What follows belongs to an exercise in optimizing a design on an open flow for small area, a short achievable clock period and few clock cycles per item; a production flow would make more cautious choices.
RTL that was checked went through simulation tests only; none was proved equivalent to the original.
Some runs may be left out. An edit can pass the tests and still lose a function that they never use.
For runs 5, 6, 8 and 9, only the layout was checked, not whether the RTL still works.

## run.sh

```bash
#!/bin/bash
# synth_recipe.tcl (not shown) runs the flow's synth.tcl, then flattens the netlist and writes it again
# the make line also repeats each setting of config.mk as NAME=value (left out here)
make -C /OpenROAD-flow-scripts/flow DESIGN_CONFIG=/design/flow/config.mk WORK_HOME=/design/flow/orfs CLKGATE_MAP_FILE= SYNTH_SCRIPT=/design/flow/synth_recipe.tcl finish
```

## config.mk

```make
export PLATFORM = sky130hd
export DESIGN_NAME = tv_div
export DESIGN_NICKNAME = tv_div
export VERILOG_FILES = /design/flow/design.v
export SDC_FILE = /design/flow/constraint.sdc
export NUM_CORES = 4
export LEC_CHECK = 0
export CAP_MARGIN = 20
export CORE_MARGIN = 2
export CORE_UTILIZATION = 40
export SLEW_MARGIN = 20
```

## constraint.sdc

```tcl
create_clock -name core_clock -period 7.5 [get_ports {clk}]
set_input_delay 1.5000 -clock core_clock [delete_from_list [all_inputs] [get_ports {clk}]]
set_output_delay 1.5000 -clock core_clock [all_outputs]
set_load 0.01 [all_outputs]
```

## design.v

```verilog
localparam XLEN = 32;
localparam XLEN_BYTES = XLEN / 8;
localparam RESET_VECTOR = 32'h00000000;
localparam INSTR_LEN = 32;
localparam INSTR_LEN_BYTES = INSTR_LEN / 8;
localparam DATA_LEN = XLEN;
localparam DATA_LEN_BYTES = DATA_LEN / 8;
localparam INSTR_MEM_WIDTH = XLEN;
localparam INSTR_MEM_DEPTH = 1024;
localparam INSTR_MEM_ADDR_WIDTH = $clog2(INSTR_MEM_DEPTH * INSTR_MEM_WIDTH / 8);
localparam INSTR_MEM_TAG_WIDTH = XLEN;
localparam DATA_MEM_WIDTH = XLEN;
localparam DATA_MEM_DEPTH = 1024;
localparam DATA_MEM_ADDR_WIDTH = $clog2(DATA_MEM_DEPTH * DATA_MEM_WIDTH / 8);
localparam REG_FILE_DEPTH = 32;
localparam REG_FILE_ADDR_WIDTH = $clog2(REG_FILE_DEPTH);
typedef struct packed {
  logic [31:0]             instr;
  logic [XLEN-1:0]         instr_tag;
  logic [4:0]              rs1_addr;
  logic [4:0]              rs2_addr;
  logic [XLEN-1:0]         imm;
  logic                    imm_valid;
  logic [4:0]              rd_addr;
  logic [$clog2(XLEN)-1:0] shamt;
  logic                    predicted_taken;
  logic alu;
  logic rs1;
  logic rs2;
  logic imm12;
  logic rd;
  logic shimm5;
  logic imm20;
  logic pc;
  logic load;
  logic store;
  logic lsu;
  logic add;
  logic sub;
  logic land;
  logic lor;
  logic lxor;
  logic sll;
  logic sra;
  logic srl;
  logic slt;
  logic unsign;
  logic condbr;
  logic beq;
  logic bne;
  logic bge;
  logic blt;
  logic jal;
  logic by;
  logic half;
  logic word;
  logic mul;
  logic rs1_sign;
  logic rs2_sign;
  logic low;
  logic div;
  logic rem;
  logic mac;
  logic macrst;
  logic nop;
  logic legal;
} idu0_out_t;
typedef struct packed {
  logic alu;
  logic rs1;
  logic rs2;
  logic imm12;
  logic rd;
  logic shimm5;
  logic imm20;
  logic pc;
  logic load;
  logic store;
  logic lsu;
  logic add;
  logic sub;
  logic land;
  logic lor;
  logic lxor;
  logic sll;
  logic sra;
  logic srl;
  logic slt;
  logic unsign;
  logic condbr;
  logic beq;
  logic bne;
  logic bge;
  logic blt;
  logic jal;
  logic by;
  logic half;
  logic word;
  logic mul;
  logic rs1_sign;
  logic rs2_sign;
  logic low;
  logic div;
  logic rem;
  logic mac;
  logic macrst;
  logic nop;
  logic legal;
} decode_out_t;
typedef struct packed {
  logic [31:0]             instr;
  logic [XLEN-1:0]         instr_tag;
  logic [XLEN-1:0]         rs1_data;
  logic [XLEN-1:0]         rs2_data;
  logic [4:0]              rs1_addr;
  logic [4:0]              rs2_addr;
  logic [XLEN-1:0]         imm;
  logic                    imm_valid;
  logic [4:0]              rd_addr;
  logic [$clog2(XLEN)-1:0] shamt;
  logic                    predicted_taken;
  logic alu;
  logic rs1;
  logic rs2;
  logic imm12;
  logic rd;
  logic shimm5;
  logic imm20;
  logic pc;
  logic load;
  logic store;
  logic lsu;
  logic add;
  logic sub;
  logic land;
  logic lor;
  logic lxor;
  logic sll;
  logic sra;
  logic srl;
  logic slt;
  logic unsign;
  logic condbr;
  logic beq;
  logic bne;
  logic bge;
  logic blt;
  logic jal;
  logic by;
  logic half;
  logic word;
  logic mul;
  logic rs1_sign;
  logic rs2_sign;
  logic low;
  logic div;
  logic rem;
  logic mac;
  logic macrst;
  logic nop;
  logic legal;
} idu1_out_t;
typedef struct packed {
  logic [31:0] instr;
  logic [XLEN-1:0] instr_tag;
  logic [4:0] rs1_addr;
  logic [4:0] rs2_addr;
  logic [4:0] rd_addr;
  logic mul;
  logic mac;
  logic macrst;
  logic alu;
  logic div;
  logic lsu;
} last_issued_instr_t;
typedef enum logic [2:0] {
  LSU_IDLE,
  LSU_LOAD_1,
  LSU_LOAD_2,
  LSU_DONE
} lsu_state_t;
module dff #(
    parameter int WIDTH = 1
) (
    input logic [WIDTH-1:0] din,
    input logic             clk,
    output logic [WIDTH-1:0] dout
);
  always_ff @(posedge clk) begin
    dout[WIDTH-1:0] <= din[WIDTH-1:0];
  end
endmodule
module dff_rst #(
    parameter int WIDTH = 1,
    parameter logic [WIDTH-1:0] RESET_VAL = 0
) (
    input logic [WIDTH-1:0] din,
    input logic             clk,
    input logic             rst_n,
    output logic [WIDTH-1:0] dout
);
  always_ff @(posedge clk) begin
    if (!rst_n) dout[WIDTH-1:0] <= RESET_VAL[WIDTH-1:0];
    else dout[WIDTH-1:0] <= din[WIDTH-1:0];
  end
endmodule
module dff_rst_flush #(
    parameter int WIDTH = 1,
    parameter logic [WIDTH-1:0] RESET_VAL = 0
) (
    input logic [WIDTH-1:0] din,
    input logic             clk,
    input logic             rst_n,
    input logic             flush,
    output logic [WIDTH-1:0] dout
);
  logic [WIDTH-1:0] din_i;
  logic [WIDTH-1:0] dout_i;
  assign din_i[WIDTH-1:0] = (flush) ? RESET_VAL[WIDTH-1:0] : din[WIDTH-1:0];
  assign dout[WIDTH-1:0]  = (flush) ? RESET_VAL[WIDTH-1:0] : dout_i[WIDTH-1:0];
  dff_rst_en #(WIDTH, RESET_VAL) dff_rst_inst (
      .din(din_i[WIDTH-1:0]),
      .clk(clk),
      .rst_n(rst_n),
      .en(~flush),
      .dout(dout_i[WIDTH-1:0])
  );
endmodule
module dff_rst_vector #(
    parameter int WIDTH = 1,
    parameter logic [WIDTH-1:0] RESET_VAL = 0
) (
    input  logic [WIDTH-1:0] din,
    input  logic             clk,
    input  logic             rst_n,
    input  logic [WIDTH-1:0] reset_val,
    output logic [WIDTH-1:0] dout
);
  always_ff @(posedge clk) begin
    if (!rst_n) dout[WIDTH-1:0] <= reset_val[WIDTH-1:0];
    else dout[WIDTH-1:0] <= din[WIDTH-1:0];
  end
endmodule
module dff_rst_en #(
    parameter int WIDTH = 1,
    parameter logic [WIDTH-1:0] RESET_VAL = 0
) (
    input logic [WIDTH-1:0] din,
    input logic             clk,
    input logic             rst_n,
    input logic             en,
    output logic [WIDTH-1:0] dout
);
  dff_rst #(WIDTH, RESET_VAL) dff_rst_inst (
      .din((en) ? din[WIDTH-1:0] : dout[WIDTH-1:0]),
      .*
  );
endmodule
module dff_rst_en_flush #(
    parameter int WIDTH = 1,
    parameter logic [WIDTH-1:0] RESET_VAL = 0
) (
    input logic [WIDTH-1:0] din,
    input logic             clk,
    input logic             rst_n,
    input logic             en,
    input logic             flush,
    output logic [WIDTH-1:0] dout
);
  logic [WIDTH-1:0] din_i;
  logic [WIDTH-1:0] dout_i;
  assign din_i[WIDTH-1:0] = (flush) ? RESET_VAL[WIDTH-1:0] : din[WIDTH-1:0];
  assign dout[WIDTH-1:0]  = (flush) ? RESET_VAL[WIDTH-1:0] : dout_i[WIDTH-1:0];
  dff_rst_en #(WIDTH, RESET_VAL) dff_rst_en_inst (
      .din  (din_i[WIDTH-1:0]),
      .clk  (clk),
      .rst_n(rst_n),
      .en   (en),
      .dout (dout_i[WIDTH-1:0])
  );
endmodule
module dff_rst_en_vector #(
    parameter int WIDTH = 1,
    parameter logic [WIDTH-1:0] RESET_VAL = 0
) (
    input logic [WIDTH-1:0] din,
    input logic             clk,
    input logic             rst_n,
    input logic [WIDTH-1:0] reset_val,
    input logic             en,
    output logic [WIDTH-1:0] dout
);
  dff_rst_vector #(WIDTH, RESET_VAL) dff_rst_inst (
      .din((en) ? din[WIDTH-1:0] : dout[WIDTH-1:0]),
      .*
  );
endmodule
module pc #(
    parameter int PC_WIDTH = 32,
    parameter logic [PC_WIDTH-1:0] INC_AMOUNT = 4
) (
    input logic                  clk,
    input logic                  rst_n,
    input logic [PC_WIDTH-1:0]   reset_vector,
    input logic                  load,
    input logic                  inc,
    input logic                  stall,
    input logic                  predict_take_branch,
    input logic [PC_WIDTH-1:0]   predict_target_pc_in,
    input  logic [PC_WIDTH-1:0] pc_in,
    output logic [PC_WIDTH-1:0] pc_out,
    output logic                pc_out_valid
);
    logic [PC_WIDTH-1:0] pc_d, pc_q;
    logic update_pc;
    dff_rst_en_vector #(PC_WIDTH) pc_dff (
        .clk      (clk),
        .rst_n    (rst_n),
        .reset_val(reset_vector[PC_WIDTH-1:0]),
        .en       (update_pc),
        .din      (pc_d[PC_WIDTH-1:0]),
        .dout     (pc_q[PC_WIDTH-1:0])
    );
    logic [PC_WIDTH-1:0] last_pc;
    always_ff @(posedge clk) begin
        if (!rst_n) begin
            last_pc <= 'b0;
        end else if (!stall) begin
            last_pc <= pc_q;
        end
    end
  always_comb begin
        pc_out_valid = 1'b1;  
        if (load) begin
            update_pc = 1'b1;
            pc_d = pc_in;
        end else if (stall) begin
            update_pc = 1'b0;
            pc_d = 'b0;  
        end else if (predict_take_branch) begin
            update_pc = 1'b1;
            pc_d = predict_target_pc_in + 4;
        end else if (inc) begin
            update_pc = 1'b1;
            pc_d = pc_q + INC_AMOUNT;
        end else begin
            update_pc = 1'b0;
            pc_d = 'b0;  
            pc_out_valid = 1'b0;
        end
    end
    assign pc_out[PC_WIDTH-1:0] = (stall) ? last_pc[PC_WIDTH-1:0] : pc_q[PC_WIDTH-1:0];
endmodule
module twoscomp #(
    parameter WIDTH = 32
) (
    input logic [WIDTH-1:0] din,
    output logic [WIDTH-1:0] dout
);
  logic [WIDTH-1:1] dout_temp;   
  genvar i;
  for (i = 1; i < WIDTH; i++) begin : flip_after_first_one
    assign dout_temp[i] = (|din[i-1:0]) ? ~din[i] : din[i];
  end : flip_after_first_one
  assign dout[WIDTH-1:0] = {dout_temp[WIDTH-1:1], din[0]};
endmodule   
module div (
    input logic clk,    
    input logic rst_n,  
    input logic dec_tlu_fast_div_disable,   
    input idu1_out_t dp,   
    input logic flush_lower,   
    output logic valid_ff_e1,    
    output logic finish_early,   
    output logic finish,         
    output logic div_stall,      
    output logic [    31:0] out,             
    output logic [     4:0] out_addr,
    output logic            out_valid,
    output logic [XLEN-1:0] instr_tag_out,
    output logic [    31:0] instr_out
);
  logic run_in, run_state;
  logic [5:0] count_in, count;
  logic [32:0] m_ff;
  logic        qff_enable;
  logic        aff_enable;
  logic [32:0] q_in, q_ff;
  logic [32:0] a_in, a_ff;
  logic [32:0] m_eff;
  logic [32:0] a_shift;
  logic dividend_neg_ff, divisor_neg_ff;
  logic [31:0] dividend_comp;
  logic [31:0] dividend_eff;
  logic [31:0] q_ff_comp;
  logic [31:0] q_ff_eff;
  logic [31:0] a_ff_comp;
  logic [31:0] a_ff_eff;
  logic sign_ff, sign_eff;
  logic        rem_ff;
  logic        add;
  logic [32:0] a_eff;
  logic [64:0] a_eff_shift;
  logic        rem_correct;
  logic        flush_lower_ff;
  logic        valid_e1;
  logic smallnum_case, smallnum_case_ff;
  logic [3:0] smallnum, smallnum_ff;
  logic m_already_comp;
  logic [31:0] dividend;
  logic [31:0] divisor;
  assign dividend = dp.rs1_data;
  assign divisor  = dp.rs2_data;
  dff_rst #(1) flush_any_ff (
      .*,
      .din (flush_lower),
      .dout(flush_lower_ff)
  );
  dff_rst #(1) e1val_ff (
      .*,
      .din (dp.legal & dp.div & ~flush_lower_ff),
      .dout(valid_ff_e1)
  );
  dff_rst #(1) runff (
      .*,
      .din (run_in),
      .dout(run_state)
  );
  dff_rst #(6) countff (
      .*,
      .din (count_in[5:0]),
      .dout(count[5:0])
  );
  dff_rst_en #(4) miscf (
      .*,
      .din ({dividend[31], divisor[31], sign_eff, dp.rem}),
      .dout({dividend_neg_ff, divisor_neg_ff, sign_ff, rem_ff}),
      .en  (dp.legal & dp.div)
  );
  dff_rst #(5) smallnumff (
      .*,
      .din ({smallnum_case, smallnum[3:0]}),
      .dout({smallnum_case_ff, smallnum_ff[3:0]})
  );
  dff_rst_en #(33) mff (
      .*,
      .en  (dp.legal & dp.div),
      .din ({~dp.unsign & divisor[31], divisor[31:0]}),
      .dout(m_ff[32:0])
  );
  dff_rst_en #(33) qff (
      .*,
      .en  (qff_enable),
      .din (q_in[32:0]),
      .dout(q_ff[32:0])
  );
  dff_rst_en #(33) aff (
      .*,
      .en  (aff_enable),
      .din (a_in[32:0]),
      .dout(a_ff[32:0])
  );
  twoscomp #(32) dividend_c (
      .din (q_ff[31:0]),
      .dout(dividend_comp[31:0])
  );
  twoscomp #(32) q_ff_c (
      .din (q_ff[31:0]),
      .dout(q_ff_comp[31:0])
  );
  twoscomp #(32) a_ff_c (
      .din (a_ff[31:0]),
      .dout(a_ff_comp[31:0])
  );
  dff_rst_en #(5) out_addr_ff (
      .*,
      .en  (dp.legal & dp.div),
      .din (dp.rd_addr),
      .dout(out_addr)
  );
  dff_rst_en #(XLEN + INSTR_LEN) instr_tag_ff (
      .*,
      .en  (dp.legal & dp.div),
      .din ({dp.instr_tag, dp.instr}),
      .dout({instr_tag_out, instr_out})
  );
  assign valid_e1 = valid_ff_e1 & ~flush_lower_ff;
  assign smallnum_case           = ((q_ff[31:4] == 28'b0) & (m_ff[31:4] == 28'b0) & (m_ff[31:0] != 32'b0) & ~rem_ff & valid_e1 & ~dec_tlu_fast_div_disable) |
                                    ((q_ff[31:0] == 32'b0) &                         (m_ff[31:0] != 32'b0) & ~rem_ff & valid_e1 & ~dec_tlu_fast_div_disable);
  assign smallnum[3] = (q_ff[3] & ~m_ff[3] & ~m_ff[2] & ~m_ff[1]);
  assign smallnum[2]             = ( q_ff[3] &                                  ~m_ff[3] & ~m_ff[2] &            ~m_ff[0]) |
                                    ( q_ff[2] &                                  ~m_ff[3] & ~m_ff[2] & ~m_ff[1]           ) |
                                    ( q_ff[3] &  q_ff[2] &                       ~m_ff[3] & ~m_ff[2]                      );
  assign smallnum[1]             = ( q_ff[2] &                                  ~m_ff[3] & ~m_ff[2] &            ~m_ff[0]) |
                                    (                       q_ff[1] &            ~m_ff[3] & ~m_ff[2] & ~m_ff[1]           ) |
                                    ( q_ff[3] &                                  ~m_ff[3] &            ~m_ff[1] & ~m_ff[0]) |
                                    ( q_ff[3] & ~q_ff[2] &                       ~m_ff[3] & ~m_ff[2] &  m_ff[1] &  m_ff[0]) |
                                    (~q_ff[3] &  q_ff[2] &  q_ff[1] &            ~m_ff[3] & ~m_ff[2]                      ) |
                                    ( q_ff[3] &  q_ff[2] &                       ~m_ff[3] &                       ~m_ff[0]) |
                                    ( q_ff[3] &  q_ff[2] &                       ~m_ff[3] &  m_ff[2] & ~m_ff[1]           ) |
                                    ( q_ff[3] &             q_ff[1] & ~m_ff[3] &                       ~m_ff[1]           ) |
                                    ( q_ff[3] &  q_ff[2] &  q_ff[1] &            ~m_ff[3] &  m_ff[2]                      );
  assign smallnum[0]             = (            q_ff[2] &  q_ff[1] &  q_ff[0] & ~m_ff[3] &            ~m_ff[1]           ) |
                                    ( q_ff[3] & ~q_ff[2] &  q_ff[0] &            ~m_ff[3] &             m_ff[1] &  m_ff[0]) |
                                    (            q_ff[2] &                       ~m_ff[3] &            ~m_ff[1] & ~m_ff[0]) |
                                    (                       q_ff[1] &            ~m_ff[3] & ~m_ff[2] &            ~m_ff[0]) |
                                    (                                  q_ff[0] & ~m_ff[3] & ~m_ff[2] & ~m_ff[1]           ) |
                                    (~q_ff[3] &  q_ff[2] & ~q_ff[1] &            ~m_ff[3] & ~m_ff[2] &  m_ff[1] &  m_ff[0]) |
                                    (~q_ff[3] &  q_ff[2] &  q_ff[1] &            ~m_ff[3] &                       ~m_ff[0]) |
                                    ( q_ff[3] &                                             ~m_ff[2] & ~m_ff[1] & ~m_ff[0]) |
                                    ( q_ff[3] & ~q_ff[2] &                       ~m_ff[3] &  m_ff[2] &  m_ff[1]           ) |
                                    (~q_ff[3] &  q_ff[2] &  q_ff[1] &            ~m_ff[3] &  m_ff[2] & ~m_ff[1]           ) |
                                    (~q_ff[3] &  q_ff[2] &             q_ff[0] & ~m_ff[3] &            ~m_ff[1]           ) |
                                    ( q_ff[3] & ~q_ff[2] & ~q_ff[1] &            ~m_ff[3] &  m_ff[2] &             m_ff[0]) |
                                    (           ~q_ff[2] &  q_ff[1] &  q_ff[0] & ~m_ff[3] & ~m_ff[2]                      ) |
                                    ( q_ff[3] &  q_ff[2] &                                             ~m_ff[1] & ~m_ff[0]) |
                                    ( q_ff[3] &             q_ff[1] &                       ~m_ff[2] &            ~m_ff[0]) |
                                    (~q_ff[3] &  q_ff[2] &  q_ff[1] &  q_ff[0] & ~m_ff[3] &  m_ff[2]                      ) |
                                    ( q_ff[3] &  q_ff[2] &                        m_ff[3] & ~m_ff[2]                      ) |
                                    ( q_ff[3] &             q_ff[1] &             m_ff[3] & ~m_ff[2] & ~m_ff[1]           ) |
                                    ( q_ff[3] &                        q_ff[0] &            ~m_ff[2] & ~m_ff[1]           ) |
                                    ( q_ff[3] &            ~q_ff[1] &            ~m_ff[3] &  m_ff[2] &  m_ff[1] &  m_ff[0]) |
                                    ( q_ff[3] &  q_ff[2] &  q_ff[1] &             m_ff[3] &                       ~m_ff[0]) |
                                    ( q_ff[3] &  q_ff[2] &  q_ff[1] &             m_ff[3] &            ~m_ff[1]           ) |
                                    ( q_ff[3] &  q_ff[2] &             q_ff[0] &  m_ff[3] &            ~m_ff[1]           ) |
                                    ( q_ff[3] & ~q_ff[2] &  q_ff[1] &            ~m_ff[3] &             m_ff[1]           ) |
                                    ( q_ff[3] &             q_ff[1] &  q_ff[0] &            ~m_ff[2]                      ) |
                                    ( q_ff[3] &  q_ff[2] &  q_ff[1] &  q_ff[0] &  m_ff[3]                                 );
  logic [ 4:0] a_cls;
  logic [ 4:0] b_cls;
  logic [ 5:0] shortq;
  logic [ 5:0] shortq_shift;
  logic [ 5:0] shortq_shift_ff;
  logic        shortq_enable;
  logic        shortq_enable_ff;
  logic [32:0] short_dividend;
  assign short_dividend[31:0] = q_ff[31:0];
  assign short_dividend[32]   = sign_ff & q_ff[31];
  logic [3:0] shortq_raw;
  logic [3:0] shortq_shift_xx;
  assign a_cls[4:3] = 2'b0;
  assign a_cls[2]                =  (~short_dividend[32] & (short_dividend[31:24] != {8{1'b0}})) | ( short_dividend[32] & (short_dividend[31:23] != {9{1'b1}}));
  assign a_cls[1]                =  (~short_dividend[32] & (short_dividend[23:16] != {8{1'b0}})) | ( short_dividend[32] & (short_dividend[22:15] != {8{1'b1}}));
  assign a_cls[0]                =  (~short_dividend[32] & (short_dividend[15:08] != {8{1'b0}})) | ( short_dividend[32] & (short_dividend[14:07] != {8{1'b1}}));
  assign b_cls[4:3] = 2'b0;
  assign b_cls[2]                =  (~m_ff[32]           & (          m_ff[31:24] != {8{1'b0}})) | ( m_ff[32]           & (          m_ff[31:24] != {8{1'b1}}));
  assign b_cls[1]                =  (~m_ff[32]           & (          m_ff[23:16] != {8{1'b0}})) | ( m_ff[32]           & (          m_ff[23:16] != {8{1'b1}}));
  assign b_cls[0]                =  (~m_ff[32]           & (          m_ff[15:08] != {8{1'b0}})) | ( m_ff[32]           & (          m_ff[15:08] != {8{1'b1}}));
  assign shortq_raw[3] = ((a_cls[2:1] == 2'b01) & (b_cls[2] == 1'b1)) |   
      ( (a_cls[2:0] == 3'b001) & (b_cls[2]   == 1'b1  ) ) |
                                    ( (a_cls[2:0] == 3'b000) & (b_cls[2]   == 1'b1  ) ) |
                                    ( (a_cls[2:0] == 3'b001) & (b_cls[2:1] == 2'b01 ) ) |
                                    ( (a_cls[2:0] == 3'b000) & (b_cls[2:1] == 2'b01 ) ) |
                                    ( (a_cls[2:0] == 3'b000) & (b_cls[2:0] == 3'b001) );
  assign shortq_raw[2] = ((a_cls[2] == 1'b1) & (b_cls[2] == 1'b1)) |   
      ( (a_cls[2:1] == 2'b01 ) & (b_cls[2:1] == 2'b01 ) ) |
                                    ( (a_cls[2:0] == 3'b001) & (b_cls[2:0] == 3'b001) ) |
                                    ( (a_cls[2:0] == 3'b000) & (b_cls[2:0] == 3'b000) );
  assign shortq_raw[1] = ((a_cls[2] == 1'b1) & (b_cls[2:1] == 2'b01)) |   
      ( (a_cls[2:1] == 2'b01 ) & (b_cls[2:0] == 3'b001) ) |
                                    ( (a_cls[2:0] == 3'b001) & (b_cls[2:0] == 3'b000) );
  assign shortq_raw[0] = ((a_cls[2] == 1'b1) & (b_cls[2:0] == 3'b001)) |   
      ((a_cls[2:1] == 2'b01) & (b_cls[2:0] == 3'b000));
  assign shortq_enable = valid_ff_e1 & (m_ff[31:0] != 32'b0) & (shortq_raw[3:0] != 4'b0);
  assign shortq_shift[3:0] = ({4{shortq_enable}} & shortq_raw[3:0]);
  dff #(5) i_shortq_ff (
      .*,
      .din ({shortq_enable, shortq_shift[3:0]}),
      .dout({shortq_enable_ff, shortq_shift_xx[3:0]})
  );
  assign shortq_shift_ff[5:0] = ({6{shortq_shift_xx[3]}} & 6'b01_1111) |   
      ({6{shortq_shift_xx[2]}} & 6'b01_1000) |   
      ({6{shortq_shift_xx[1]}} & 6'b01_0000) |   
      ({6{shortq_shift_xx[0]}} & 6'b00_1000);   
  dff #(1) out_valid_ff (
      .*,
      .din (finish),
      .dout(out_valid)
  );
  assign div_stall = run_state;
  assign run_in = (dp.legal & dp.div | run_state) & ~finish & ~flush_lower_ff;
  assign count_in[5:0]           = {6{run_state & ~finish & ~flush_lower_ff & ~shortq_enable}} & (count[5:0] + shortq_shift_ff[5:0] + 6'd1);
  assign finish_early = smallnum_case;
  assign finish                  = (smallnum_case | ((~rem_ff) ? (count[5:0] == 6'd32) : (count[5:0] == 6'd33))) & ~flush_lower & ~flush_lower_ff;
  assign sign_eff = ~dp.unsign & (divisor[31:0] != 32'b0);
  assign q_in[32:0]              = ({33{~run_state                                   }} &  {1'b0,dividend[31:0]}) |
                                    ({33{ run_state &  (valid_ff_e1 | shortq_enable_ff)}} &  ({dividend_eff[31:0], ~a_in[32]} << shortq_shift_ff[5:0])) |
                                    ({33{ run_state & ~(valid_ff_e1 | shortq_enable_ff)}} &  {q_ff[31:0], ~a_in[32]});
  assign qff_enable = dp.legal & dp.div | (run_state & ~shortq_enable);
  assign dividend_eff[31:0] = (sign_ff & dividend_neg_ff) ? dividend_comp[31:0] : q_ff[31:0];
  assign m_eff[32:0] = (add) ? m_ff[32:0] : ~m_ff[32:0];
  assign a_eff_shift[64:0] = {33'b0, dividend_eff[31:0]} << shortq_shift_ff[5:0];
  assign a_eff[32:0]             = ({33{ rem_correct                    }} &  a_ff[32:0]           ) |
                                    ({33{~rem_correct & ~shortq_enable_ff}} & {a_ff[31:0], q_ff[32]}) |
                                    ({33{~rem_correct &  shortq_enable_ff}} &  a_eff_shift[64:32]   );
  assign a_shift[32:0] = {33{run_state}} & a_eff[32:0];
  assign a_in[32:0] = {33{run_state}} & (a_shift[32:0] + m_eff[32:0] + {32'b0, ~add});
  assign aff_enable = dp.legal & dp.div | (run_state & ~shortq_enable & (count[5:0] != 6'd33)) | rem_correct;
  assign m_already_comp = (divisor_neg_ff & sign_ff);
  assign add = (a_ff[32] | rem_correct) ^ m_already_comp;
  assign rem_correct = (count[5:0] == 6'd33) & rem_ff & a_ff[32];
  assign q_ff_eff[31:0]          = (sign_ff & (dividend_neg_ff ^ divisor_neg_ff)) ? q_ff_comp[31:0] : q_ff[31:0];
  assign a_ff_eff[31:0] = (sign_ff & dividend_neg_ff) ? a_ff_comp[31:0] : a_ff[31:0];
  assign out[31:0]               = ({32{ smallnum_case_ff          }} & {28'b0, smallnum_ff[3:0]}) |
                                    ({32{                     rem_ff}} &  a_ff_eff[31:0]          ) |
                                    ({32{~smallnum_case_ff & ~rem_ff}} &  q_ff_eff[31:0]          );
endmodule
module tv_div (
    input  logic        clk,
    input  logic        rst_n,
    input  logic        start,          
    input  logic        op_unsigned,    
    input  logic        op_rem,         
    input  logic [31:0] dividend,
    input  logic [31:0] divisor,
    output logic        busy,
    output logic        result_valid,
    output logic [31:0] result
);
  idu1_out_t dp;
  always_comb begin
    dp          = '0;
    dp.legal    = start;
    dp.div      = start;
    dp.unsign   = op_unsigned;
    dp.rem      = op_rem;
    dp.rs1_data = dividend;
    dp.rs2_data = divisor;
  end
  div div_inst (
      .clk                     (clk),
      .rst_n                   (rst_n),
      .dp                      (dp),
      .dec_tlu_fast_div_disable(1'b0),
      .flush_lower             (1'b0),
      .out                     (result),
      .out_addr                (),
      .out_valid               (result_valid),
      .finish                  (),
      .finish_early            (),
      .valid_ff_e1             (),
      .instr_out               (),
      .instr_tag_out           (),
      .div_stall               (busy)
  );
endmodule
```

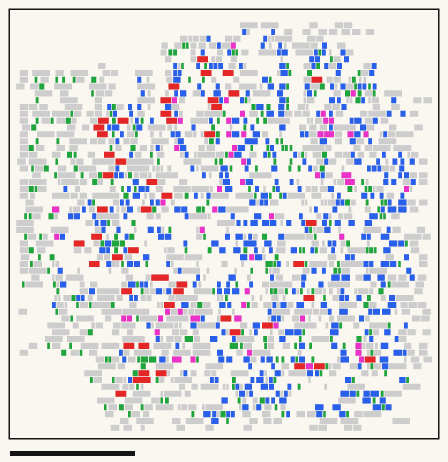
run_1/gate_families.png
Bar = 50 µm.
legend:
  red:
    family: adder and majority cells
    cells: 48
  magenta:
    family: AND and OR gates
    cells: 53
  blue:
    family: inverting AOI/OAI gates
    cells: 426
  green:
    family: NOR gates
    cells: 269
    where: all over the die
non-filler cells, final: 1938
commonest non-fill, non-tap cell in the layout: nor2_1
multi-input combinational area share: 62.2%

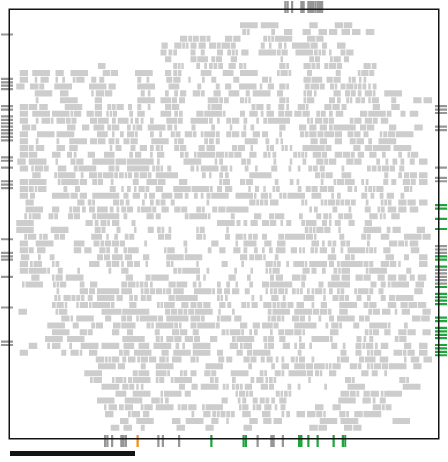
run_1/pins.png
Bar = 50 µm. Pins as bars across the die edge, other pins in gray.
legend:
  green:
    port: `dividend`
    pins: 32
    direction: input
    edge: 22 right, 10 bottom
  orange:
    port: `start`
    pins: 1
    direction: input
    edge: bottom
all pins by edge: 38 right, 29 left, 24 bottom, 12 top

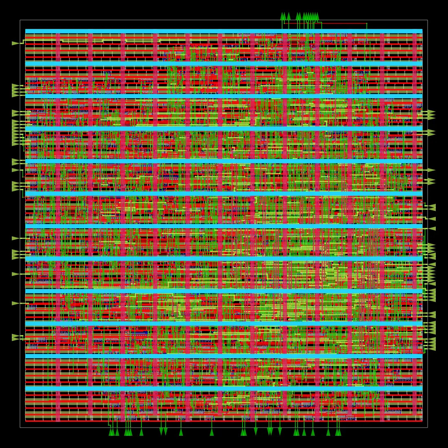
run_1/final_all.png
drt total wl: 44400 µm
final instance area: 12900 µm²
chip width: 171 µm

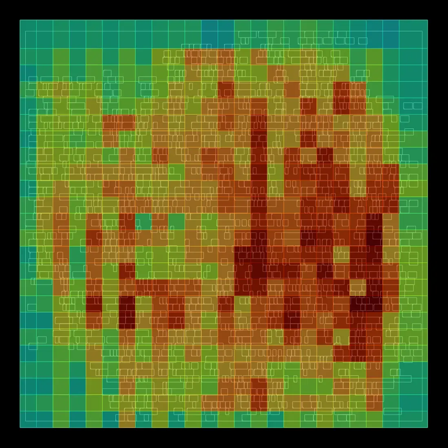
run_1/final_congestion.png
GRT met2 Usage: 47.2%
Layout Utilization: 47.6%
GRT Total Usage: 30.4%
M3 GR Usage: 6.22%

==> impl_metrics.json, run 1 <==
{
  "status": "no timing/DRC/antenna violations",
  "taps": 372,
  "cts_inserted_buffers": 17,
  "cts-resized-gates": 0,
  "synth_top_family_by_area": "compound AO/OA/AOI/OAI gates",
  "clk-insertion-delay-late_ns": 0.44,
  "antenna_found_initial": 0,
  "grt_pass1_wl_um": 67200,
  "nonClkBufAreaFrac_pct": 9.63,
  "finalSetupViolCount": 0,
  "preCtsSetupSlack_ns": 0.884,
  "h-tree-depth": 4,
  "yosys.area_share.simple_pct": 22.5,
  "synthDominantCellAreaShare_pct": 21.8,
  "rsz0062_at_grt": "false",
  "via_per_inst": 6.23,
  "dp.cells": 1908,
  "num_vias": 12100,
  "clockNetworkAreaShare_pct": 4.61,
  "drc_errors": 0,
  "grt_pass1_vias": 11200,
  "root_buffer": "clkbuf_16",
  "r2r_end": "div_inst.qff.dff_rst_inst.dout[0]",
  "max_freq_ghz": 0.146,
  "cp-endpoint": "div_inst.qff.dff_rst_inst.dout[0]",
  "relSlewSlack_pct": 27.1,
  "yosysTopAreaCell": "dfxtp_1",
  "cts.clk_slew.worst_paths_ns": 0.06,
  "nets": 1672,
  "syn_area_um2": 11100,
  "crit_fanout": 13,
  "multiInputGateArea_um2": 8010,
  "synth_nets": 1650,
  "worst_path_max_delay_cell": "or3b_2",
  "cts_setup_buffers": 0,
  "synth_seq_cells": 121,
  "muxShareOfSynthArea_pct": 4.46,
  "synth_compound_area_share_pct": 28.1,
  "io_pins": 103,
  "crit_family": "compound AO/OA/AOI/OAI gates",
  "final_cell_mix": "nor2_1 (189), nand2_1 (135), dfxtp_1 (121), a21oi_1 (110), clkdlybuf4s50_1 (101)",
  "drt-initial-drc-count": 1546,
  "hold_path.class": "register to register",
  "synthCells": 1533,
  "path_buf_inv": 4,
  "drive_gt1_share_pct": 5.62,
  "critPathCaptureType": "register",
  "ant_nets": 0,
  "nFlopsAndLatches": 121,
  "hold_end": "div_inst.aff.dff_rst_inst.dout[1]",
  "cts_tree": "done",
  "holdWs_ns": 0.466,
  "arrival_ns": 7.19,
  "worst-slew-pin-transition_ns": 1.09,
  "area_growth_pct": 16.1,
  "finalSetupTns_ns": 0,
  "largestClassByArea": "multi-input gates",
  "yosysWarnings": 10,
  "fin_ws_ns": 0.668,
  "drv_slew": 0,
  "synth_cell_type_count": 81,
  "clock_skew_ns": 0.0151,
  "syn_area_per_cell_um2": 7.24,
  "startpoint_type": "register",
  "yosys.area_share.xor_xnor_pct": 11.5,
  "timing.rr.start": "div_inst.qff.dff_rst_inst.dout[1]",
  "crit_chain": "inv_1 -> ha_1 -> or3b_2 -> inv_1 -> nand4_2 -> inv_1 -> ha_1 -> mux4_2 -> o2111ai_1 -> a31oi_1 -> nor2_1 -> o21bai_1 -> inv_1 -> fa_1 -> nand2b_1 -> a21oi_1 -> o21ai_0 -> a31oi_1 -> a22oi_1 -> mux2i_1 -> nor2_1 -> o311ai_0 -> a21oi_1",
  "non_clock_inverter_count": 41,
  "dpl_cell_area_um2": 12300,
  "multi_input_gates": 1242,
  "cpPeakStageDelay_ns": 0.52,
  "reg2reg_depth": 23,
  "min_delay_path_depth": 2,
  "cts.sinks": 121,
  "core_um2": 27100,
  "clock_path_buffers": 2,
  "final_hold_viol_count": 0,
  "min_period_ns": 6.83,
  "synthAdderAreaFrac_pct": 5.54,
  "overflow": 0,
  "yosysSeqAreaShare_pct": 21.8,
  "grt_max_degree": 71,
  "ys.flop_type": "dfxtp_1",
  "finalCritPeriodShare_pct": 91.1,
  "routedWlPerCell_um": 22.9,
  "seq_share_pct": 18.8
}
Testbench counts for the RTL of run 1, summed over its fixed seeds: cycles 34,879, divides 2,400.
run 1: metal layers:
metal	part of all wire, %	vias up	track usage [%]
li1	-	5674	-
met1	44	5666	41.1
met2	44	625	47.2
met3	8.8	113	6.22
met4	3.9	0	12.0
met5	0	-	0
run 1: cell usage after synthesis, drive strengths merged (4+ instances only):
| library cell | instances |
|---|---|
| and3 | 18 |
| a211oi | 33 |
| nand4 | 22 |
| and2 | 9 |
| nor3 | 38 |
| nand2 | 135 |
| a221oi | 27 |
| o21bai | 8 |
| clkbuf | 100 |
| a21oi | 111 |
| a21boi | 6 |
| inv | 40 |
| nand3b | 4 |
| xor2 | 87 |
| dfxtp | 121 |
| a21o | 25 |
| a2111oi | 5 |
| nor4 | 30 |
| nor4b | 4 |
| or3 | 11 |
| o22ai | 31 |
| nand2b | 16 |
| nor2 | 190 |
| or4 | 7 |
| o21ai | 103 |
| o21a | 8 |
| mux2i | 45 |
| o41ai | 5 |
| a31oi | 24 |
| xnor2 | 56 |
| nand3 | 25 |
| a222oi | 23 |
| o31ai | 11 |
| or2 | 5 |
| o211ai | 12 |
| a22oi | 12 |
| ha | 46 |
| nor2b | 7 |
| buf | 29 |
--- run 2 (changed files replaced; the others as in run 1) ---
==> design.v <==
localparam XLEN = 32;
localparam XLEN_BYTES = XLEN / 8;
localparam RESET_VECTOR = 32'h00000000;
localparam INSTR_LEN = 32;
localparam INSTR_LEN_BYTES = INSTR_LEN / 8;
localparam DATA_LEN = XLEN;
localparam DATA_LEN_BYTES = DATA_LEN / 8;
localparam INSTR_MEM_WIDTH = XLEN;
localparam INSTR_MEM_DEPTH = 1024;
localparam INSTR_MEM_ADDR_WIDTH = $clog2(INSTR_MEM_DEPTH * INSTR_MEM_WIDTH / 8);
localparam INSTR_MEM_TAG_WIDTH = XLEN;
localparam DATA_MEM_WIDTH = XLEN;
localparam DATA_MEM_DEPTH = 1024;
localparam DATA_MEM_ADDR_WIDTH = $clog2(DATA_MEM_DEPTH * DATA_MEM_WIDTH / 8);
localparam REG_FILE_DEPTH = 32;
localparam REG_FILE_ADDR_WIDTH = $clog2(REG_FILE_DEPTH);
typedef struct packed {
  logic [31:0]             instr;
  logic [XLEN-1:0]         instr_tag;
  logic [4:0]              rs1_addr;
  logic [4:0]              rs2_addr;
  logic [XLEN-1:0]         imm;
  logic                    imm_valid;
  logic [4:0]              rd_addr;
  logic [$clog2(XLEN)-1:0] shamt;
  logic                    predicted_taken;
  logic alu;
  logic rs1;
  logic rs2;
  logic imm12;
  logic rd;
  logic shimm5;
  logic imm20;
  logic pc;
  logic load;
  logic store;
  logic lsu;
  logic add;
  logic sub;
  logic land;
  logic lor;
  logic lxor;
  logic sll;
  logic sra;
  logic srl;
  logic slt;
  logic unsign;
  logic condbr;
  logic beq;
  logic bne;
  logic bge;
  logic blt;
  logic jal;
  logic by;
  logic half;
  logic word;
  logic mul;
  logic rs1_sign;
  logic rs2_sign;
  logic low;
  logic div;
  logic rem;
  logic mac;
  logic macrst;
  logic nop;
  logic legal;
} idu0_out_t;
typedef struct packed {
  logic alu;
  logic rs1;
  logic rs2;
  logic imm12;
  logic rd;
  logic shimm5;
  logic imm20;
  logic pc;
  logic load;
  logic store;
  logic lsu;
  logic add;
  logic sub;
  logic land;
  logic lor;
  logic lxor;
  logic sll;
  logic sra;
  logic srl;
  logic slt;
  logic unsign;
  logic condbr;
  logic beq;
  logic bne;
  logic bge;
  logic blt;
  logic jal;
  logic by;
  logic half;
  logic word;
  logic mul;
  logic rs1_sign;
  logic rs2_sign;
  logic low;
  logic div;
  logic rem;
  logic mac;
  logic macrst;
  logic nop;
  logic legal;
} decode_out_t;
typedef struct packed {
  logic [31:0]             instr;
  logic [XLEN-1:0]         instr_tag;
  logic [XLEN-1:0]         rs1_data;
  logic [XLEN-1:0]         rs2_data;
  logic [4:0]              rs1_addr;
  logic [4:0]              rs2_addr;
  logic [XLEN-1:0]         imm;
  logic                    imm_valid;
  logic [4:0]              rd_addr;
  logic [$clog2(XLEN)-1:0] shamt;
  logic                    predicted_taken;
  logic alu;
  logic rs1;
  logic rs2;
  logic imm12;
  logic rd;
  logic shimm5;
  logic imm20;
  logic pc;
  logic load;
  logic store;
  logic lsu;
  logic add;
  logic sub;
  logic land;
  logic lor;
  logic lxor;
  logic sll;
  logic sra;
  logic srl;
  logic slt;
  logic unsign;
  logic condbr;
  logic beq;
  logic bne;
  logic bge;
  logic blt;
  logic jal;
  logic by;
  logic half;
  logic word;
  logic mul;
  logic rs1_sign;
  logic rs2_sign;
  logic low;
  logic div;
  logic rem;
  logic mac;
  logic macrst;
  logic nop;
  logic legal;
} idu1_out_t;
typedef struct packed {
  logic [31:0] instr;
  logic [XLEN-1:0] instr_tag;
  logic [4:0] rs1_addr;
  logic [4:0] rs2_addr;
  logic [4:0] rd_addr;
  logic mul;
  logic mac;
  logic macrst;
  logic alu;
  logic div;
  logic lsu;
} last_issued_instr_t;
typedef enum logic [2:0] {
  LSU_IDLE,
  LSU_LOAD_1,
  LSU_LOAD_2,
  LSU_DONE
} lsu_state_t;
module dff #(
    parameter int WIDTH = 1
) (
    input logic [WIDTH-1:0] din,
    input logic             clk,
    output logic [WIDTH-1:0] dout
);
  always_ff @(posedge clk) begin
    dout[WIDTH-1:0] <= din[WIDTH-1:0];
  end
endmodule
module dff_rst #(
    parameter int WIDTH = 1,
    parameter logic [WIDTH-1:0] RESET_VAL = 0
) (
    input logic [WIDTH-1:0] din,
    input logic             clk,
    input logic             rst_n,
    output logic [WIDTH-1:0] dout
);
  always_ff @(posedge clk) begin
    if (!rst_n) dout[WIDTH-1:0] <= RESET_VAL[WIDTH-1:0];
    else dout[WIDTH-1:0] <= din[WIDTH-1:0];
  end
endmodule
module dff_rst_flush #(
    parameter int WIDTH = 1,
    parameter logic [WIDTH-1:0] RESET_VAL = 0
) (
    input logic [WIDTH-1:0] din,
    input logic             clk,
    input logic             rst_n,
    input logic             flush,
    output logic [WIDTH-1:0] dout
);
  logic [WIDTH-1:0] din_i;
  logic [WIDTH-1:0] dout_i;
  assign din_i[WIDTH-1:0] = (flush) ? RESET_VAL[WIDTH-1:0] : din[WIDTH-1:0];
  assign dout[WIDTH-1:0]  = (flush) ? RESET_VAL[WIDTH-1:0] : dout_i[WIDTH-1:0];
  dff_rst_en #(WIDTH, RESET_VAL) dff_rst_inst (
      .din(din_i[WIDTH-1:0]),
      .clk(clk),
      .rst_n(rst_n),
      .en(~flush),
      .dout(dout_i[WIDTH-1:0])
  );
endmodule
module dff_rst_vector #(
    parameter int WIDTH = 1,
    parameter logic [WIDTH-1:0] RESET_VAL = 0
) (
    input  logic [WIDTH-1:0] din,
    input  logic             clk,
    input  logic             rst_n,
    input  logic [WIDTH-1:0] reset_val,
    output logic [WIDTH-1:0] dout
);
  always_ff @(posedge clk) begin
    if (!rst_n) dout[WIDTH-1:0] <= reset_val[WIDTH-1:0];
    else dout[WIDTH-1:0] <= din[WIDTH-1:0];
  end
endmodule
module dff_rst_en #(
    parameter int WIDTH = 1,
    parameter logic [WIDTH-1:0] RESET_VAL = 0
) (
    input logic [WIDTH-1:0] din,
    input logic             clk,
    input logic             rst_n,
    input logic             en,
    output logic [WIDTH-1:0] dout
);
  dff_rst #(WIDTH, RESET_VAL) dff_rst_inst (
      .din((en) ? din[WIDTH-1:0] : dout[WIDTH-1:0]),
      .*
  );
endmodule
module dff_rst_en_flush #(
    parameter int WIDTH = 1,
    parameter logic [WIDTH-1:0] RESET_VAL = 0
) (
    input logic [WIDTH-1:0] din,
    input logic             clk,
    input logic             rst_n,
    input logic             en,
    input logic             flush,
    output logic [WIDTH-1:0] dout
);
  logic [WIDTH-1:0] din_i;
  logic [WIDTH-1:0] dout_i;
  assign din_i[WIDTH-1:0] = (flush) ? RESET_VAL[WIDTH-1:0] : din[WIDTH-1:0];
  assign dout[WIDTH-1:0]  = (flush) ? RESET_VAL[WIDTH-1:0] : dout_i[WIDTH-1:0];
  dff_rst_en #(WIDTH, RESET_VAL) dff_rst_en_inst (
      .din  (din_i[WIDTH-1:0]),
      .clk  (clk),
      .rst_n(rst_n),
      .en   (en),
      .dout (dout_i[WIDTH-1:0])
  );
endmodule
module dff_rst_en_vector #(
    parameter int WIDTH = 1,
    parameter logic [WIDTH-1:0] RESET_VAL = 0
) (
    input logic [WIDTH-1:0] din,
    input logic             clk,
    input logic             rst_n,
    input logic [WIDTH-1:0] reset_val,
    input logic             en,
    output logic [WIDTH-1:0] dout
);
  dff_rst_vector #(WIDTH, RESET_VAL) dff_rst_inst (
      .din((en) ? din[WIDTH-1:0] : dout[WIDTH-1:0]),
      .*
  );
endmodule
module pc #(
    parameter int PC_WIDTH = 32,
    parameter logic [PC_WIDTH-1:0] INC_AMOUNT = 4
) (
    input logic                  clk,
    input logic                  rst_n,
    input logic [PC_WIDTH-1:0]   reset_vector,
    input logic                  load,
    input logic                  inc,
    input logic                  stall,
    input logic                  predict_take_branch,
    input logic [PC_WIDTH-1:0]   predict_target_pc_in,
    input  logic [PC_WIDTH-1:0] pc_in,
    output logic [PC_WIDTH-1:0] pc_out,
    output logic                pc_out_valid
);
    logic [PC_WIDTH-1:0] pc_d, pc_q;
    logic update_pc;
    dff_rst_en_vector #(PC_WIDTH) pc_dff (
        .clk      (clk),
        .rst_n    (rst_n),
        .reset_val(reset_vector[PC_WIDTH-1:0]),
        .en       (update_pc),
        .din      (pc_d[PC_WIDTH-1:0]),
        .dout     (pc_q[PC_WIDTH-1:0])
    );
    logic [PC_WIDTH-1:0] last_pc;
    always_ff @(posedge clk) begin
        if (!rst_n) begin
            last_pc <= 'b0;
        end else if (!stall) begin
            last_pc <= pc_q;
        end
    end
  always_comb begin
        pc_out_valid = 1'b1;  
        if (load) begin
            update_pc = 1'b1;
            pc_d = pc_in;
        end else if (stall) begin
            update_pc = 1'b0;
            pc_d = 'b0;  
        end else if (predict_take_branch) begin
            update_pc = 1'b1;
            pc_d = predict_target_pc_in + 4;
        end else if (inc) begin
            update_pc = 1'b1;
            pc_d = pc_q + INC_AMOUNT;
        end else begin
            update_pc = 1'b0;
            pc_d = 'b0;  
            pc_out_valid = 1'b0;
        end
    end
    assign pc_out[PC_WIDTH-1:0] = (stall) ? last_pc[PC_WIDTH-1:0] : pc_q[PC_WIDTH-1:0];
endmodule
module twoscomp #(
    parameter WIDTH = 32
) (
    input logic [WIDTH-1:0] din,
    output logic [WIDTH-1:0] dout
);
  logic [WIDTH-1:1] dout_temp;   
  genvar i;
  for (i = 1; i < WIDTH; i++) begin : flip_after_first_one
    assign dout_temp[i] = (|din[i-1:0]) ? ~din[i] : din[i];
  end : flip_after_first_one
  assign dout[WIDTH-1:0] = {dout_temp[WIDTH-1:1], din[0]};
endmodule   
module tv_div (
    input  logic        clk,
    input  logic        rst_n,
    input  logic        start,          
    input  logic        op_unsigned,    
    input  logic        op_rem,         
    input  logic [31:0] dividend,
    input  logic [31:0] divisor,
    output logic        busy,
    output logic        result_valid,
    output logic [31:0] result
);
  localparam int M  = 2;            
  localparam int LM = $clog2(M);
  localparam int DW = 32 + M - 1;   
  localparam logic [1:0] S_IDLE = 2'd0, S_ALIGN = 2'd1, S_ITER = 2'd2, S_DONE = 2'd3;
  logic [1:0]    state;
  logic [31:0]   r, q;
  logic [DW-1:0] d;
  logic [4:0]    cnt;
  logic          rem, neg;
  function automatic logic [5:0] lzc32(input logic [31:0] x);
    lzc32 = 6'd32;
    for (int i = 0; i < 32; i++) if (x[i]) lzc32 = 6'(31 - i);
  endfunction
  wire align = (state == S_ALIGN);
  wire iter  = (state == S_ITER);
  logic [31:0]   rs   [0:M];
  logic [M-1:0]  g;
  logic [DW:0]   diff [0:M-1];
  logic [5:0]    lz_r, lz_d;
  logic [5:0]    sh;
  logic          dz, lt, same;
  assign lz_r = lzc32(r);
  assign lz_d = lzc32(d[31:0]);
  assign sh   = lz_d - lz_r;          
  assign dz   = lz_d[5];              
  assign same = (lz_r == lz_d);
  always_comb begin
    rs[0] = r;
    for (int j = 0; j < M; j++) begin
      diff[j] = {1'b0, {(DW - 32){1'b0}}, rs[j]} - {1'b0, (d >> j)};
      if (j == 0) g[M-1-j] = ~diff[j][DW] & (iter | (align & same));
      else        g[M-1-j] = ~diff[j][DW] & iter;
      rs[j+1] = g[M-1-j] ? diff[j][31:0] : rs[j];
    end
  end
  assign lt = diff[0][DW];            
  wire done0  = align & lt;           
  wire signed_op = ~op_unsigned;
  assign busy         = (state == S_ITER) | (align & ~lt);
  assign result_valid = (state == S_DONE) | done0;
  wire cap = start & ~busy;
  wire [31:0] abs_a = (signed_op & dividend[31]) ? 32'(-dividend) : dividend;
  wire [31:0] abs_b = (signed_op & divisor[31]) ? 32'(-divisor) : divisor;
  logic [5:0] sh_pad;
  assign sh_pad = sh | 6'(M - 1);
  always_ff @(posedge clk) begin
    if (!rst_n) state <= S_IDLE;
    else begin
      case (state)
        S_ALIGN: state <= lt ? (cap ? S_ALIGN : S_IDLE) : ((dz | same) ? S_DONE : S_ITER);
        S_ITER:  state <= (cnt == 5'd0) ? S_DONE : S_ITER;
        default: state <= cap ? S_ALIGN : S_IDLE;
      endcase
    end
  end
  always_ff @(posedge clk) begin
    cnt <= align ? 5'(sh_pad >> LM) : cnt - 5'd1;
    if (cap) begin
      r   <= abs_a;
      d   <= DW'(abs_b);
      rem <= op_rem;
      neg <= signed_op & (op_rem ? dividend[31] : (dividend[31] ^ divisor[31]));
    end else begin
      r <= rs[M];
      d <= align ? (DW'(d[31:0]) << sh_pad[4:0]) : (d >> M);
      if (align & dz & ~rem) neg <= 1'b0;
    end
    q <= align ? {{31{dz}}, dz | g[M-1]} : {q[31-M:0], g};
  end
  wire [31:0] x = rem ? r : (align ? 32'd0 : q);
  assign result = neg ? -x : x;
endmodule
==> config.mk <==
export PLATFORM = sky130hd
export DESIGN_NAME = tv_div
export DESIGN_NICKNAME = tv_div
export VERILOG_FILES = /design/flow/design.v
export SDC_FILE = /design/flow/constraint.sdc
export NUM_CORES = 4
export LEC_CHECK = 0
export ABC_AREA = 1
export CAP_MARGIN = 20
export CORE_MARGIN = 2
export CORE_UTILIZATION = 40
export SETUP_SLACK_MARGIN = 3.5
export SLEW_MARGIN = 20
==> impl_metrics.json, run 2 <==
{
  "routedWlPerCell_um": 18.9,
  "path_buf_inv": 16,
  "root_buffer": "clkbuf_16",
  "cpPeakStageDelay_ns": 0.38,
  "drc_errors": 0,
  "multiInputGateArea_um2": 9410,
  "fin_util_pct": 53.8,
  "synth_nets": 2144,
  "cts_tree": "done",
  "cp-endpoint": "r[4]",
  "crit_fanout": 5,
  "finalSetupViolCount": 0,
  "muxShareOfSynthArea_pct": 0.333,
  "grt_pass1_vias": 13100,
  "yosys-top-cells-count": "nand2_1 (435), o21ai_0 (274), inv_1 (255), nor2_1 (192), a21oi_1 (109)",
  "stdcell_area_um2": 16000,
  "clock_path_buffers": 2,
  "final_cell_mix": "nand2_1 (408), inv_1 (244), o21ai_0 (194), nor2_1 (173), a21oi_1 (103)",
  "via_per_inst": 5.56,
  "worst-slew-pin-transition_ns": 0.875,
  "overflow": 0,
  "yosysWarnings": 3,
  "yosysTopAreaCell": "dfxtp_1",
  "status": "no timing/DRC/antenna violations",
  "yosys.area_share.xor_xnor_pct": 10.8,
  "hold_path.class": "register to register",
  "finalSetupTns_ns": 0,
  "critPathCaptureType": "register",
  "die_x_um": 177,
  "finalCritPeriodShare_pct": 77.0,
  "antenna_found_initial": 1,
  "yosysSeqAreaShare_pct": 17.8,
  "core_um2": 29600,
  "r2r_end": "r[4]",
  "drv_slew": 0,
  "clock_skew_ns": 0.00994,
  "synth_seq_cells": 106,
  "synthDominantCellAreaShare_pct": 17.3,
  "fin_ws_ns": 1.73,
  "syn_area_um2": 12000,
  "arrival_ns": 6.02,
  "cts.clk_slew.worst_paths_ns": 0.07,
  "ys.flop_type": "dfxtp_1",
  "clk-insertion-delay-late_ns": 0.37,
  "syn_area_per_cell_um2": 6.03,
  "worst_path_max_delay_cell": "dfxtp_4",
  "cts_inserted_buffers": 9,
  "relSlewSlack_pct": 41.5
}
Testbench counts for the RTL of run 2, summed over its fixed seeds: cycles 10,373, divides 2,400.
==> run 2: layer usage <==
layer | global-route usage [%] | up-vias | wire length [µm]
met3 | 4.67 | 116 | 4970
li1 | - | 6941 | -
met4 | 9.90 | 0 | 1680
met5 | 0 | - | 0
met1 | 44.0 | 6505 | 22000
met2 | 45.4 | 771 | 20100
==> run 2: layout make-up <==
class	instances	share of cell area, %
multi-input cells	1551	59.0
repair buffers	246	15.5
flip-flops and latches	106	13.6
inverters	264	6.56
well taps	390	3.06
clock buffers	12	1.61
repair inverters	7	0.470
clock inverters	2	0.235
diodes	1	0.0157
==> run 2: how the worst min path moves through the flow <==
stage,endpoint,slack (ns),cells past startpoint
floorplan,q[10],0.43,2
global placement,q[2],0.44,2
detailed placement,q[2],0.45,2
CTS,q[12],0.46,2
global route,q[27],0.47,2
finish,q[12],0.46,2
==> run 2: repair_timing <==
action,4_1_cts,5_1_grt
setup buffers,100,21
endpoints found under the setup margin,103,97
cloned,17,1
pin swaps,76,36
resized for setup,263,144
==> run 2: tightest hold or removal path, delay by kind of cell, from the launching register on <==
kind	cells	cell delay (ns)
flops	1	0.30
compound gates	1	0.06
buf+inv	1	0.05
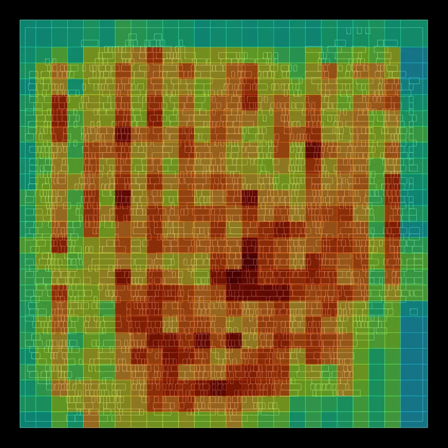
run_2/final_congestion.png
most crowded layer after global routing: met2
GRT met1 Usage: 44.0%
GRT Total Usage: 30.3%
M3 GR Usage: 4.67%

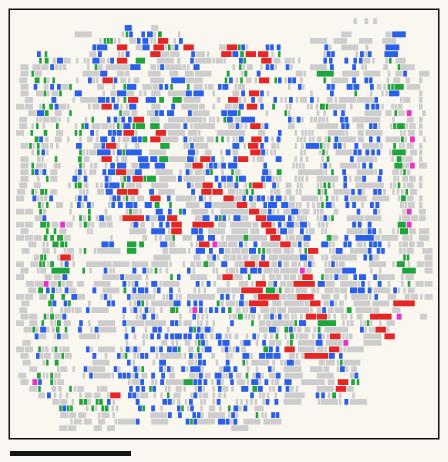
run_2/gate_families.png
Bar = 50 µm.
legend:
  magenta:
    family: AND and OR gates
    cells: 13
  green:
    family: NOR gates
    cells: 248
    where: all over the die
  red:
    family: adder and majority cells
    cells: 80
  blue:
    family: inverting AOI/OAI gates
    cells: 548
    where: all over the die

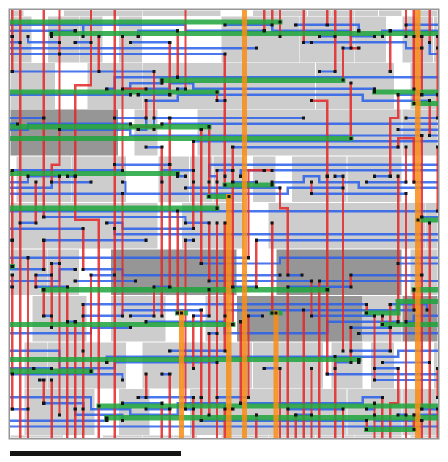
run_2/zoom.png
Bar = 10 µm. Region (76, 76) to (101, 101) µm. Cells in gray, sequential cells in the stronger gray; small squares are vias.
legend:
  green:
    layer: met3
  blue:
    layer: met1
  red:
    layer: met2
  orange:
    layer: met4
most frequent: nand2_1 (6), o21ai_2 (6), o21ai_1 (5)
netlist names of flops here include: `r` (4)
cells with their middle in the window: 49
sequential cells in the window: 4

==> inputs of run 3 (changes only) <==
--- a/config.mk
+++ b/config.mk
@@ -5,7 +5,6 @@
 export SDC_FILE = /design/flow/constraint.sdc
 export NUM_CORES = 4
 export LEC_CHECK = 0
-export ABC_AREA = 1
 export CAP_MARGIN = 20
 export CORE_MARGIN = 2
 export CORE_UTILIZATION = 40
==> impl_metrics.json, run 3 <==
{
  "status": "no timing/DRC/antenna violations",
  "critPathCaptureType": "register",
  "finalCritPeriodShare_pct": 80.5,
  "cp-endpoint": "r[31]",
  "cts.clk_slew.worst_paths_ns": 0.07,
  "drc_errors": 0,
  "cts_inserted_buffers": 9,
  "hold_end": "q[30]",
  "synth_nets": 1884,
  "cpPeakStageDelay_ns": 0.49,
  "root_buffer": "clkbuf_16",
  "hold_path.class": "register to register",
  "relSlewSlack_pct": 28.0,
  "routedWlPerCell_um": 23.0,
  "fin_ws_ns": 1.47,
  "antenna_found_initial": 2,
  "clock_path_buffers": 2,
  "syn_area_per_cell_um2": 7.04,
  "arrival_ns": 6.31,
  "r2r_end": "r[31]",
  "finalSetupTns_ns": 0,
  "worst-slew-pin-transition_ns": 1.08,
  "clk-insertion-delay-late_ns": 0.37,
  "die_x_um": 179,
  "min_delay_path_depth": 2,
  "via_per_inst": 6.32,
  "ys.flop_type": "dfxtp_1",
  "crit_fanout": 6,
  "yosys.area_share.xor_xnor_pct": 10.5,
  "worst_path_max_delay_cell": "or4_1",
  "synthDominantCellAreaShare_pct": 17.0,
  "yosysTopAreaCell": "dfxtp_1",
  "yosys-top-cells-count": "nand2_1 (195), a21oi_1 (177), o21ai_0 (152), nor2_1 (142), dfxtp_1 (104)",
  "muxShareOfSynthArea_pct": 3.63,
  "yosysSeqAreaShare_pct": 17.5,
  "overflow": 0,
  "finalSetupViolCount": 0
}
-- run 3: changes by cell type in the layout (fill, tap and decap cells not counted), moves of 34 or more --
cell | before | now
o21ai_1 | 97 | 18
buf_4 | 93 | 128
xnor2_1 | 47 | 85
xor2_1 | 92 | 53
o21ai_2 | 56 | 22
o21ai_0 | 194 | 111
nand2_1 | 408 | 182
inv_1 | 244 | 74
a21oi_1 | 103 | 155
nor2_1 | 173 | 127
-- run 3: metal layers --
metal  vias to the layer above  wire length (µm)  GRT usage (%)
li1                       6863                 -              -
met1                      7099             24400           48.4
met2                       846             22800           49.1
met3                        96              5270           5.05
met4                         2              1670           9.38
met5                         -                 8              0
-- run 3: layout make-up --
cell class	count	area, µm²
clock buffers	10	239
clock inverters	6	48.8
fillers	2727	12700
inverters	91	365
multi-input cells	1452	10900
flip-flops and latches	106	2200
well taps	390	488
repair buffers	304	2900
-- run 3: timing repair --
item | 4_1_cts | 5_1_grt
endpoints found under the setup margin | 99 | 98
resized for setup | 359 | 127
hold endpoints to repair | 0 | 0
buffers inserted | 110 | 59
pin swaps | 77 | 56
cloned | 8 | 0
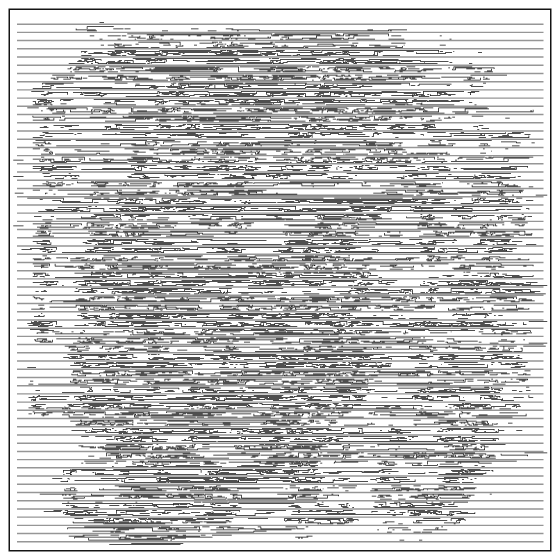
run_3/met1.png
Supply wires on this layer in gray.
nets with wire on the layer: 1973
share of all routed wire: 45%

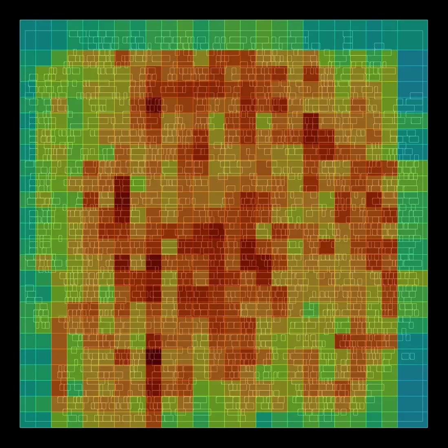
run_3/final_congestion.png
M3 GR Usage: 5.05%
GRT Total Usage: 32.9%
Layout Utilization: 57.3%
GRT met1 Usage: 48.4%

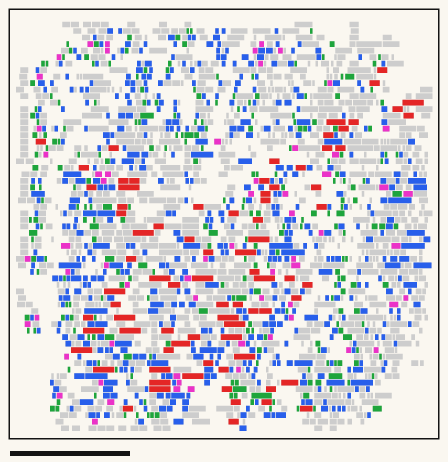
run_3/gate_families.png
Bar = 50 µm.
legend:
  green:
    family: NOR gates
    cells: 252
    where: all over the die
  red:
    family: adder and majority cells
    cells: 80
  magenta:
    family: AND and OR gates
    cells: 62
    where: all over the die
  blue:
    family: inverting AOI/OAI gates
    cells: 525
    where: all over the die

==> inputs of run 4 (changes only) <==
--- a/config.mk
+++ b/config.mk
@@ -8,5 +8,4 @@
 export CAP_MARGIN = 20
 export CORE_MARGIN = 2
 export CORE_UTILIZATION = 40
-export SETUP_SLACK_MARGIN = 3.5
 export SLEW_MARGIN = 20
==> impl_metrics.json, run 4 <==
{
  "root_buffer": "clkbuf_16",
  "drc_errors": 0,
  "synth_cell_type_count": 79,
  "relSlewSlack_pct": 27.0,
  "synthDominantCellAreaShare_pct": 17.0,
  "fillers": 3106,
  "io_pins": 103,
  "grt_pass1_wl_um": 71500,
  "cpPeakStageDelay_ns": 0.47,
  "multi_input_area_share_pct": 67.1,
  "taps": 390,
  "regArea_um2": 2140,
  "synth_nets": 1884,
  "overflow": 0,
  "cts_inserted_buffers": 9,
  "nonClkBufAreaFrac_pct": 9.68,
  "finalSetupViolCount": 0,
  "drive_gt1_share_pct": 6.15,
  "cts_setup_buffers": 0,
  "clockNetworkAreaShare_pct": 2.05,
  "finalSetupTns_ns": 0,
  "multiInputGateArea_um2": 9440,
  "hold_end": "q[20]",
  "n_all_buffers": 144,
  "r2r_end": "r[12]",
  "crit_fanout": 29,
  "worst-slew-pin-transition_ns": 1.09,
  "yosysSeqAreaShare_pct": 17.5,
  "die_x_um": 179,
  "critPathKind": "register to register",
  "antenna_found_initial": 0,
  "status": "no timing/DRC/antenna violations",
  "multi_input_gates": 1448,
  "yosysTopAreaCell": "dfxtp_1",
  "cp-endpoint": "r[12]",
  "clock_path_buffers": 2,
  "cts.clk_slew.worst_paths_ns": 0.08,
  "worst_path_max_delay_cell": "dfxtp_1",
  "clock_buffers": 10,
  "critPathCaptureType": "register",
  "arrival_ns": 7.29,
  "routedWlPerCell_um": 21.3,
  "non_clock_inverter_count": 91,
  "largestClassByArea": "multi-input gates",
  "yosysWarnings": 3,
  "min_delay_path_depth": 2,
  "via_per_inst": 6.13,
  "cts-resized-gates": 0,
  "yosys-top-cells-count": "nand2_1 (195), a21oi_1 (177), o21ai_0 (152), nor2_1 (142), dfxtp_1 (104)",
  "h-tree-depth": 3,
  "grt_max_degree": 52,
  "seq_share_pct": 15.2,
  "clk-insertion-delay-late_ns": 0.37,
  "finalCritPeriodShare_pct": 93.8,
  "grt_use_total_pct": 29.1
}
==> run 4: cells by family (layout without fill, tap and decap cells) <==
logic type	after synthesis	count (layout)	synth area share [%]
buffers and inverters	181	251	5.63
adder cells (fa/ha/maj)	80	80	8.38
AO/OA/AOI/OAI	621	621	32.6
AND/OR/NAND/NOR	564	564	21.7
XOR/XNOR	146	146	10.5
flip-flops	106	106	17.5
multiplexers	37	37	3.63
==> run 4: metal layers <==
metal	track usage (%)	wire [µm]	part of all wire (%)
met5	0	0	0
met4	5.35	666	1.4
met1	45.2	23000	49
met3	5.77	4440	9.5
met2	41.1	18600	40
==> run 4: stage by stage <==
stage / util (%) / instances / setup WS, ns
2_1_floorplan: - / 1735 / 1.37
3_3_place_gp: 46.0 / 2179 / 0.647
3_5_place_dp: 46.0 / 2179 / 0.552
4_1_cts: 47.0 / 2195 / 0.511
5_1_grt: 47.1 / 2195 / 0.0235
6_report: 47.1 / 2195 / 0.462
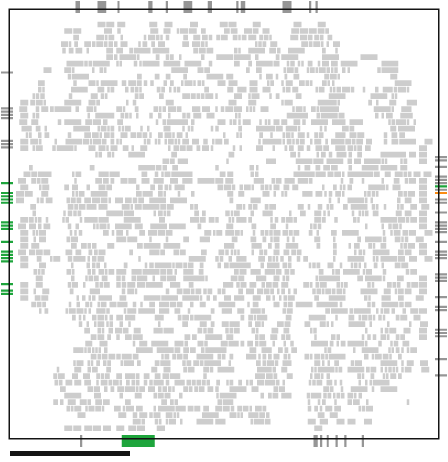
run_4/pins.png
Bar = 50 µm. Pins as bars across the die edge, other pins in gray.
legend:
  green:
    port: `dividend`
    pins: 32
    direction: input
    edge: 16 left, 15 bottom, 1 right
  orange:
    port: `start`
    pins: 1
    direction: input
    edge: right
all pins by edge: 31 right, 25 top, 24 left, 23 bottom
Die H: 179 µm
I/O Buffers: 102

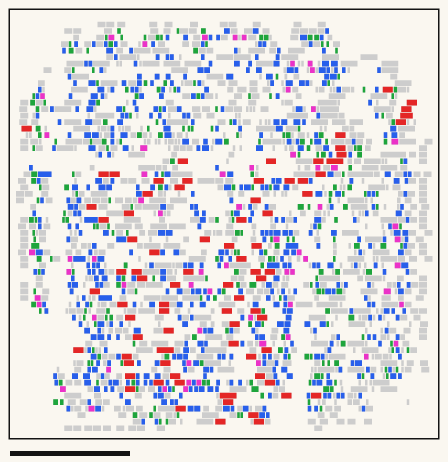
run_4/gate_families.png
Bar = 50 µm.
legend:
  magenta:
    family: AND and OR gates
    cells: 62
    where: all over the die
  green:
    family: NOR gates
    cells: 250
    where: all over the die
  blue:
    family: inverting AOI/OAI gates
    cells: 525
    where: all over the die
  red:
    family: adder and majority cells
    cells: 80

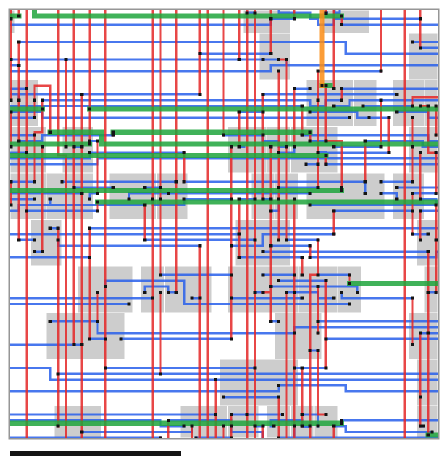
run_4/zoom.png
Bar = 10 µm. Region (77, 77) to (102, 102) µm. Cells in gray, sequential cells in the stronger gray; small squares are vias.
legend:
  green:
    layer: met3
  orange:
    layer: met4
  red:
    layer: met2
  blue:
    layer: met1
most frequent: nor2_1 (5), a21oi_1 (4), o21ai_0 (4)
sequential cells in the window: 0
cells with their middle in the window: 40

==> inputs of run 5 (changes only) <==
--- a/design.v
+++ b/design.v
@@ -386,8 +386,29 @@
   logic [4:0]    cnt;
   logic          rem, neg;
   function automatic logic [5:0] lzc32(input logic [31:0] x);
-    lzc32 = 6'd32;
-    for (int i = 0; i < 32; i++) if (x[i]) lzc32 = 6'(31 - i);
+    logic [15:0] v1; logic [15:0] c1;
+    logic [7:0]  v2; logic [1:0] c2 [8];
+    logic [3:0]  v3; logic [2:0] c3 [4];
+    logic [1:0]  v4; logic [3:0] c4 [2];
+    logic [4:0]  c5;
+    for (int i = 0; i < 16; i++) begin
+      v1[i] = x[2*i+1] | x[2*i];
+      c1[i] = ~x[2*i+1];
+    end
+    for (int i = 0; i < 8; i++) begin
+      v2[i] = v1[2*i+1] | v1[2*i];
+      c2[i] = v1[2*i+1] ? {1'b0, c1[2*i+1]} : {1'b1, c1[2*i]};
+    end
+    for (int i = 0; i < 4; i++) begin
+      v3[i] = v2[2*i+1] | v2[2*i];
+      c3[i] = v2[2*i+1] ? {1'b0, c2[2*i+1]} : {1'b1, c2[2*i]};
+    end
+    for (int i = 0; i < 2; i++) begin
+      v4[i] = v3[2*i+1] | v3[2*i];
+      c4[i] = v3[2*i+1] ? {1'b0, c3[2*i+1]} : {1'b1, c3[2*i]};
+    end
+    c5 = v4[1] ? {1'b0, c4[1]} : {1'b1, c4[0]};
+    lzc32 = (v4[1] | v4[0]) ? {1'b0, c5} : 6'd32;
   endfunction
   wire align = (state == S_ALIGN);
   wire iter  = (state == S_ITER);
--- a/config.mk
+++ b/config.mk
@@ -5,6 +5,7 @@
 export SDC_FILE = /design/flow/constraint.sdc
 export NUM_CORES = 4
 export LEC_CHECK = 0
+export ABC_AREA = 1
 export CAP_MARGIN = 20
 export CORE_MARGIN = 2
 export CORE_UTILIZATION = 40
==> impl_metrics.json, run 5 <==
{
  "status": "no timing/DRC/antenna violations",
  "finalSetupViolCount": 0,
  "finalSetupTns_ns": 0,
  "yosysSeqAreaShare_pct": 15.6,
  "synthDominantCellAreaShare_pct": 22.4,
  "critPathCaptureType": "register",
  "via_per_inst": 5.58,
  "worst_path_max_delay_cell": "dfxtp_1",
  "finalCritPeriodShare_pct": 86.5,
  "fillers": 3788,
  "r2r_end": "r[19]",
  "root_buffer": "clkbuf_16",
  "overflow": 0,
  "cts_inserted_buffers": 9,
  "regArea_um2": 2140,
  "io_pins": 103,
  "clk-insertion-delay-late_ns": 0.37,
  "yosys-top-cells-count": "nand2_1 (819), inv_1 (320), nor2_1 (228), nand3_1 (225), o21ai_0 (178)",
  "synth_nets": 2644,
  "relSlewSlack_pct": 27.7,
  "antenna_found_initial": 1,
  "area_growth_pct": 12.0,
  "worst-slew-pin-transition_ns": 1.08,
  "grt_pass1_wl_um": 94100,
  "yosysTopAreaCell": "nand2_1",
  "clock_path_buffers": 2,
  "num_rows": 67,
  "drc_errors": 0,
  "clock_skew_ns": 0.0158,
  "dp.cells": 2986,
  "die_x_um": 189,
  "arrival_ns": 6.71,
  "routedWlPerCell_um": 21.2,
  "final_hold_viol_count": 0,
  "grt_max_degree": 65,
  "h-tree-depth": 3,
  "fin_util_pct": 45.6,
  "drive_gt1_share_pct": 2.70,
  "io_buffers": 102,
  "cp-endpoint": "r[19]",
  "crit_fanout": 34,
  "drt-initial-drc-count": 2084,
  "cts.clk_slew.worst_paths_ns": 0.09,
  "cts-resized-gates": 0,
  "multiInputGateArea_um2": 10000,
  "synth_cell_type_count": 53,
  "critPathKind": "register to register",
  "preCtsSetupSlack_ns": 1.22,
  "fin_cells": 3001,
  "yosysWarnings": 9,
  "cpPeakStageDelay_ns": 0.55,
  "async_flop_share_pct": 0,
  "grt_use_total_pct": 34.8,
  "fin_ws_ns": 1.01
}
-- run 5: critical path, delay by kind of cell, from the launching register on --
family                   cells  cell delay [ns]
AO/OA/AOI/OAI                2             0.37
buffers and inverters        5             0.83
adder cells (fa/ha/maj)      3             1.12
flip-flops                   1             0.55
AND/OR/NAND/NOR             22             3.46
-- run 5: layout make-up --
cell class / count / area share, %
clock inverter: 6 / 0.334
tap: 448 / 3.64
clock buffer: 9 / 1.46
timing repair buffer: 122 / 7.62
sequential: 106 / 13.9
inverter: 327 / 7.98
multi-input combinational: 1983 / 65.0
-- run 5: worst min-delay path by stage --
stage / to / cells past startpoint
2_1_floorplan: q[10] / 2
3_3_place_gp: q[4] / 2
3_5_place_dp: q[8] / 2
4_1_cts: q[23] / 2
5_1_grt: q[5] / 2
6_report: q[26] / 2
-- run 5: layer usage --
metal	part of all wire, %	global-route usage [%]
met1	47	52.1
met2	41	50.9
met3	9.8	6.39
met4	2.4	7.69
met5	0.12	1.37
-- run 5: cells by family after synthesis --
logic type      Yosys count  synth area share [%]
simple gates           1382                  41.9
buf+inv                 406                  11.7
fa+ha+maj                80                  7.45
flops                   106                  15.6
compound gates          410                  16.2
xor+xnor                109                  6.95
mux                       2                 0.146
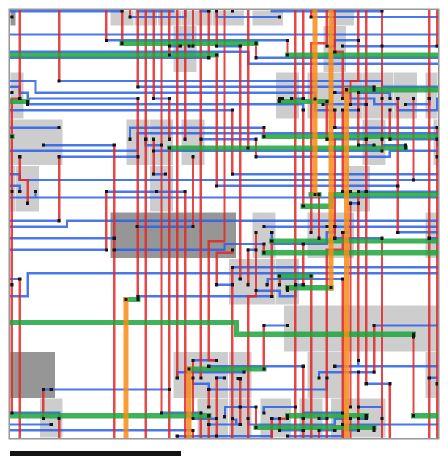
run_5/zoom.png
Bar = 10 µm. Region (82, 82) to (107, 107) µm. Cells in gray, sequential cells in the stronger gray; small squares are vias.
legend:
  red:
    layer: met2
  green:
    layer: met3
  blue:
    layer: met1
  orange:
    layer: met4
most frequent: nand2_1 (10), nor2_1 (5), inv_1 (5)
sequential cells in the window: 1
cells with their middle in the window: 33
netlist names of flops here include: `q` (1)

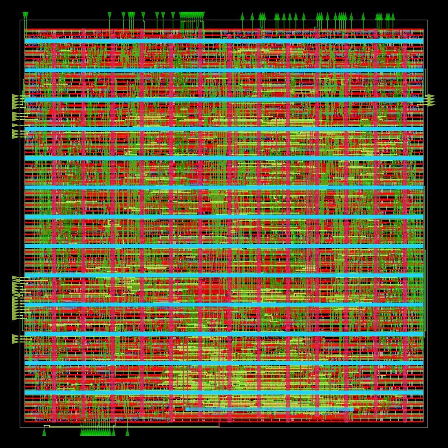
run_5/final_all.png
Die H: 189 µm
drt total wl: 63600 µm

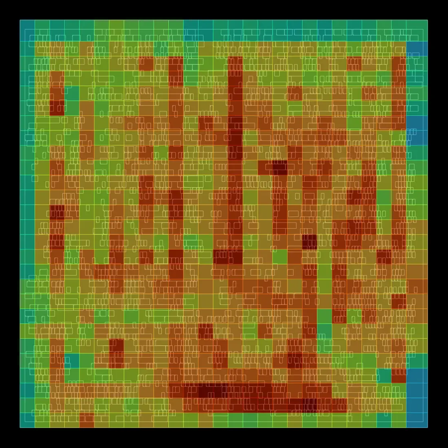
run_5/final_congestion.png
GRT met2 Usage: 50.9%
most crowded layer after global routing: met1
M3 GR Usage: 6.39%

==> inputs of run 6 (changes only) <==
--- a/config.mk
+++ b/config.mk
@@ -5,7 +5,6 @@
 export SDC_FILE = /design/flow/constraint.sdc
 export NUM_CORES = 4
 export LEC_CHECK = 0
-export ABC_AREA = 1
 export CAP_MARGIN = 20
 export CORE_MARGIN = 2
 export CORE_UTILIZATION = 40
==> impl_metrics.json, run 6 <==
{
  "status": "no timing/DRC/antenna violations",
  "synth_cell_type_count": 87,
  "grt_pass1_wl_um": 68700,
  "synth_seq_cells": 106,
  "timing.rr.start": "d[7]",
  "hold_buffers": 0,
  "fillers": 3153,
  "grt_pass1_vias": 12000,
  "syn_area_um2": 12300,
  "synth_nets": 1856,
  "synthDominantCellAreaShare_pct": 16.9,
  "fin_util_pct": 45.9,
  "fin_cells": 2160,
  "worst_path_max_delay_cell": "nor4_1",
  "drc_errors": 0,
  "hold_path.class": "register to register",
  "design.die.area_um2": 32200,
  "root_buffer": "clkbuf_16",
  "drt-initial-drc-count": 1087,
  "cts_inserted_buffers": 9,
  "critPathCaptureType": "register",
  "num_rows": 64,
  "die_x_um": 179,
  "area_growth_pct": 13.4,
  "layout_commonest_cell": "nand2_1",
  "cts_tree": "done",
  "maxCapViolCount": 0,
  "core_um2": 30400,
  "start_util_pct": 40.5,
  "min_delay_path_depth": 2,
  "reg.largest.list": "d: 33 flops, q: 32 flops, r: 32 flops",
  "path_buf_inv": 3,
  "finalCritPeriodShare_pct": 92.4,
  "startpoint_type": "register",
  "holdWs_ns": 0.445,
  "r2r_end": "r[11]",
  "synth_edf_count": 2,
  "final_hold_viol_count": 0,
  "synth.most_common_cell": "nand2_1",
  "overflow": 0,
  "dpl_cell_area_um2": 13700,
  "hp-start": "q[20]",
  "grt_max_degree": 56,
  "yosysTopAreaCell": "dfxtp_1",
  "drv_slew": 0,
  "largest_register_ffs": 33,
  "ys.flop_type": "dfxtp_1",
  "crit_family": "compound AO/OA/AOI/OAI gates",
  "h-tree-depth": 3,
  "dp.cells": 2143,
  "yosys-top-cells-count": "nand2_1 (205), a21oi_1 (168), nor2_1 (152), o21ai_0 (128), dfxtp_1 (104)",
  "finalSetupTns_ns": 0,
  "clk-insertion-delay-late_ns": 0.37,
  "cpPeakStageDelay_ns": 0.88,
  "yosysSeqAreaShare_pct": 17.4,
  "worstSetupPathDepth": 26,
  "num_vias": 13100,
  "fin_ws_ns": 0.572,
  "cts-resized-gates": 0,
  "max_freq_ghz": 0.144,
  "wirelength_um": 44800,
  "cp-endpoint": "r[11]",
  "drive_gt1_share_pct": 5.67,
  "antenna_found_initial": 0,
  "reg2reg_slack_ns": 0.57,
  "rsz0062_at_grt": "false",
  "place.gp.congestion": 0.942,
  "arrival_ns": 7.15,
  "final_cell_mix": "nand2_1 (204), a21oi_1 (168), nor2_1 (152), o21ai_0 (128), dfxtp_1 (104)",
  "yosysWarnings": 9,
  "hold_end": "q[22]",
  "io_pins": 103,
  "via_per_inst": 6.04,
  "finalSetupViolCount": 0,
  "crit_fanout": 15,
  "clock_skew_ns": 0.0118,
  "cts_setup_buffers": 0,
  "cp.required_ns": 7.73,
  "ant_nets": 0,
  "clock_path_buffers": 2,
  "hpwlAfterDp_um": 35700,
  "relSlewSlack_pct": 25.9,
  "cts.clk_slew.worst_paths_ns": 0.08,
  "critPathKind": "register to register",
  "io_buffers": 102,
  "reg2reg_depth": 26,
  "grt_use_total_pct": 26.8,
  "preCtsSetupSlack_ns": 0.823,
  "ys_top_cells_by_area": "dfxtp_1 (17%), ha_1 (7.8%), a21oi_1 (6.8%), xnor2_1 (6.8%), nand2_1 (6.2%)",
  "routedWlPerCell_um": 20.7,
  "async_flop_share_pct": 0,
  "worst-slew-pin-transition_ns": 1.11,
  "syn_area_per_cell_um2": 7.22,
  "crit_start": "d[7]"
}
-- run 6: routing by layer --
metal	GRT usage, %	vias up	routed length, µm
met5	0	-	0
met4	7.12	0	985
met3	3.08	46	3670
met2	40.5	545	19200
met1	39.9	6142	21000
li1	-	6323	-
-- run 6: area by class of cell --
cell class | count | area (µm²) | share of cell area (%)
Clock buffer | 9 | 225 | 1.61
Clock inverter | 7 | 61.3 | 0.439
Inverter | 83 | 312 | 2.23
Multi-Input combinational cell | 1435 | 9510 | 68.1
Sequential cell | 106 | 2140 | 15.3
Tap cell | 396 | 495 | 3.55
Timing Repair Buffer | 124 | 1220 | 8.72
-- run 6: kinds of logic after synthesis --
| group | Yosys count | synth area share [%] |
|---|---|---|
| flip-flops | 106 | 17.4 |
| adder cells (fa/ha/maj) | 80 | 8.31 |
| XOR/XNOR | 151 | 10.7 |
| AND/OR/NAND/NOR | 577 | 22.5 |
| buffers and inverters | 166 | 5.56 |
| multiplexers | 82 | 7.46 |
| AO/OA/AOI/OAI | 545 | 28.1 |
-- run 6: tightest hold or removal path: stages, from the launching register on --
cell and delay (ns):
dfxtp_1 0.31, nand2_1 0.06, nand2_1 0.05
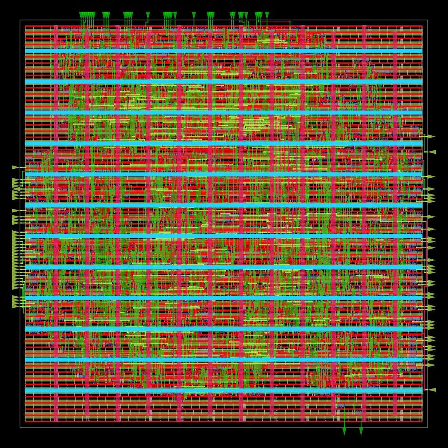
run_6/final_all.png
final instance area: 14000 µm²
Die H: 179 µm

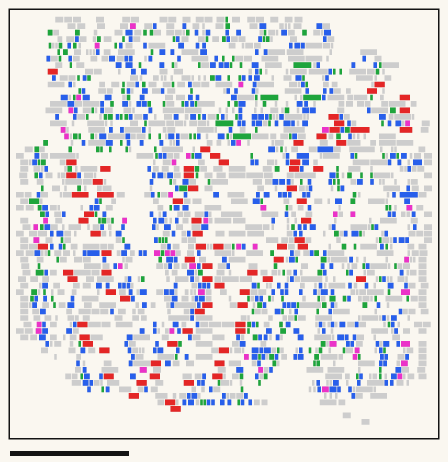
run_6/gate_families.png
Bar = 50 µm.
legend:
  green:
    family: NOR gates
    cells: 241
    where: all over the die
  red:
    family: adder and majority cells
    cells: 80
  magenta:
    family: AND and OR gates
    cells: 45
  blue:
    family: inverting AOI/OAI gates
    cells: 462
    where: all over the die

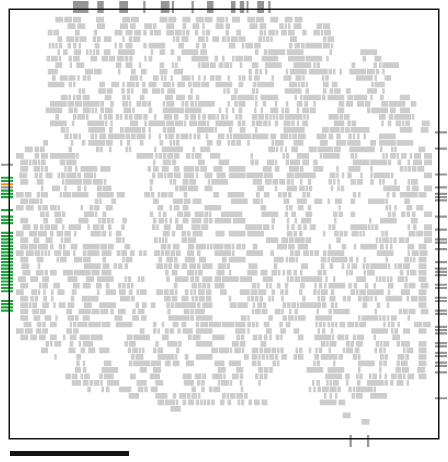
run_6/pins.png
Bar = 50 µm. Pins as bars across the die edge, other pins in gray.
legend:
  green:
    port: `dividend`
    pins: 32
    direction: input
    edge: left
  orange:
    port: `start`
    pins: 1
    direction: input
    edge: left

==> inputs of run 7 (changes only) <==
--- a/design.v
+++ b/design.v
@@ -410,6 +410,14 @@
     c5 = v4[1] ? {1'b0, c4[1]} : {1'b1, c4[0]};
     lzc32 = (v4[1] | v4[0]) ? {1'b0, c5} : 6'd32;
   endfunction
+  function automatic logic [31:0] cneg32(input logic [31:0] x, input logic s);
+    logic [31:0] o [6];   
+    o[0] = x;
+    for (int k = 0; k < 5; k++)
+      for (int i = 0; i < 32; i++)
+        o[k+1][i] = ((i >> k) & 1) ? (o[k][i] | o[k][((i >> k) << k) - 1]) : o[k][i];
+    cneg32 = x ^ ({32{s}} & {o[5][30:0], 1'b0});
+  endfunction
   wire align = (state == S_ALIGN);
   wire iter  = (state == S_ITER);
   logic [31:0]   rs   [0:M];
@@ -438,8 +446,8 @@
   assign busy         = (state == S_ITER) | (align & ~lt);
   assign result_valid = (state == S_DONE) | done0;
   wire cap = start & ~busy;
-  wire [31:0] abs_a = (signed_op & dividend[31]) ? 32'(-dividend) : dividend;
-  wire [31:0] abs_b = (signed_op & divisor[31]) ? 32'(-divisor) : divisor;
+  wire [31:0] abs_a = cneg32(dividend, signed_op & dividend[31]);
+  wire [31:0] abs_b = cneg32(divisor, signed_op & divisor[31]);
   logic [5:0] sh_pad;
   assign sh_pad = sh | 6'(M - 1);
   always_ff @(posedge clk) begin
@@ -464,8 +472,9 @@
       d <= align ? (DW'(d[31:0]) << sh_pad[4:0]) : (d >> M);
       if (align & dz & ~rem) neg <= 1'b0;
     end
-    q <= align ? {{31{dz}}, dz | g[M-1]} : {q[31-M:0], g};
+    if (cap) q <= 32'd0;
+    else     q <= {q[31-M:0], align ? {{(M-1){1'b0}}, g[M-1]} : g} | {32{align & dz}};
   end
-  wire [31:0] x = rem ? r : (align ? 32'd0 : q);
-  assign result = neg ? -x : x;
+  wire [31:0] x = rem ? r : q;
+  assign result = cneg32(x, neg);
 endmodule
--- a/config.mk
+++ b/config.mk
@@ -5,6 +5,7 @@
 export SDC_FILE = /design/flow/constraint.sdc
 export NUM_CORES = 4
 export LEC_CHECK = 0
+export ABC_AREA = 1
 export CAP_MARGIN = 20
 export CORE_MARGIN = 2
 export CORE_UTILIZATION = 40
==> impl_metrics.json, run 7 <==
{
  "status": "no timing/DRC/antenna violations",
  "holdWs_ns": 0.488,
  "synthDominantCellAreaShare_pct": 22.9,
  "reg2reg_depth": 32,
  "yosys.area_share.simple_pct": 41.1,
  "arrival_ns": 5.97,
  "cp.required_ns": 7.77,
  "antenna_found_initial": 2,
  "fin_util_pct": 45.4,
  "reg.largest.list": "d: 33 flops, q: 32 flops, r: 32 flops",
  "path_buf_inv": 3,
  "fin_ws_ns": 1.81,
  "yosys-top-cells-count": "nand2_1 (839), inv_1 (345), nor2_1 (203), nand3_1 (186), o21ai_0 (172)",
  "muxShareOfSynthArea_pct": 0.228,
  "dpl_cell_area_um2": 15000,
  "relSlewSlack_pct": 30.6,
  "synthAdderAreaFrac_pct": 7.08,
  "crit_family": "simple AND/OR/NAND/NOR gates",
  "top_layer": "met4",
  "ys.flop_type": "dfxtp_1",
  "io_pins": 103,
  "crit_fanout": 35,
  "max_freq_ghz": 0.176,
  "ant_nets": 0,
  "cts.clk_slew.worst_paths_ns": 0.08,
  "die_x_um": 189,
  "ys_top_cells_by_area": "nand2_1 (23%), dfxtp_1 (15%), inv_1 (9.4%), nand3_1 (6.8%), ha_1 (6.6%)",
  "startpoint_type": "register",
  "finalCritPeriodShare_pct": 75.9,
  "dp.cells": 2957,
  "yosysWarnings": 12,
  "design.die.area_um2": 35900,
  "critPathCaptureType": "register",
  "reg2reg_slack_ns": 1.81,
  "synth.most_common_cell": "nand2_1",
  "hold_end": "q[7]",
  "place.gp.congestion": 1.07,
  "cpPeakStageDelay_ns": 0.60,
  "min_delay_path_depth": 2,
  "grt_max_degree": 76,
  "start_util_pct": 40.8,
  "core_um2": 33700,
  "cts-resized-gates": 0,
  "hpwlAfterDp_um": 46600,
  "yosysTopAreaCell": "nand2_1",
  "num_rows": 67,
  "yosysSeqAreaShare_pct": 15.6,
  "m1WireLength_um": 22500,
  "preCtsSetupSlack_ns": 1.92,
  "drt-initial-drc-count": 1328,
  "area_growth_pct": 11.3,
  "die_y_um": 189,
  "worst_path_max_delay_cell": "dfxtp_1",
  "timing.rr.start": "d[1]",
  "synth_compound_area_share_pct": 15.1,
  "syn_area_per_cell_um2": 5.57,
  "maxCapViolCount": 0,
  "finalSetupViolCount": 0,
  "hold_buffers": 0,
  "route.met3.wl_um": 3070,
  "synth_cell_type_count": 57,
  "largest_register_ffs": 33,
  "regArea_um2": 2140,
  "cts_tree": "done",
  "io_buffers": 102,
  "async_flop_share_pct": 0,
  "synth_seq_cells": 106,
  "overflow": 0,
  "hold_path.class": "register to register",
  "h-tree-depth": 3,
  "grt_pass1_wl_um": 85300,
  "synth_top_family_by_area": "simple AND/OR/NAND/NOR gates",
  "multiInputGateArea_um2": 9790,
  "fillers": 3782,
  "clock_path_buffers": 2,
  "yosys.area_share.xor_xnor_pct": 7.70,
  "final_hold_viol_count": 0,
  "clock_skew_ns": 0.0142,
  "drv_slew": 0,
  "drc_errors": 0,
  "grt_pass1_vias": 15200,
  "routed-wl-met2_um": 27500,
  "hp-start": "q[5]",
  "critPathKind": "register to register",
  "cts_inserted_buffers": 9,
  "worst-slew-pin-transition_ns": 1.04,
  "root_buffer": "clkbuf_16",
  "synth_nets": 2613,
  "stdcell_area_um2": 15300,
  "syn_area_um2": 13700,
  "finalSetupTns_ns": 0,
  "via_per_inst": 5.30,
  "synth_edf_count": 2
}
Testbench counts for the RTL of run 7, summed over its fixed seeds: cycles 10,373, divides 2,400.
==> run 7: changes by cell type in the layout (fill, tap and decap cells not counted), moves of 31 or more <==
cell     delta
a21o_1     -31
a21oi_1    -64
inv_1     +263
mux2i_1    -53
nand2_1   +635
nand3_1   +148
nor2_1     +50
o21ai_0    +44
xnor2_1    -55
==> run 7: how the worst max path moves through the flow <==
stage               start    end  slack, ns  depth (start not counted)
finish               d[1]   r[2]       1.81                         32
global route        r[13]  r[29]       1.32                         35
CTS                  d[1]  r[29]       1.86                         33
detailed placement   d[1]  r[29]       1.92                         33
global placement    d[11]  r[29]       1.91                         33
floorplan           d[14]  r[14]       3.20                         35
==> run 7: metal layers <==
layer | up-vias | track usage (%)
li1 | 7924 | -
met1 | 7178 | 34.9
met2 | 509 | 56.2
met3 | 150 | 5.73
met4 | 0 | 17.1
met5 | - | 0
==> run 7: area by class of cell <==
type,count,area share [%]
multi-input cells,1916,64.0
flip-flops and latches,106,14.0
inverters,371,9.10
repair buffers,116,7.36
well taps,448,3.66
clock buffers,10,1.56
clock inverters,6,0.335
diodes,1,0.0164
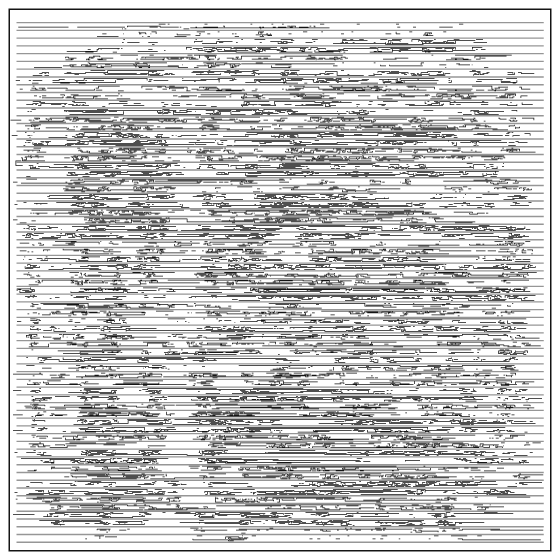
run_7/met1.png
Supply wires on this layer in gray.
longest straight run: 87.9 µm
wire length on this layer: 22.5 mm
nets with wire on the layer: 2519
GRT met1 Usage: 34.9%
DR vias: 15800
drt total wl: 56400 µm

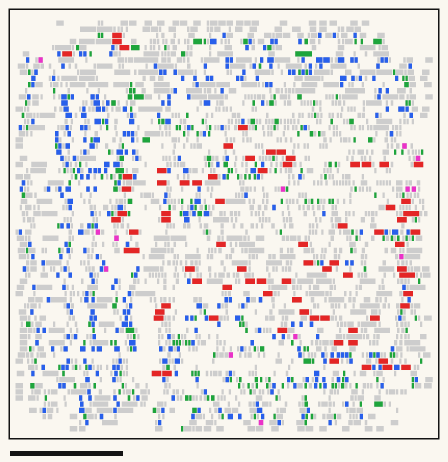
run_7/gate_families.png
Bar = 50 µm.
legend:
  blue:
    family: inverting AOI/OAI gates
    cells: 365
    where: all over the die
  red:
    family: adder and majority cells
    cells: 76
  magenta:
    family: AND and OR gates
    cells: 13
  green:
    family: NOR gates
    cells: 251
    where: all over the die
commonest non-fill, non-tap cell in the layout: nand2_1
multi-input combinational area share: 64.0%
non-filler cells, final: 2974

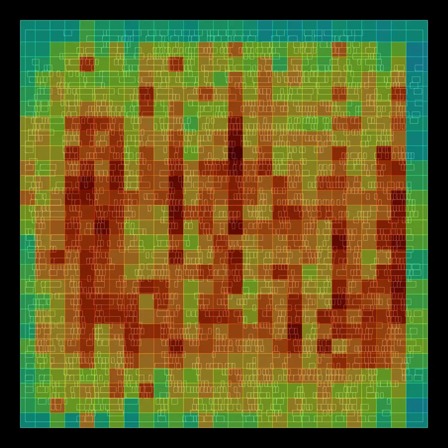
run_7/final_congestion.png
wire length per cell: 19.0 µm
GRT Total Usage: 31.3%

==> inputs of run 8 (changes only) <==
--- a/design.v
+++ b/design.v
@@ -376,7 +376,7 @@
     output logic        result_valid,
     output logic [31:0] result
 );
-  localparam int M  = 2;            
+  localparam int M  = 1;            
   localparam int LM = $clog2(M);
   localparam int DW = 32 + M - 1;   
   localparam logic [1:0] S_IDLE = 2'd0, S_ALIGN = 2'd1, S_ITER = 2'd2, S_DONE = 2'd3;
==> impl_metrics.json, run 8 <==
{
  "fin_ws_ns": 2.46,
  "grt_use_total_pct": 26.0,
  "die_y_um": 169,
  "num_vias": 11800,
  "nFlopsAndLatches": 105,
  "synth.most_common_cell": "nand2_1",
  "drv_slew": 0,
  "io_buffers": 102,
  "cpPeakStageDelay_ns": 0.71,
  "hold_end": "q[29]",
  "io_pins": 103,
  "worst_path_max_delay_cell": "clkinv_1",
  "worstSetupPathDepth": 21,
  "holdWs_ns": 0.475,
  "synth_compound_area_share_pct": 17.6,
  "reg.largest.list": "d: 32 flops, q: 32 flops, r: 32 flops",
  "regArea_um2": 2460,
  "ant_nets": 0,
  "async_flop_share_pct": 0,
  "overflow": 0,
  "synth_edf_count": 36,
  "layout_commonest_cell": "nand2_1",
  "finalSetupTns_ns": 0,
  "syn_area_um2": 10900,
  "reg2reg_slack_ns": 2.46,
  "h-tree-depth": 3,
  "maxCapViolCount": 0,
  "num_rows": 60,
  "antenna_found_initial": 1,
  "finalSetupViolCount": 0,
  "crit_family": "buffers and inverters",
  "finalCritPeriodShare_pct": 67.2,
  "fillers": 2927,
  "routedWlPerCell_um": 16.9,
  "yosys-top-cells-count": "nand2_1 (597), inv_1 (215), o21ai_0 (170), nor2_1 (135), nand3_1 (103)",
  "root_buffer": "clkbuf_16",
  "critPathKind": "register to register",
  "clock_path_buffers": 2,
  "start_util_pct": 40.5,
  "final_hold_viol_count": 0,
  "grt_pass1_vias": 10600,
  "ys.flop_type": "dfxtp_1",
  "ys_top_cells_by_area": "nand2_1 (21%), dfxtp_1 (13%), edfxtp_1 (9.9%), o21ai_0 (7.8%), inv_1 (7.4%)",
  "multiInputGateArea_um2": 7270,
  "hold_buffers": 0,
  "multi_input_gates": 1412,
  "path_buf_inv": 5,
  "arrival_ns": 5.24,
  "clock_buffers": 11,
  "syn_area_per_cell_um2": 6.03,
  "clockNetworkAreaShare_pct": 2.27,
  "preCtsSetupSlack_ns": 2.57,
  "cp.required_ns": 7.70,
  "max_freq_ghz": 0.198,
  "reg2reg_depth": 21,
  "status": "no timing/DRC/antenna violations",
  "multi_input_area_share_pct": 58.7,
  "synth_seq_cells": 105,
  "crit_fanout": 38,
  "grt_pass1_wl_um": 58500
}
run 8: cell types whose count changed in the layout (fill, tap and decap cells not counted), sizes merged, moves of 9 or more:
cell,before,now
a21oi,105,82
dfxtp,104,69
edfxtp,2,36
ha,73,41
inv,369,220
nand2,850,611
nand3,193,107
nand4,25,15
nor2,228,147
o21ai,210,191
o22ai,5,17
xor2,81,72
run 8: logic make-up (layout without fill, tap and decap cells):
| family | Yosys count | count (layout) |
|---|---|---|
| and+or+nand+nor | 906 | 906 |
| adders and majority gates | 43 | 43 |
| buffers and inverters | 288 | 353 |
| muxes | 8 | 8 |
| AOI/OAI and AO/OA | 346 | 346 |
| xor gates and xnor gates | 109 | 109 |
| DFF | 105 | 105 |
run 8: per-stage QoR:
step	cells
floorplan	1805
global placement	2195
detailed placement	2195
CTS	2211
global route	2211
finish	2211
run 8: routing by layer:
layer	up-vias	GRT usage, %	part of all wire, %
met5	-	0	0
met3	38	3.58	8.7
li1	5945	-	-
met4	0	6.43	1.8
met1	5270	39.7	49
met2	514	38.3	41
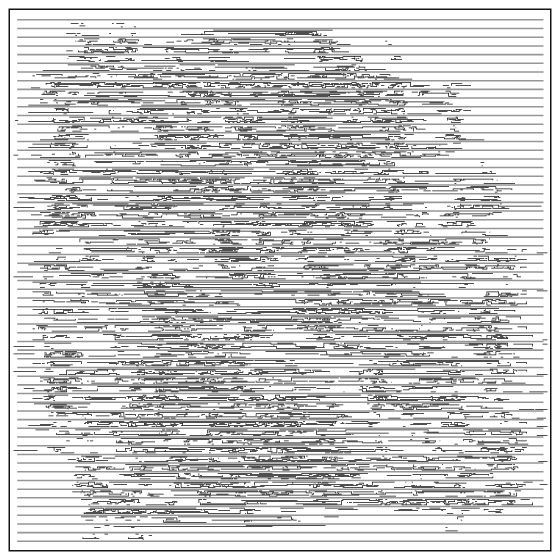
run_8/met1.png
Supply wires on this layer in gray.
main direction: horizontal
nets with wire on the layer: 1844
longest straight run: 80.0 µm
wire length on this layer: 18200 µm

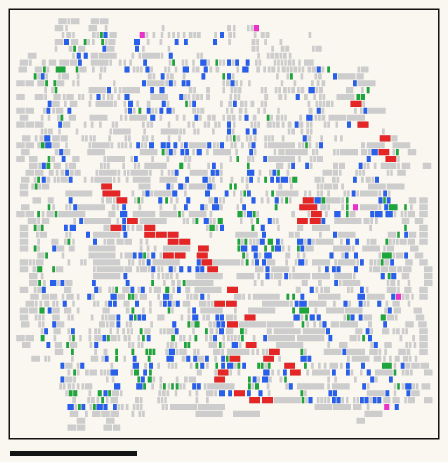
run_8/gate_families.png
Bar = 50 µm.
legend:
  blue:
    family: inverting AOI/OAI gates
    cells: 336
    where: all over the die
  green:
    family: NOR gates
    cells: 165
    where: all over the die
  magenta:
    family: AND and OR gates
    cells: 5
  red:
    family: adder and majority cells
    cells: 43

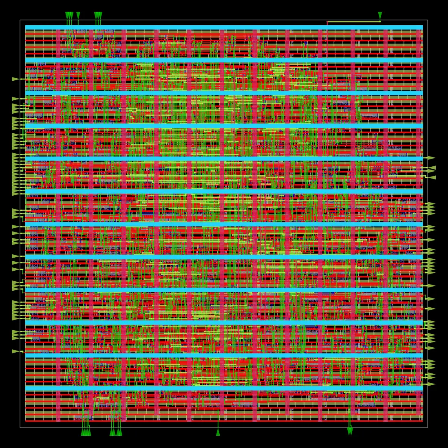
run_8/final_all.png
die area: 28600 µm²
Layout Utilization: 46.1%
non-filler cells, final: 2211

==> inputs of run 9 (changes only) <==
--- a/config.mk
+++ b/config.mk
@@ -9,4 +9,5 @@
 export CAP_MARGIN = 20
 export CORE_MARGIN = 2
 export CORE_UTILIZATION = 40
+export SETUP_SLACK_MARGIN = 3.0
 export SLEW_MARGIN = 20
==> impl_metrics.json, run 9 <==
{
  "grt_use_total_pct": 26.2,
  "route.met3.wl_um": 3590,
  "hold_end": "q[29]",
  "crit_family": "simple AND/OR/NAND/NOR gates",
  "ys_top_cells_by_area": "nand2_1 (21%), dfxtp_1 (13%), edfxtp_1 (9.9%), o21ai_0 (7.8%), inv_1 (7.4%)",
  "antennaDiodeCount": 0,
  "root_buffer": "clkbuf_16",
  "met2_usage_pct": 38.7,
  "holdWs_ns": 0.475,
  "fin_util_pct": 47.2,
  "grt_max_degree": 70,
  "routedWlPerCell_um": 17.1,
  "cts.sinks": 105,
  "top_layer": "met4",
  "critPathKind": "register to primary output",
  "regArea_um2": 2470,
  "fillers": 2902,
  "io_pins": 103,
  "dp.cells": 2195,
  "max_freq_ghz": 0.223,
  "reg.largest.list": "d: 32 flops, q: 32 flops, r: 32 flops",
  "arrival_ns": 2.99,
  "routed-wl-met2_um": 15700,
  "finalSetupViolCount": 0,
  "drt_pass1_iterations": 6,
  "antenna_found_initial": 0,
  "synth_compound_area_share_pct": 17.6,
  "core_um2": 26900,
  "syn_area_um2": 10900,
  "design.die.area_um2": 28600,
  "h-tree-depth": 3,
  "m1WireLength_um": 18100,
  "relSlewSlack_pct": 50.5,
  "ant_nets": 0,
  "fin_ws_ns": 3.01,
  "preCtsSetupSlack_ns": 2.57,
  "start_util_pct": 40.5,
  "status": "no timing/DRC/antenna violations",
  "reg2reg_depth": 23,
  "synth_edf_count": 36,
  "path_buf_inv": 2,
  "grt_pass1_vias": 10600,
  "layout_commonest_cell": "nand2_1",
  "hp-start": "q[28]",
  "io_buffers": 102,
  "cpPeakStageDelay_ns": 0.54,
  "overflow": 0,
  "synth_seq_cells": 105,
  "min_period_ns": 4.49,
  "maxCapViolCount": 0,
  "met3_usage_pct": 3.41,
  "drv_slew": 0,
  "clock_skew_ns": 0.0111,
  "async_flop_share_pct": 0,
  "syn_area_per_cell_um2": 6.03,
  "synth.most_common_cell": "nand2_1",
  "num_vias": 12000,
  "crit_fanout": 4,
  "clock_path_buffers": 2,
  "worst_path_max_delay_cell": "clkdlybuf4s50_1",
  "yosys-top-cells-count": "nand2_1 (597), inv_1 (215), o21ai_0 (170), nor2_1 (135), nand3_1 (103)",
  "busiest_layer": "met1",
  "grt_pass1_wl_um": 58900,
  "multiInputGateArea_um2": 7360,
  "final_hold_viol_count": 0,
  "reg2reg_slack_ns": 3.16,
  "finalCritPeriodShare_pct": 59.9,
  "finalSetupTns_ns": 0,
  "hold_buffers": 0,
  "muxShareOfSynthArea_pct": 0.735,
  "cp.required_ns": 6.00,
  "ys.flop_type": "dfxtp_1",
  "num_rows": 60
}
run 9: cell counts after synthesis:
No cell type changed its count.
run 9: cell type report:
cell class | count | share of cell area (%)
sequential | 105 | 19.4
clock inverter | 5 | 0.306
inverter | 222 | 6.62
tap | 341 | 3.36
timing repair inverter | 1 | 0.0394
timing repair buffer | 128 | 10.3
clock buffer | 11 | 1.91
multi-input combinational | 1412 | 58.0
run 9: worst max path at each step:
stage,start,endpoint,slack [ns],cells past startpoint
floorplan,r[15],r[0],3.79,19
global placement,r[23],d[12],2.56,21
detailed placement,r[23],d[12],2.57,21
CTS,rem,result[30],2.98,14
global route,r[0],busy,2.87,13
finish,r[0],busy,3.01,13
run 9: tightest hold or removal path, delay by kind of cell (launching register included):
family,cells,cell delay [ns]
buffers and inverters,1,0.05
AO/OA/AOI/OAI,1,0.08
flip-flops,1,0.32
run 9: timing repair:
item	in CTS	in global routing
gates resized for setup	12	49
cloned	1	2
pin swaps	3	6
buffers inserted	5	6
endpoints found under the setup margin	52	89
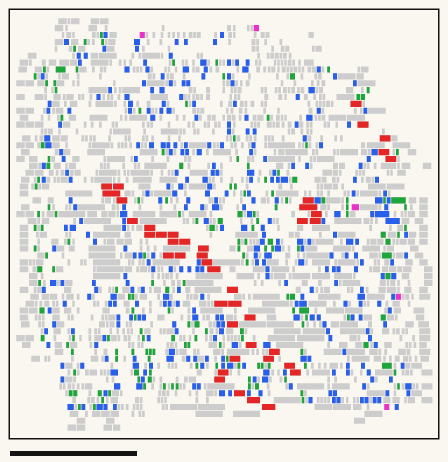
run_9/gate_families.png
Bar = 50 µm.
legend:
  green:
    family: NOR gates
    cells: 165
    where: all over the die
  red:
    family: adder and majority cells
    cells: 43
  magenta:
    family: AND and OR gates
    cells: 5
  blue:
    family: inverting AOI/OAI gates
    cells: 336
    where: all over the die
non-filler cells, final: 2225
multi-input combinational area share: 58.0%

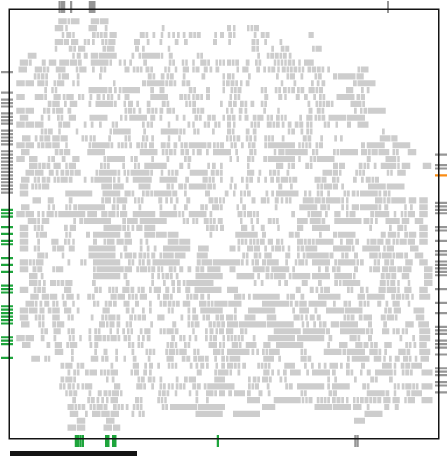
run_9/pins.png
Bar = 50 µm. Pins as bars across the die edge, other pins in gray.
legend:
  orange:
    port: `start`
    pins: 1
    direction: input
    edge: right
  green:
    port: `dividend`
    pins: 32
    direction: input
    edge: 23 left, 9 bottom
all pins by edge: 50 left, 34 right, 11 bottom, 8 top
chip width: 169 µm
Die H: 169 µm

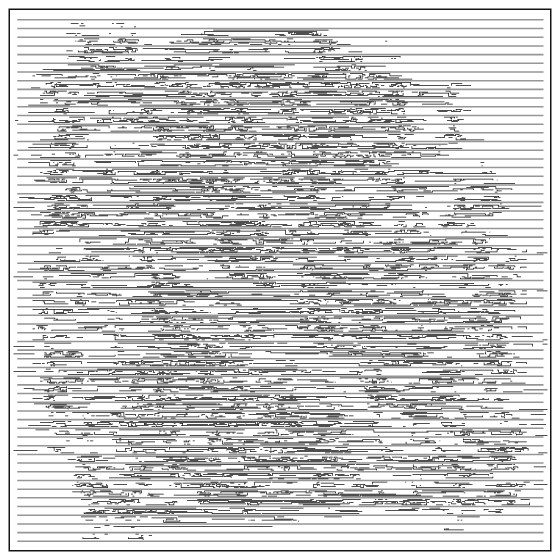
run_9/met1.png
Supply wires on this layer in gray.
share of all routed wire: 48%
nets with wire on the layer: 1854
drt total wl: 38000 µm
GRT met1 Usage: 40.1%

==> inputs of run 10 (changes only) <==
--- a/design.v
+++ b/design.v
@@ -376,7 +376,7 @@
     output logic        result_valid,
     output logic [31:0] result
 );
-  localparam int M  = 1;            
+  localparam int M  = 2;            
   localparam int LM = $clog2(M);
   localparam int DW = 32 + M - 1;   
   localparam logic [1:0] S_IDLE = 2'd0, S_ALIGN = 2'd1, S_ITER = 2'd2, S_DONE = 2'd3;
--- a/config.mk
+++ b/config.mk
@@ -9,5 +9,5 @@
 export CAP_MARGIN = 20
 export CORE_MARGIN = 2
 export CORE_UTILIZATION = 40
-export SETUP_SLACK_MARGIN = 3.0
+export SETUP_SLACK_MARGIN = 3.5
 export SLEW_MARGIN = 20
==> impl_metrics.json, run 10 <==
{
  "status": "no timing/DRC/antenna violations",
  "syn_area_um2": 13700,
  "ys_top_cells_by_area": "nand2_1 (23%), dfxtp_1 (15%), inv_1 (9.4%), nand3_1 (6.8%), ha_1 (6.6%)",
  "synth_compound_area_share_pct": 15.1,
  "overflow": 0,
  "ys.flop_type": "dfxtp_1",
  "holdWs_ns": 0.479,
  "routedWlPerCell_um": 20.6,
  "path_buf_inv": 18,
  "fin_ws_ns": 2.90,
  "yosys-top-cells-count": "nand2_1 (839), inv_1 (345), nor2_1 (203), nand3_1 (186), o21ai_0 (172)",
  "synth_edf_count": 2,
  "drt_pass1_iterations": 6,
  "grt_max_degree": 91,
  "drv_slew": 0,
  "crit_family": "buffers and inverters",
  "preCtsSetupSlack_ns": 1.41,
  "cp-endpoint": "r[0]",
  "fin_cells": 3156,
  "yosys.area_share.xor_xnor_pct": 7.70,
  "crit_start": "r[27]",
  "maxCapViolCount": 0,
  "die_x_um": 189,
  "synth_nets": 2613,
  "grt_pass1_wl_um": 95300,
  "synthCells": 2468,
  "root_buffer": "clkbuf_16",
  "min_delay_path_depth": 2,
  "antenna_found_initial": 3,
  "synthAdderAreaFrac_pct": 7.08,
  "place.gp.congestion": 0.991,
  "hold_buffers": 0,
  "met2_usage_pct": 59.8,
  "rsz0062_at_grt": "true",
  "final_hold_viol_count": 0,
  "hold_path.class": "register to register",
  "top_layer": "met5",
  "reg2reg_slack_ns": 2.90,
  "cp.required_ns": 7.83,
  "cpPeakStageDelay_ns": 0.38,
  "route.met3.wl_um": 4930,
  "ant_nets": 0,
  "relSlewSlack_pct": 28.8,
  "startpoint_type": "register",
  "cts.sinks": 106,
  "max_freq_ghz": 0.217,
  "critPathCaptureType": "register",
  "grt_pass1_vias": 16500,
  "yosysTopAreaCell": "nand2_1",
  "dp.cells": 2953,
  "finalSetupTns_ns": 0,
  "arrival_ns": 4.93,
  "syn_area_per_cell_um2": 5.57,
  "hold_end": "q[31]",
  "clock_skew_ns": 0.0180,
  "grt_use_total_pct": 35.4,
  "m1WireLength_um": 25200,
  "io_buffers": 102,
  "h-tree-depth": 3,
  "cts_tree": "done",
  "via_per_inst": 5.48,
  "synth.most_common_cell": "nand2_1",
  "reg2reg_depth": 34,
  "layout_commonest_cell": "nand2_1",
  "synth_seq_cells": 106,
  "async_flop_share_pct": 0,
  "reg.largest.list": "d: 33 flops, q: 32 flops, r: 32 flops",
  "critPathKind": "register to register",
  "finalSetupViolCount": 0,
  "crit_fanout": 7,
  "worst_path_max_delay_cell": "dfxtp_4",
  "busiest_layer": "met2",
  "finalCritPeriodShare_pct": 61.3,
  "min_period_ns": 4.60,
  "design.die.area_um2": 35900,
  "io_pins": 103,
  "routed-wl-met2_um": 29800,
  "fin_util_pct": 56.5,
  "core_um2": 33700,
  "hp-start": "q[29]",
  "muxShareOfSynthArea_pct": 0.228,
  "timing.rr.start": "r[27]",
  "clock_path_buffers": 2,
  "worstSetupPathDepth": 34,
  "met3_usage_pct": 7.93,
  "start_util_pct": 40.8
}
Testbench counts for the RTL of run 10, summed over its fixed seeds: cycles 10,373, divides 2,400.
==> run 10: cell types whose count changed after synthesis, moves of 11 or more <==
cell	previous run	this run
a21oi_1	82	104
ha_1	41	73
dfxtp_1	69	104
nand2_1	597	839
nor2_2	8	19
inv_2	4	23
nand3_1	103	186
nor2_1	135	203
edfxtp_1	36	2
o22ai_1	17	5
inv_1	215	345
o21ai_1	17	31
==> run 10: cell families after synthesis <==
kind of cell             count (synthesis)
AND/OR/NAND/NOR                       1340
XOR/XNOR                               120
buffers and inverters                  446
AO/OA/AOI/OAI                          377
flip-flops                             106
multiplexers                             3
adder cells (fa/ha/maj)                 76
==> run 10: timing repair <==
action                     4_1_cts  5_1_grt
pin swaps                      100       99
gates cloned                    14        1
setup buffers                  137       34
gates resized for setup        489      200
setup endpoints to repair       96       92
==> run 10: layout make-up <==
type | count | area, µm²
inverters | 371 | 1520
fillers | 3470 | 14600
multi-input cells | 1924 | 11700
diodes | 1 | 2.50
clock inverters | 6 | 47.5
repair buffers | 286 | 2610
flip-flops and latches | 106 | 2290
clock buffers | 10 | 239
repair inverters | 4 | 48.8
well taps | 448 | 561
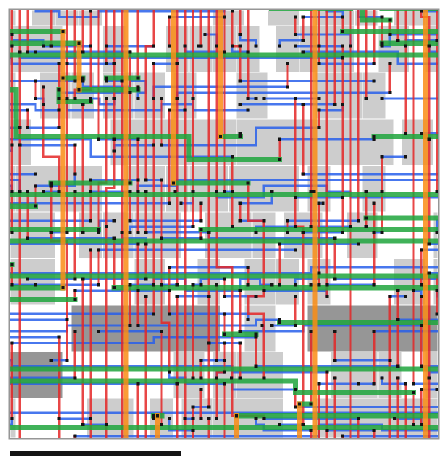
run_10/zoom.png
Bar = 10 µm. Region (82, 82) to (107, 107) µm. Cells in gray, sequential cells in the stronger gray; small squares are vias.
legend:
  blue:
    layer: met1
  red:
    layer: met2
  green:
    layer: met3
  orange:
    layer: met4
netlist names of flops here include: `r` (2)
cells with their middle in the window: 58
sequential cells in the window: 2
most frequent: nand2_1 (15), nand3_1 (10), buf_4 (6)

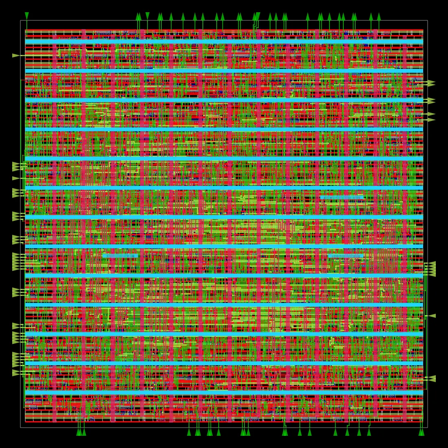
run_10/final_all.png
Die H: 189 µm
Rows: 67
final instance area: 19100 µm²

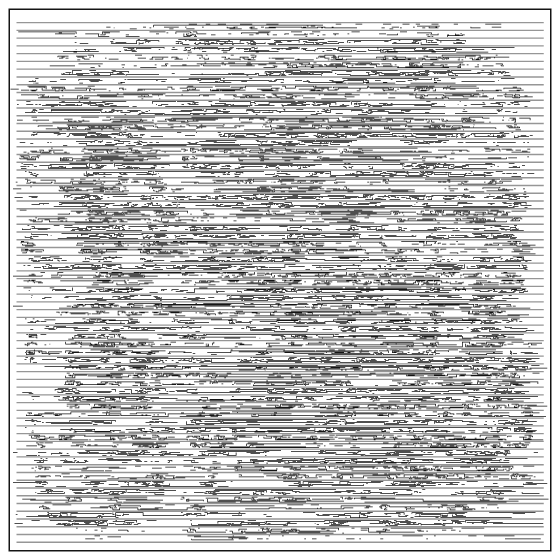
run_10/met1.png
Supply wires on this layer in gray.
longest straight run: 110 µm
main direction: horizontal
wire length on this layer: 25.2 mm
nets with wire on the layer: 2671
drt total wl: 65000 µm
DR vias: 17300
GRT met1 Usage: 40.0%

==> inputs of run 11 (changes only) <==
--- a/config.mk
+++ b/config.mk
@@ -5,9 +5,8 @@
 export SDC_FILE = /design/flow/constraint.sdc
 export NUM_CORES = 4
 export LEC_CHECK = 0
-export ABC_AREA = 1
 export CAP_MARGIN = 20
 export CORE_MARGIN = 2
 export CORE_UTILIZATION = 40
-export SETUP_SLACK_MARGIN = 3.5
+export SETUP_SLACK_MARGIN = 3.0
 export SLEW_MARGIN = 20
==> impl_metrics.json, run 11 <==
{
  "final_hold_viol_count": 0,
  "finalCritPeriodShare_pct": 76.3,
  "drt_pass1_iterations": 6,
  "ys.flop_type": "dfxtp_1",
  "preCtsSetupSlack_ns": 0.951,
  "yosys-top-cells-count": "nor2_1 (214), a21oi_1 (161), o21ai_0 (128), nand2_1 (127), dfxtp_1 (104)",
  "muxShareOfSynthArea_pct": 10.1,
  "h-tree-depth": 3,
  "cp.required_ns": 7.78,
  "ant_nets": 0,
  "fin_ws_ns": 1.77,
  "syn_area_per_cell_um2": 7.27,
  "max_freq_ghz": 0.175,
  "worst_path_max_delay_cell": "a221oi_1",
  "status": "no timing/DRC/antenna violations",
  "crit_fanout": 7,
  "start_util_pct": 40.5,
  "rsz0062_at_grt": "true",
  "num_rows": 62,
  "place.gp.congestion": 0.938,
  "hold_path.class": "register to register",
  "hold_end": "q[26]",
  "overflow": 0,
  "startpoint_type": "register",
  "drv_slew": 0,
  "synth_edf_count": 2,
  "synthCells": 1590,
  "maxCapViolCount": 0,
  "synth.most_common_cell": "nor2_1",
  "yosys.area_share.xor_xnor_pct": 11.4,
  "cts_tree": "done",
  "cpPeakStageDelay_ns": 0.43,
  "synth_seq_cells": 106,
  "root_buffer": "clkbuf_16",
  "fin_cells": 2134,
  "ys_top_cells_by_area": "dfxtp_1 (18%), ha_1 (7.9%), a21oi_1 (7.0%), nor2_1 (6.9%), xnor2_1 (6.1%)",
  "finalSetupViolCount": 0,
  "min_delay_path_depth": 2,
  "grt_max_degree": 64,
  "min_period_ns": 5.73,
  "clock_path_buffers": 2,
  "stdcell_area_um2": 15600,
  "grt_pass1_vias": 11800,
  "relSlewSlack_pct": 35.6,
  "hold_buffers": 0,
  "cts.sinks": 106,
  "layout_commonest_cell": "nor2_1",
  "hp-start": "q[24]",
  "critPathKind": "register to register",
  "timing.rr.start": "d[3]",
  "wirelength_um": 41400,
  "area_growth_pct": 34.5,
  "via_per_inst": 5.89,
  "cts-resized-gates": 172,
  "reg2reg_depth": 28,
  "io_pins": 103,
  "antenna_found_initial": 0,
  "yosysTopAreaCell": "dfxtp_1",
  "crit_family": "compound AO/OA/AOI/OAI gates",
  "grt_pass1_wl_um": 64000,
  "die_y_um": 174,
  "fillers": 2751,
  "design.die.area_um2": 30300,
  "clock_skew_ns": 0.0139,
  "syn_area_um2": 11600,
  "reg.largest.list": "d: 33 flops, q: 32 flops, r: 32 flops",
  "antennaDiodeCount": 0,
  "dp.cells": 2019,
  "synth_nets": 1735,
  "holdWs_ns": 0.468,
  "core_um2": 28500,
  "io_buffers": 102,
  "path_buf_inv": 7,
  "synth_compound_area_share_pct": 26.0,
  "synthAdderAreaFrac_pct": 8.42
}
==> run 11: cell count changes in the layout (fill, tap and decap cells not counted), moves of 31 or more <==
cell,before,now
nand2_2,71,10
a21oi_1,78,147
o21ai_0,150,94
nor2_1,165,208
inv_2,44,13
mux2i_1,2,50
xnor2_1,38,79
nand3_1,157,18
inv_1,290,54
nand2_1,757,113
buf_4,146,77
==> run 11: per-layer routing <==
layer	GRT usage, %	part of all wire, %	up-vias
met5	0	0	-
met2	43.8	45	477
met3	3.52	6.2	86
li1	-	-	6050
met4	10.4	3.5	0
met1	35.0	45	5951
==> run 11: how the worst max path moves through the flow <==
stage                from     to  cells after the start
finish               d[3]   r[0]                     28
CTS                 r[20]   r[0]                     27
global placement    r[20]   r[0]                     23
floorplan           r[20]   r[9]                     26
global route        d[23]  r[27]                     27
detailed placement  r[20]   r[0]                     23
==> run 11: layout make-up <==
class,instances,area (µm²),area share (%)
timing repair buffer,215,2240,14.4
clock inverter,4,52.6,0.338
clock buffer,12,236,1.52
sequential,106,2200,14.2
tap,384,480,3.09
multi-input combinational,1342,10100,64.7
inverter,71,279,1.79
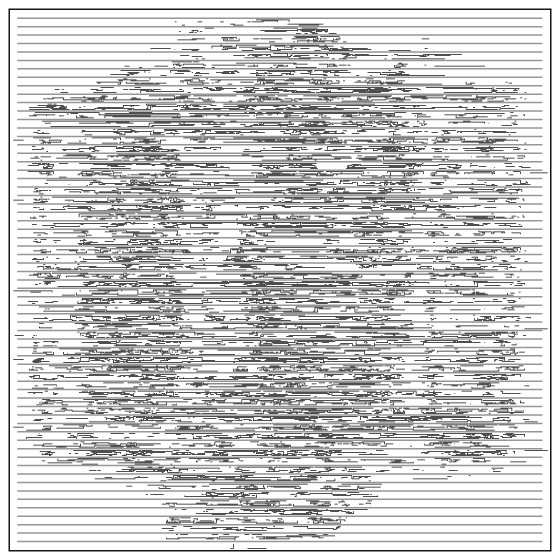
run_11/met1.png
Supply wires on this layer in gray.
nets with wire on the layer: 1747
wire length on this layer: 18600 µm
share of all routed wire: 45%
main direction: horizontal
longest straight run: 74.1 µm

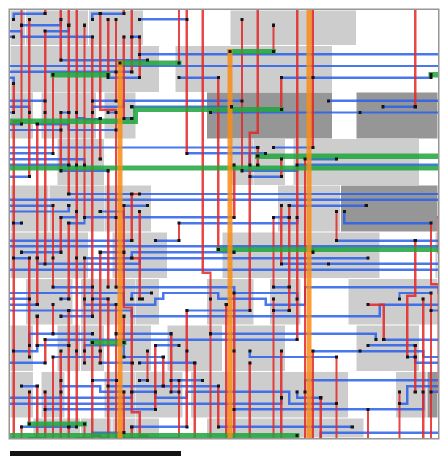
run_11/zoom.png
Bar = 10 µm. Region (75, 75) to (100, 100) µm. Cells in gray, sequential cells in the stronger gray; small squares are vias.
legend:
  orange:
    layer: met4
  green:
    layer: met3
  red:
    layer: met2
  blue:
    layer: met1
sequential cells in the window: 3
most frequent: a21oi_1 (5)
netlist names of flops here include: `r` (3)
cells with their middle in the window: 40

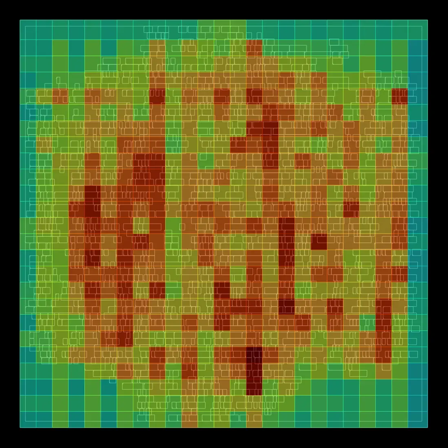
run_11/final_congestion.png
wire length per cell: 19.4 µm
GRT met2 Usage: 43.8%
M3 GR Usage: 3.52%
Layout Utilization: 54.5%
GRT Total Usage: 26.5%

==> inputs of run 12 (changes only) <==
--- a/config.mk
+++ b/config.mk
@@ -5,6 +5,7 @@
 export SDC_FILE = /design/flow/constraint.sdc
 export NUM_CORES = 4
 export LEC_CHECK = 0
+export ABC_AREA = 1
 export CAP_MARGIN = 20
 export CORE_MARGIN = 2
 export CORE_UTILIZATION = 40
==> impl_metrics.json, run 12 <==
{
  "final_hold_viol_count": 0,
  "m1WireLength_um": 25100,
  "synthCells": 2468,
  "top_layer": "met4",
  "grt_pass1_wl_um": 90500,
  "synth_compound_area_share_pct": 15.1,
  "finalCritPeriodShare_pct": 60.3,
  "dp.cells": 2957,
  "h-tree-depth": 3,
  "root_buffer": "clkbuf_16",
  "reg.largest.list": "d: 33 flops, q: 32 flops, r: 32 flops",
  "antenna_found_initial": 2,
  "relSlewSlack_pct": 38.2,
  "cts-resized-gates": 227,
  "cpPeakStageDelay_ns": 0.38,
  "yosys-top-cells-count": "nand2_1 (839), inv_1 (345), nor2_1 (203), nand3_1 (186), o21ai_0 (172)",
  "wirelength_um": 62400,
  "ys_top_cells_by_area": "nand2_1 (23%), dfxtp_1 (15%), inv_1 (9.4%), nand3_1 (6.8%), ha_1 (6.6%)",
  "clock_path_buffers": 2,
  "holdWs_ns": 0.488,
  "io_buffers": 102,
  "critPathKind": "register to register",
  "clock_skew_ns": 0.0148,
  "core_um2": 33700,
  "routedWlPerCell_um": 20.1,
  "drt_pass1_iterations": 6,
  "yosysTopAreaCell": "nand2_1",
  "preCtsSetupSlack_ns": 1.92,
  "via_per_inst": 5.43,
  "synth_nets": 2613,
  "grt_pass1_vias": 15800,
  "ys.flop_type": "dfxtp_1",
  "stdcell_area_um2": 18400,
  "synthAdderAreaFrac_pct": 7.08,
  "design.die.area_um2": 35900,
  "crit_fanout": 5,
  "cts.sinks": 106,
  "area_growth_pct": 34.0,
  "path_buf_inv": 7,
  "layout_commonest_cell": "nand2_1",
  "min_delay_path_depth": 2,
  "fin_ws_ns": 2.98,
  "syn_area_per_cell_um2": 5.57,
  "route.met3.wl_um": 3540,
  "met3_usage_pct": 5.17,
  "cts_tree": "done",
  "crit_family": "simple AND/OR/NAND/NOR gates",
  "worst_path_max_delay_cell": "dfxtp_4",
  "hp-start": "q[5]",
  "busiest_layer": "met2",
  "synthDominantCellAreaShare_pct": 22.9,
  "hold_end": "q[7]",
  "timing.rr.start": "r[7]",
  "synth.most_common_cell": "nand2_1",
  "routed-wl-met2_um": 29600,
  "syn_area_um2": 13700,
  "synth_edf_count": 2,
  "place.gp.congestion": 1.07,
  "grt_use_total_pct": 33.4,
  "met2_usage_pct": 58.0,
  "hold_path.class": "register to register",
  "yosys.area_share.xor_xnor_pct": 7.70,
  "max_freq_ghz": 0.221,
  "finalSetupViolCount": 0,
  "min_period_ns": 4.52,
  "status": "no timing/DRC/antenna violations",
  "maxCapViolCount": 0,
  "hold_buffers": 0,
  "synth_seq_cells": 106,
  "startpoint_type": "register",
  "muxShareOfSynthArea_pct": 0.228,
  "cp.required_ns": 7.77,
  "ant_nets": 0
}
-- run 12: cell types whose count changed after synthesis, sizes merged, moves of 25 or more --
cell	change
nand3	+173
clkbuf	-25
xnor2	-42
buf	+28
o21ai	+80
nand2	+723
mux2i	-58
inv	+298
a21oi	-56
mux2	-45
-- run 12: area by class of cell --
cell class,count,area [µm²]
Timing Repair Buffer,238,2280
Clock buffer,10,239
Timing Repair inverter,1,7.51
Antenna cell,1,2.50
Fill cell,3433,15300
Sequential cell,106,2300
Clock inverter,6,51.3
Inverter,371,1490
Multi-Input combinational cell,1920,11500
Tap cell,448,561
-- run 12: cells by family after synthesis --
kind of cell	Yosys count
compound gates	377
flops	106
mux	3
simple gates	1340
buf+inv	446
xor+xnor	120
fa+ha+maj	76
-- run 12: worst max-delay path by stage --
stage	start	end	slack [ns]	cells past startpoint
floorplan	d[14]	r[14]	3.20	35
global placement	d[11]	r[29]	1.91	33
detailed placement	d[1]	r[29]	1.92	33
CTS	r[26]	r[29]	2.94	30
global route	r[30]	r[1]	2.75	34
finish	r[7]	r[1]	2.98	33
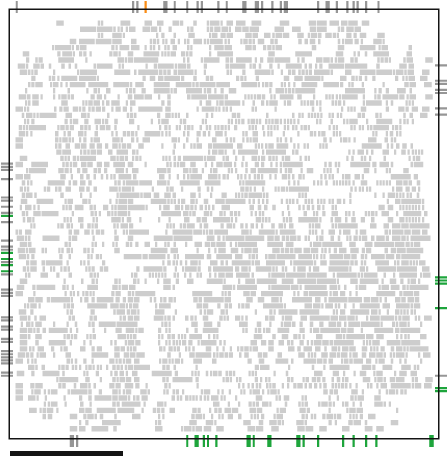
run_12/pins.png
Bar = 50 µm. Pins as bars across the die edge, other pins in gray.
legend:
  green:
    port: `dividend`
    pins: 32
    direction: input
    edge: 21 bottom, 6 right, 5 left
  orange:
    port: `start`
    pins: 1
    direction: input
    edge: top
chip width: 189 µm

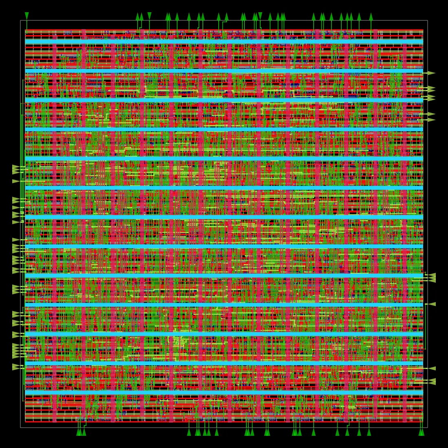
run_12/final_all.png
num ports: 103
non-filler cells, final: 3101

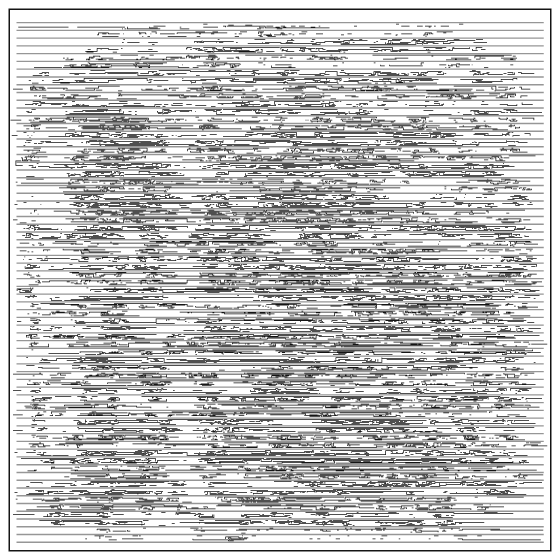
run_12/met1.png
Supply wires on this layer in gray.
longest straight run: 110 µm
share of all routed wire: 40%
main direction: horizontal
nets with wire on the layer: 2647
DR vias: 16800
GRT met1 Usage: 38.8%

==> separate check: timing with driven ports <==
How much do the figures lean on ideal ports? The routed layouts below were timed once more, with nothing changed but the port constraints.
Step 1 assumes that a clkbuf_16 drives the clock port and a buf_2 every other input.
Step 2 moves the port delays by t, midway between the first and last clock arrival at a register: inputs arrive t later, outputs are due t later. That takes back most of the time a late clock gives input paths.
a / b / c = no drivers / after step 1 / after step 2; a / b = the first two.
run	t, ns	setup slack, ns	clock arrival spread, ns
run 1	0.485	0.668 / 0.668 / 0.668	0.015 / 0.015
run 2	0.410	1.725 / 1.725 / 1.725	0.010 / 0.010
run 3	0.413	1.465 / 1.465 / 1.465	0.016 / 0.016
run 4	0.409	0.462 / 0.462 / 0.462	0.015 / 0.015
run 5	0.409	1.011 / 1.011 / 1.011	0.016 / 0.016
run 6	0.413	0.572 / 0.572 / 0.572	0.012 / 0.012
run 7	0.434	1.806 / 1.806 / 1.806	0.014 / 0.014
run 8	0.406	2.461 / 2.461 / 2.461	0.013 / 0.012
run 9	0.404	3.008 / 2.960 / 3.159	0.011 / 0.011
run 10	0.440	2.901 / 2.901 / 2.901	0.018 / 0.018
run 11	0.410	1.774 / 1.774 / 1.774	0.014 / 0.013
run 12	0.435	2.978 / 2.978 / 2.978	0.015 / 0.015
After both steps setup and hold are still met in every run listed.
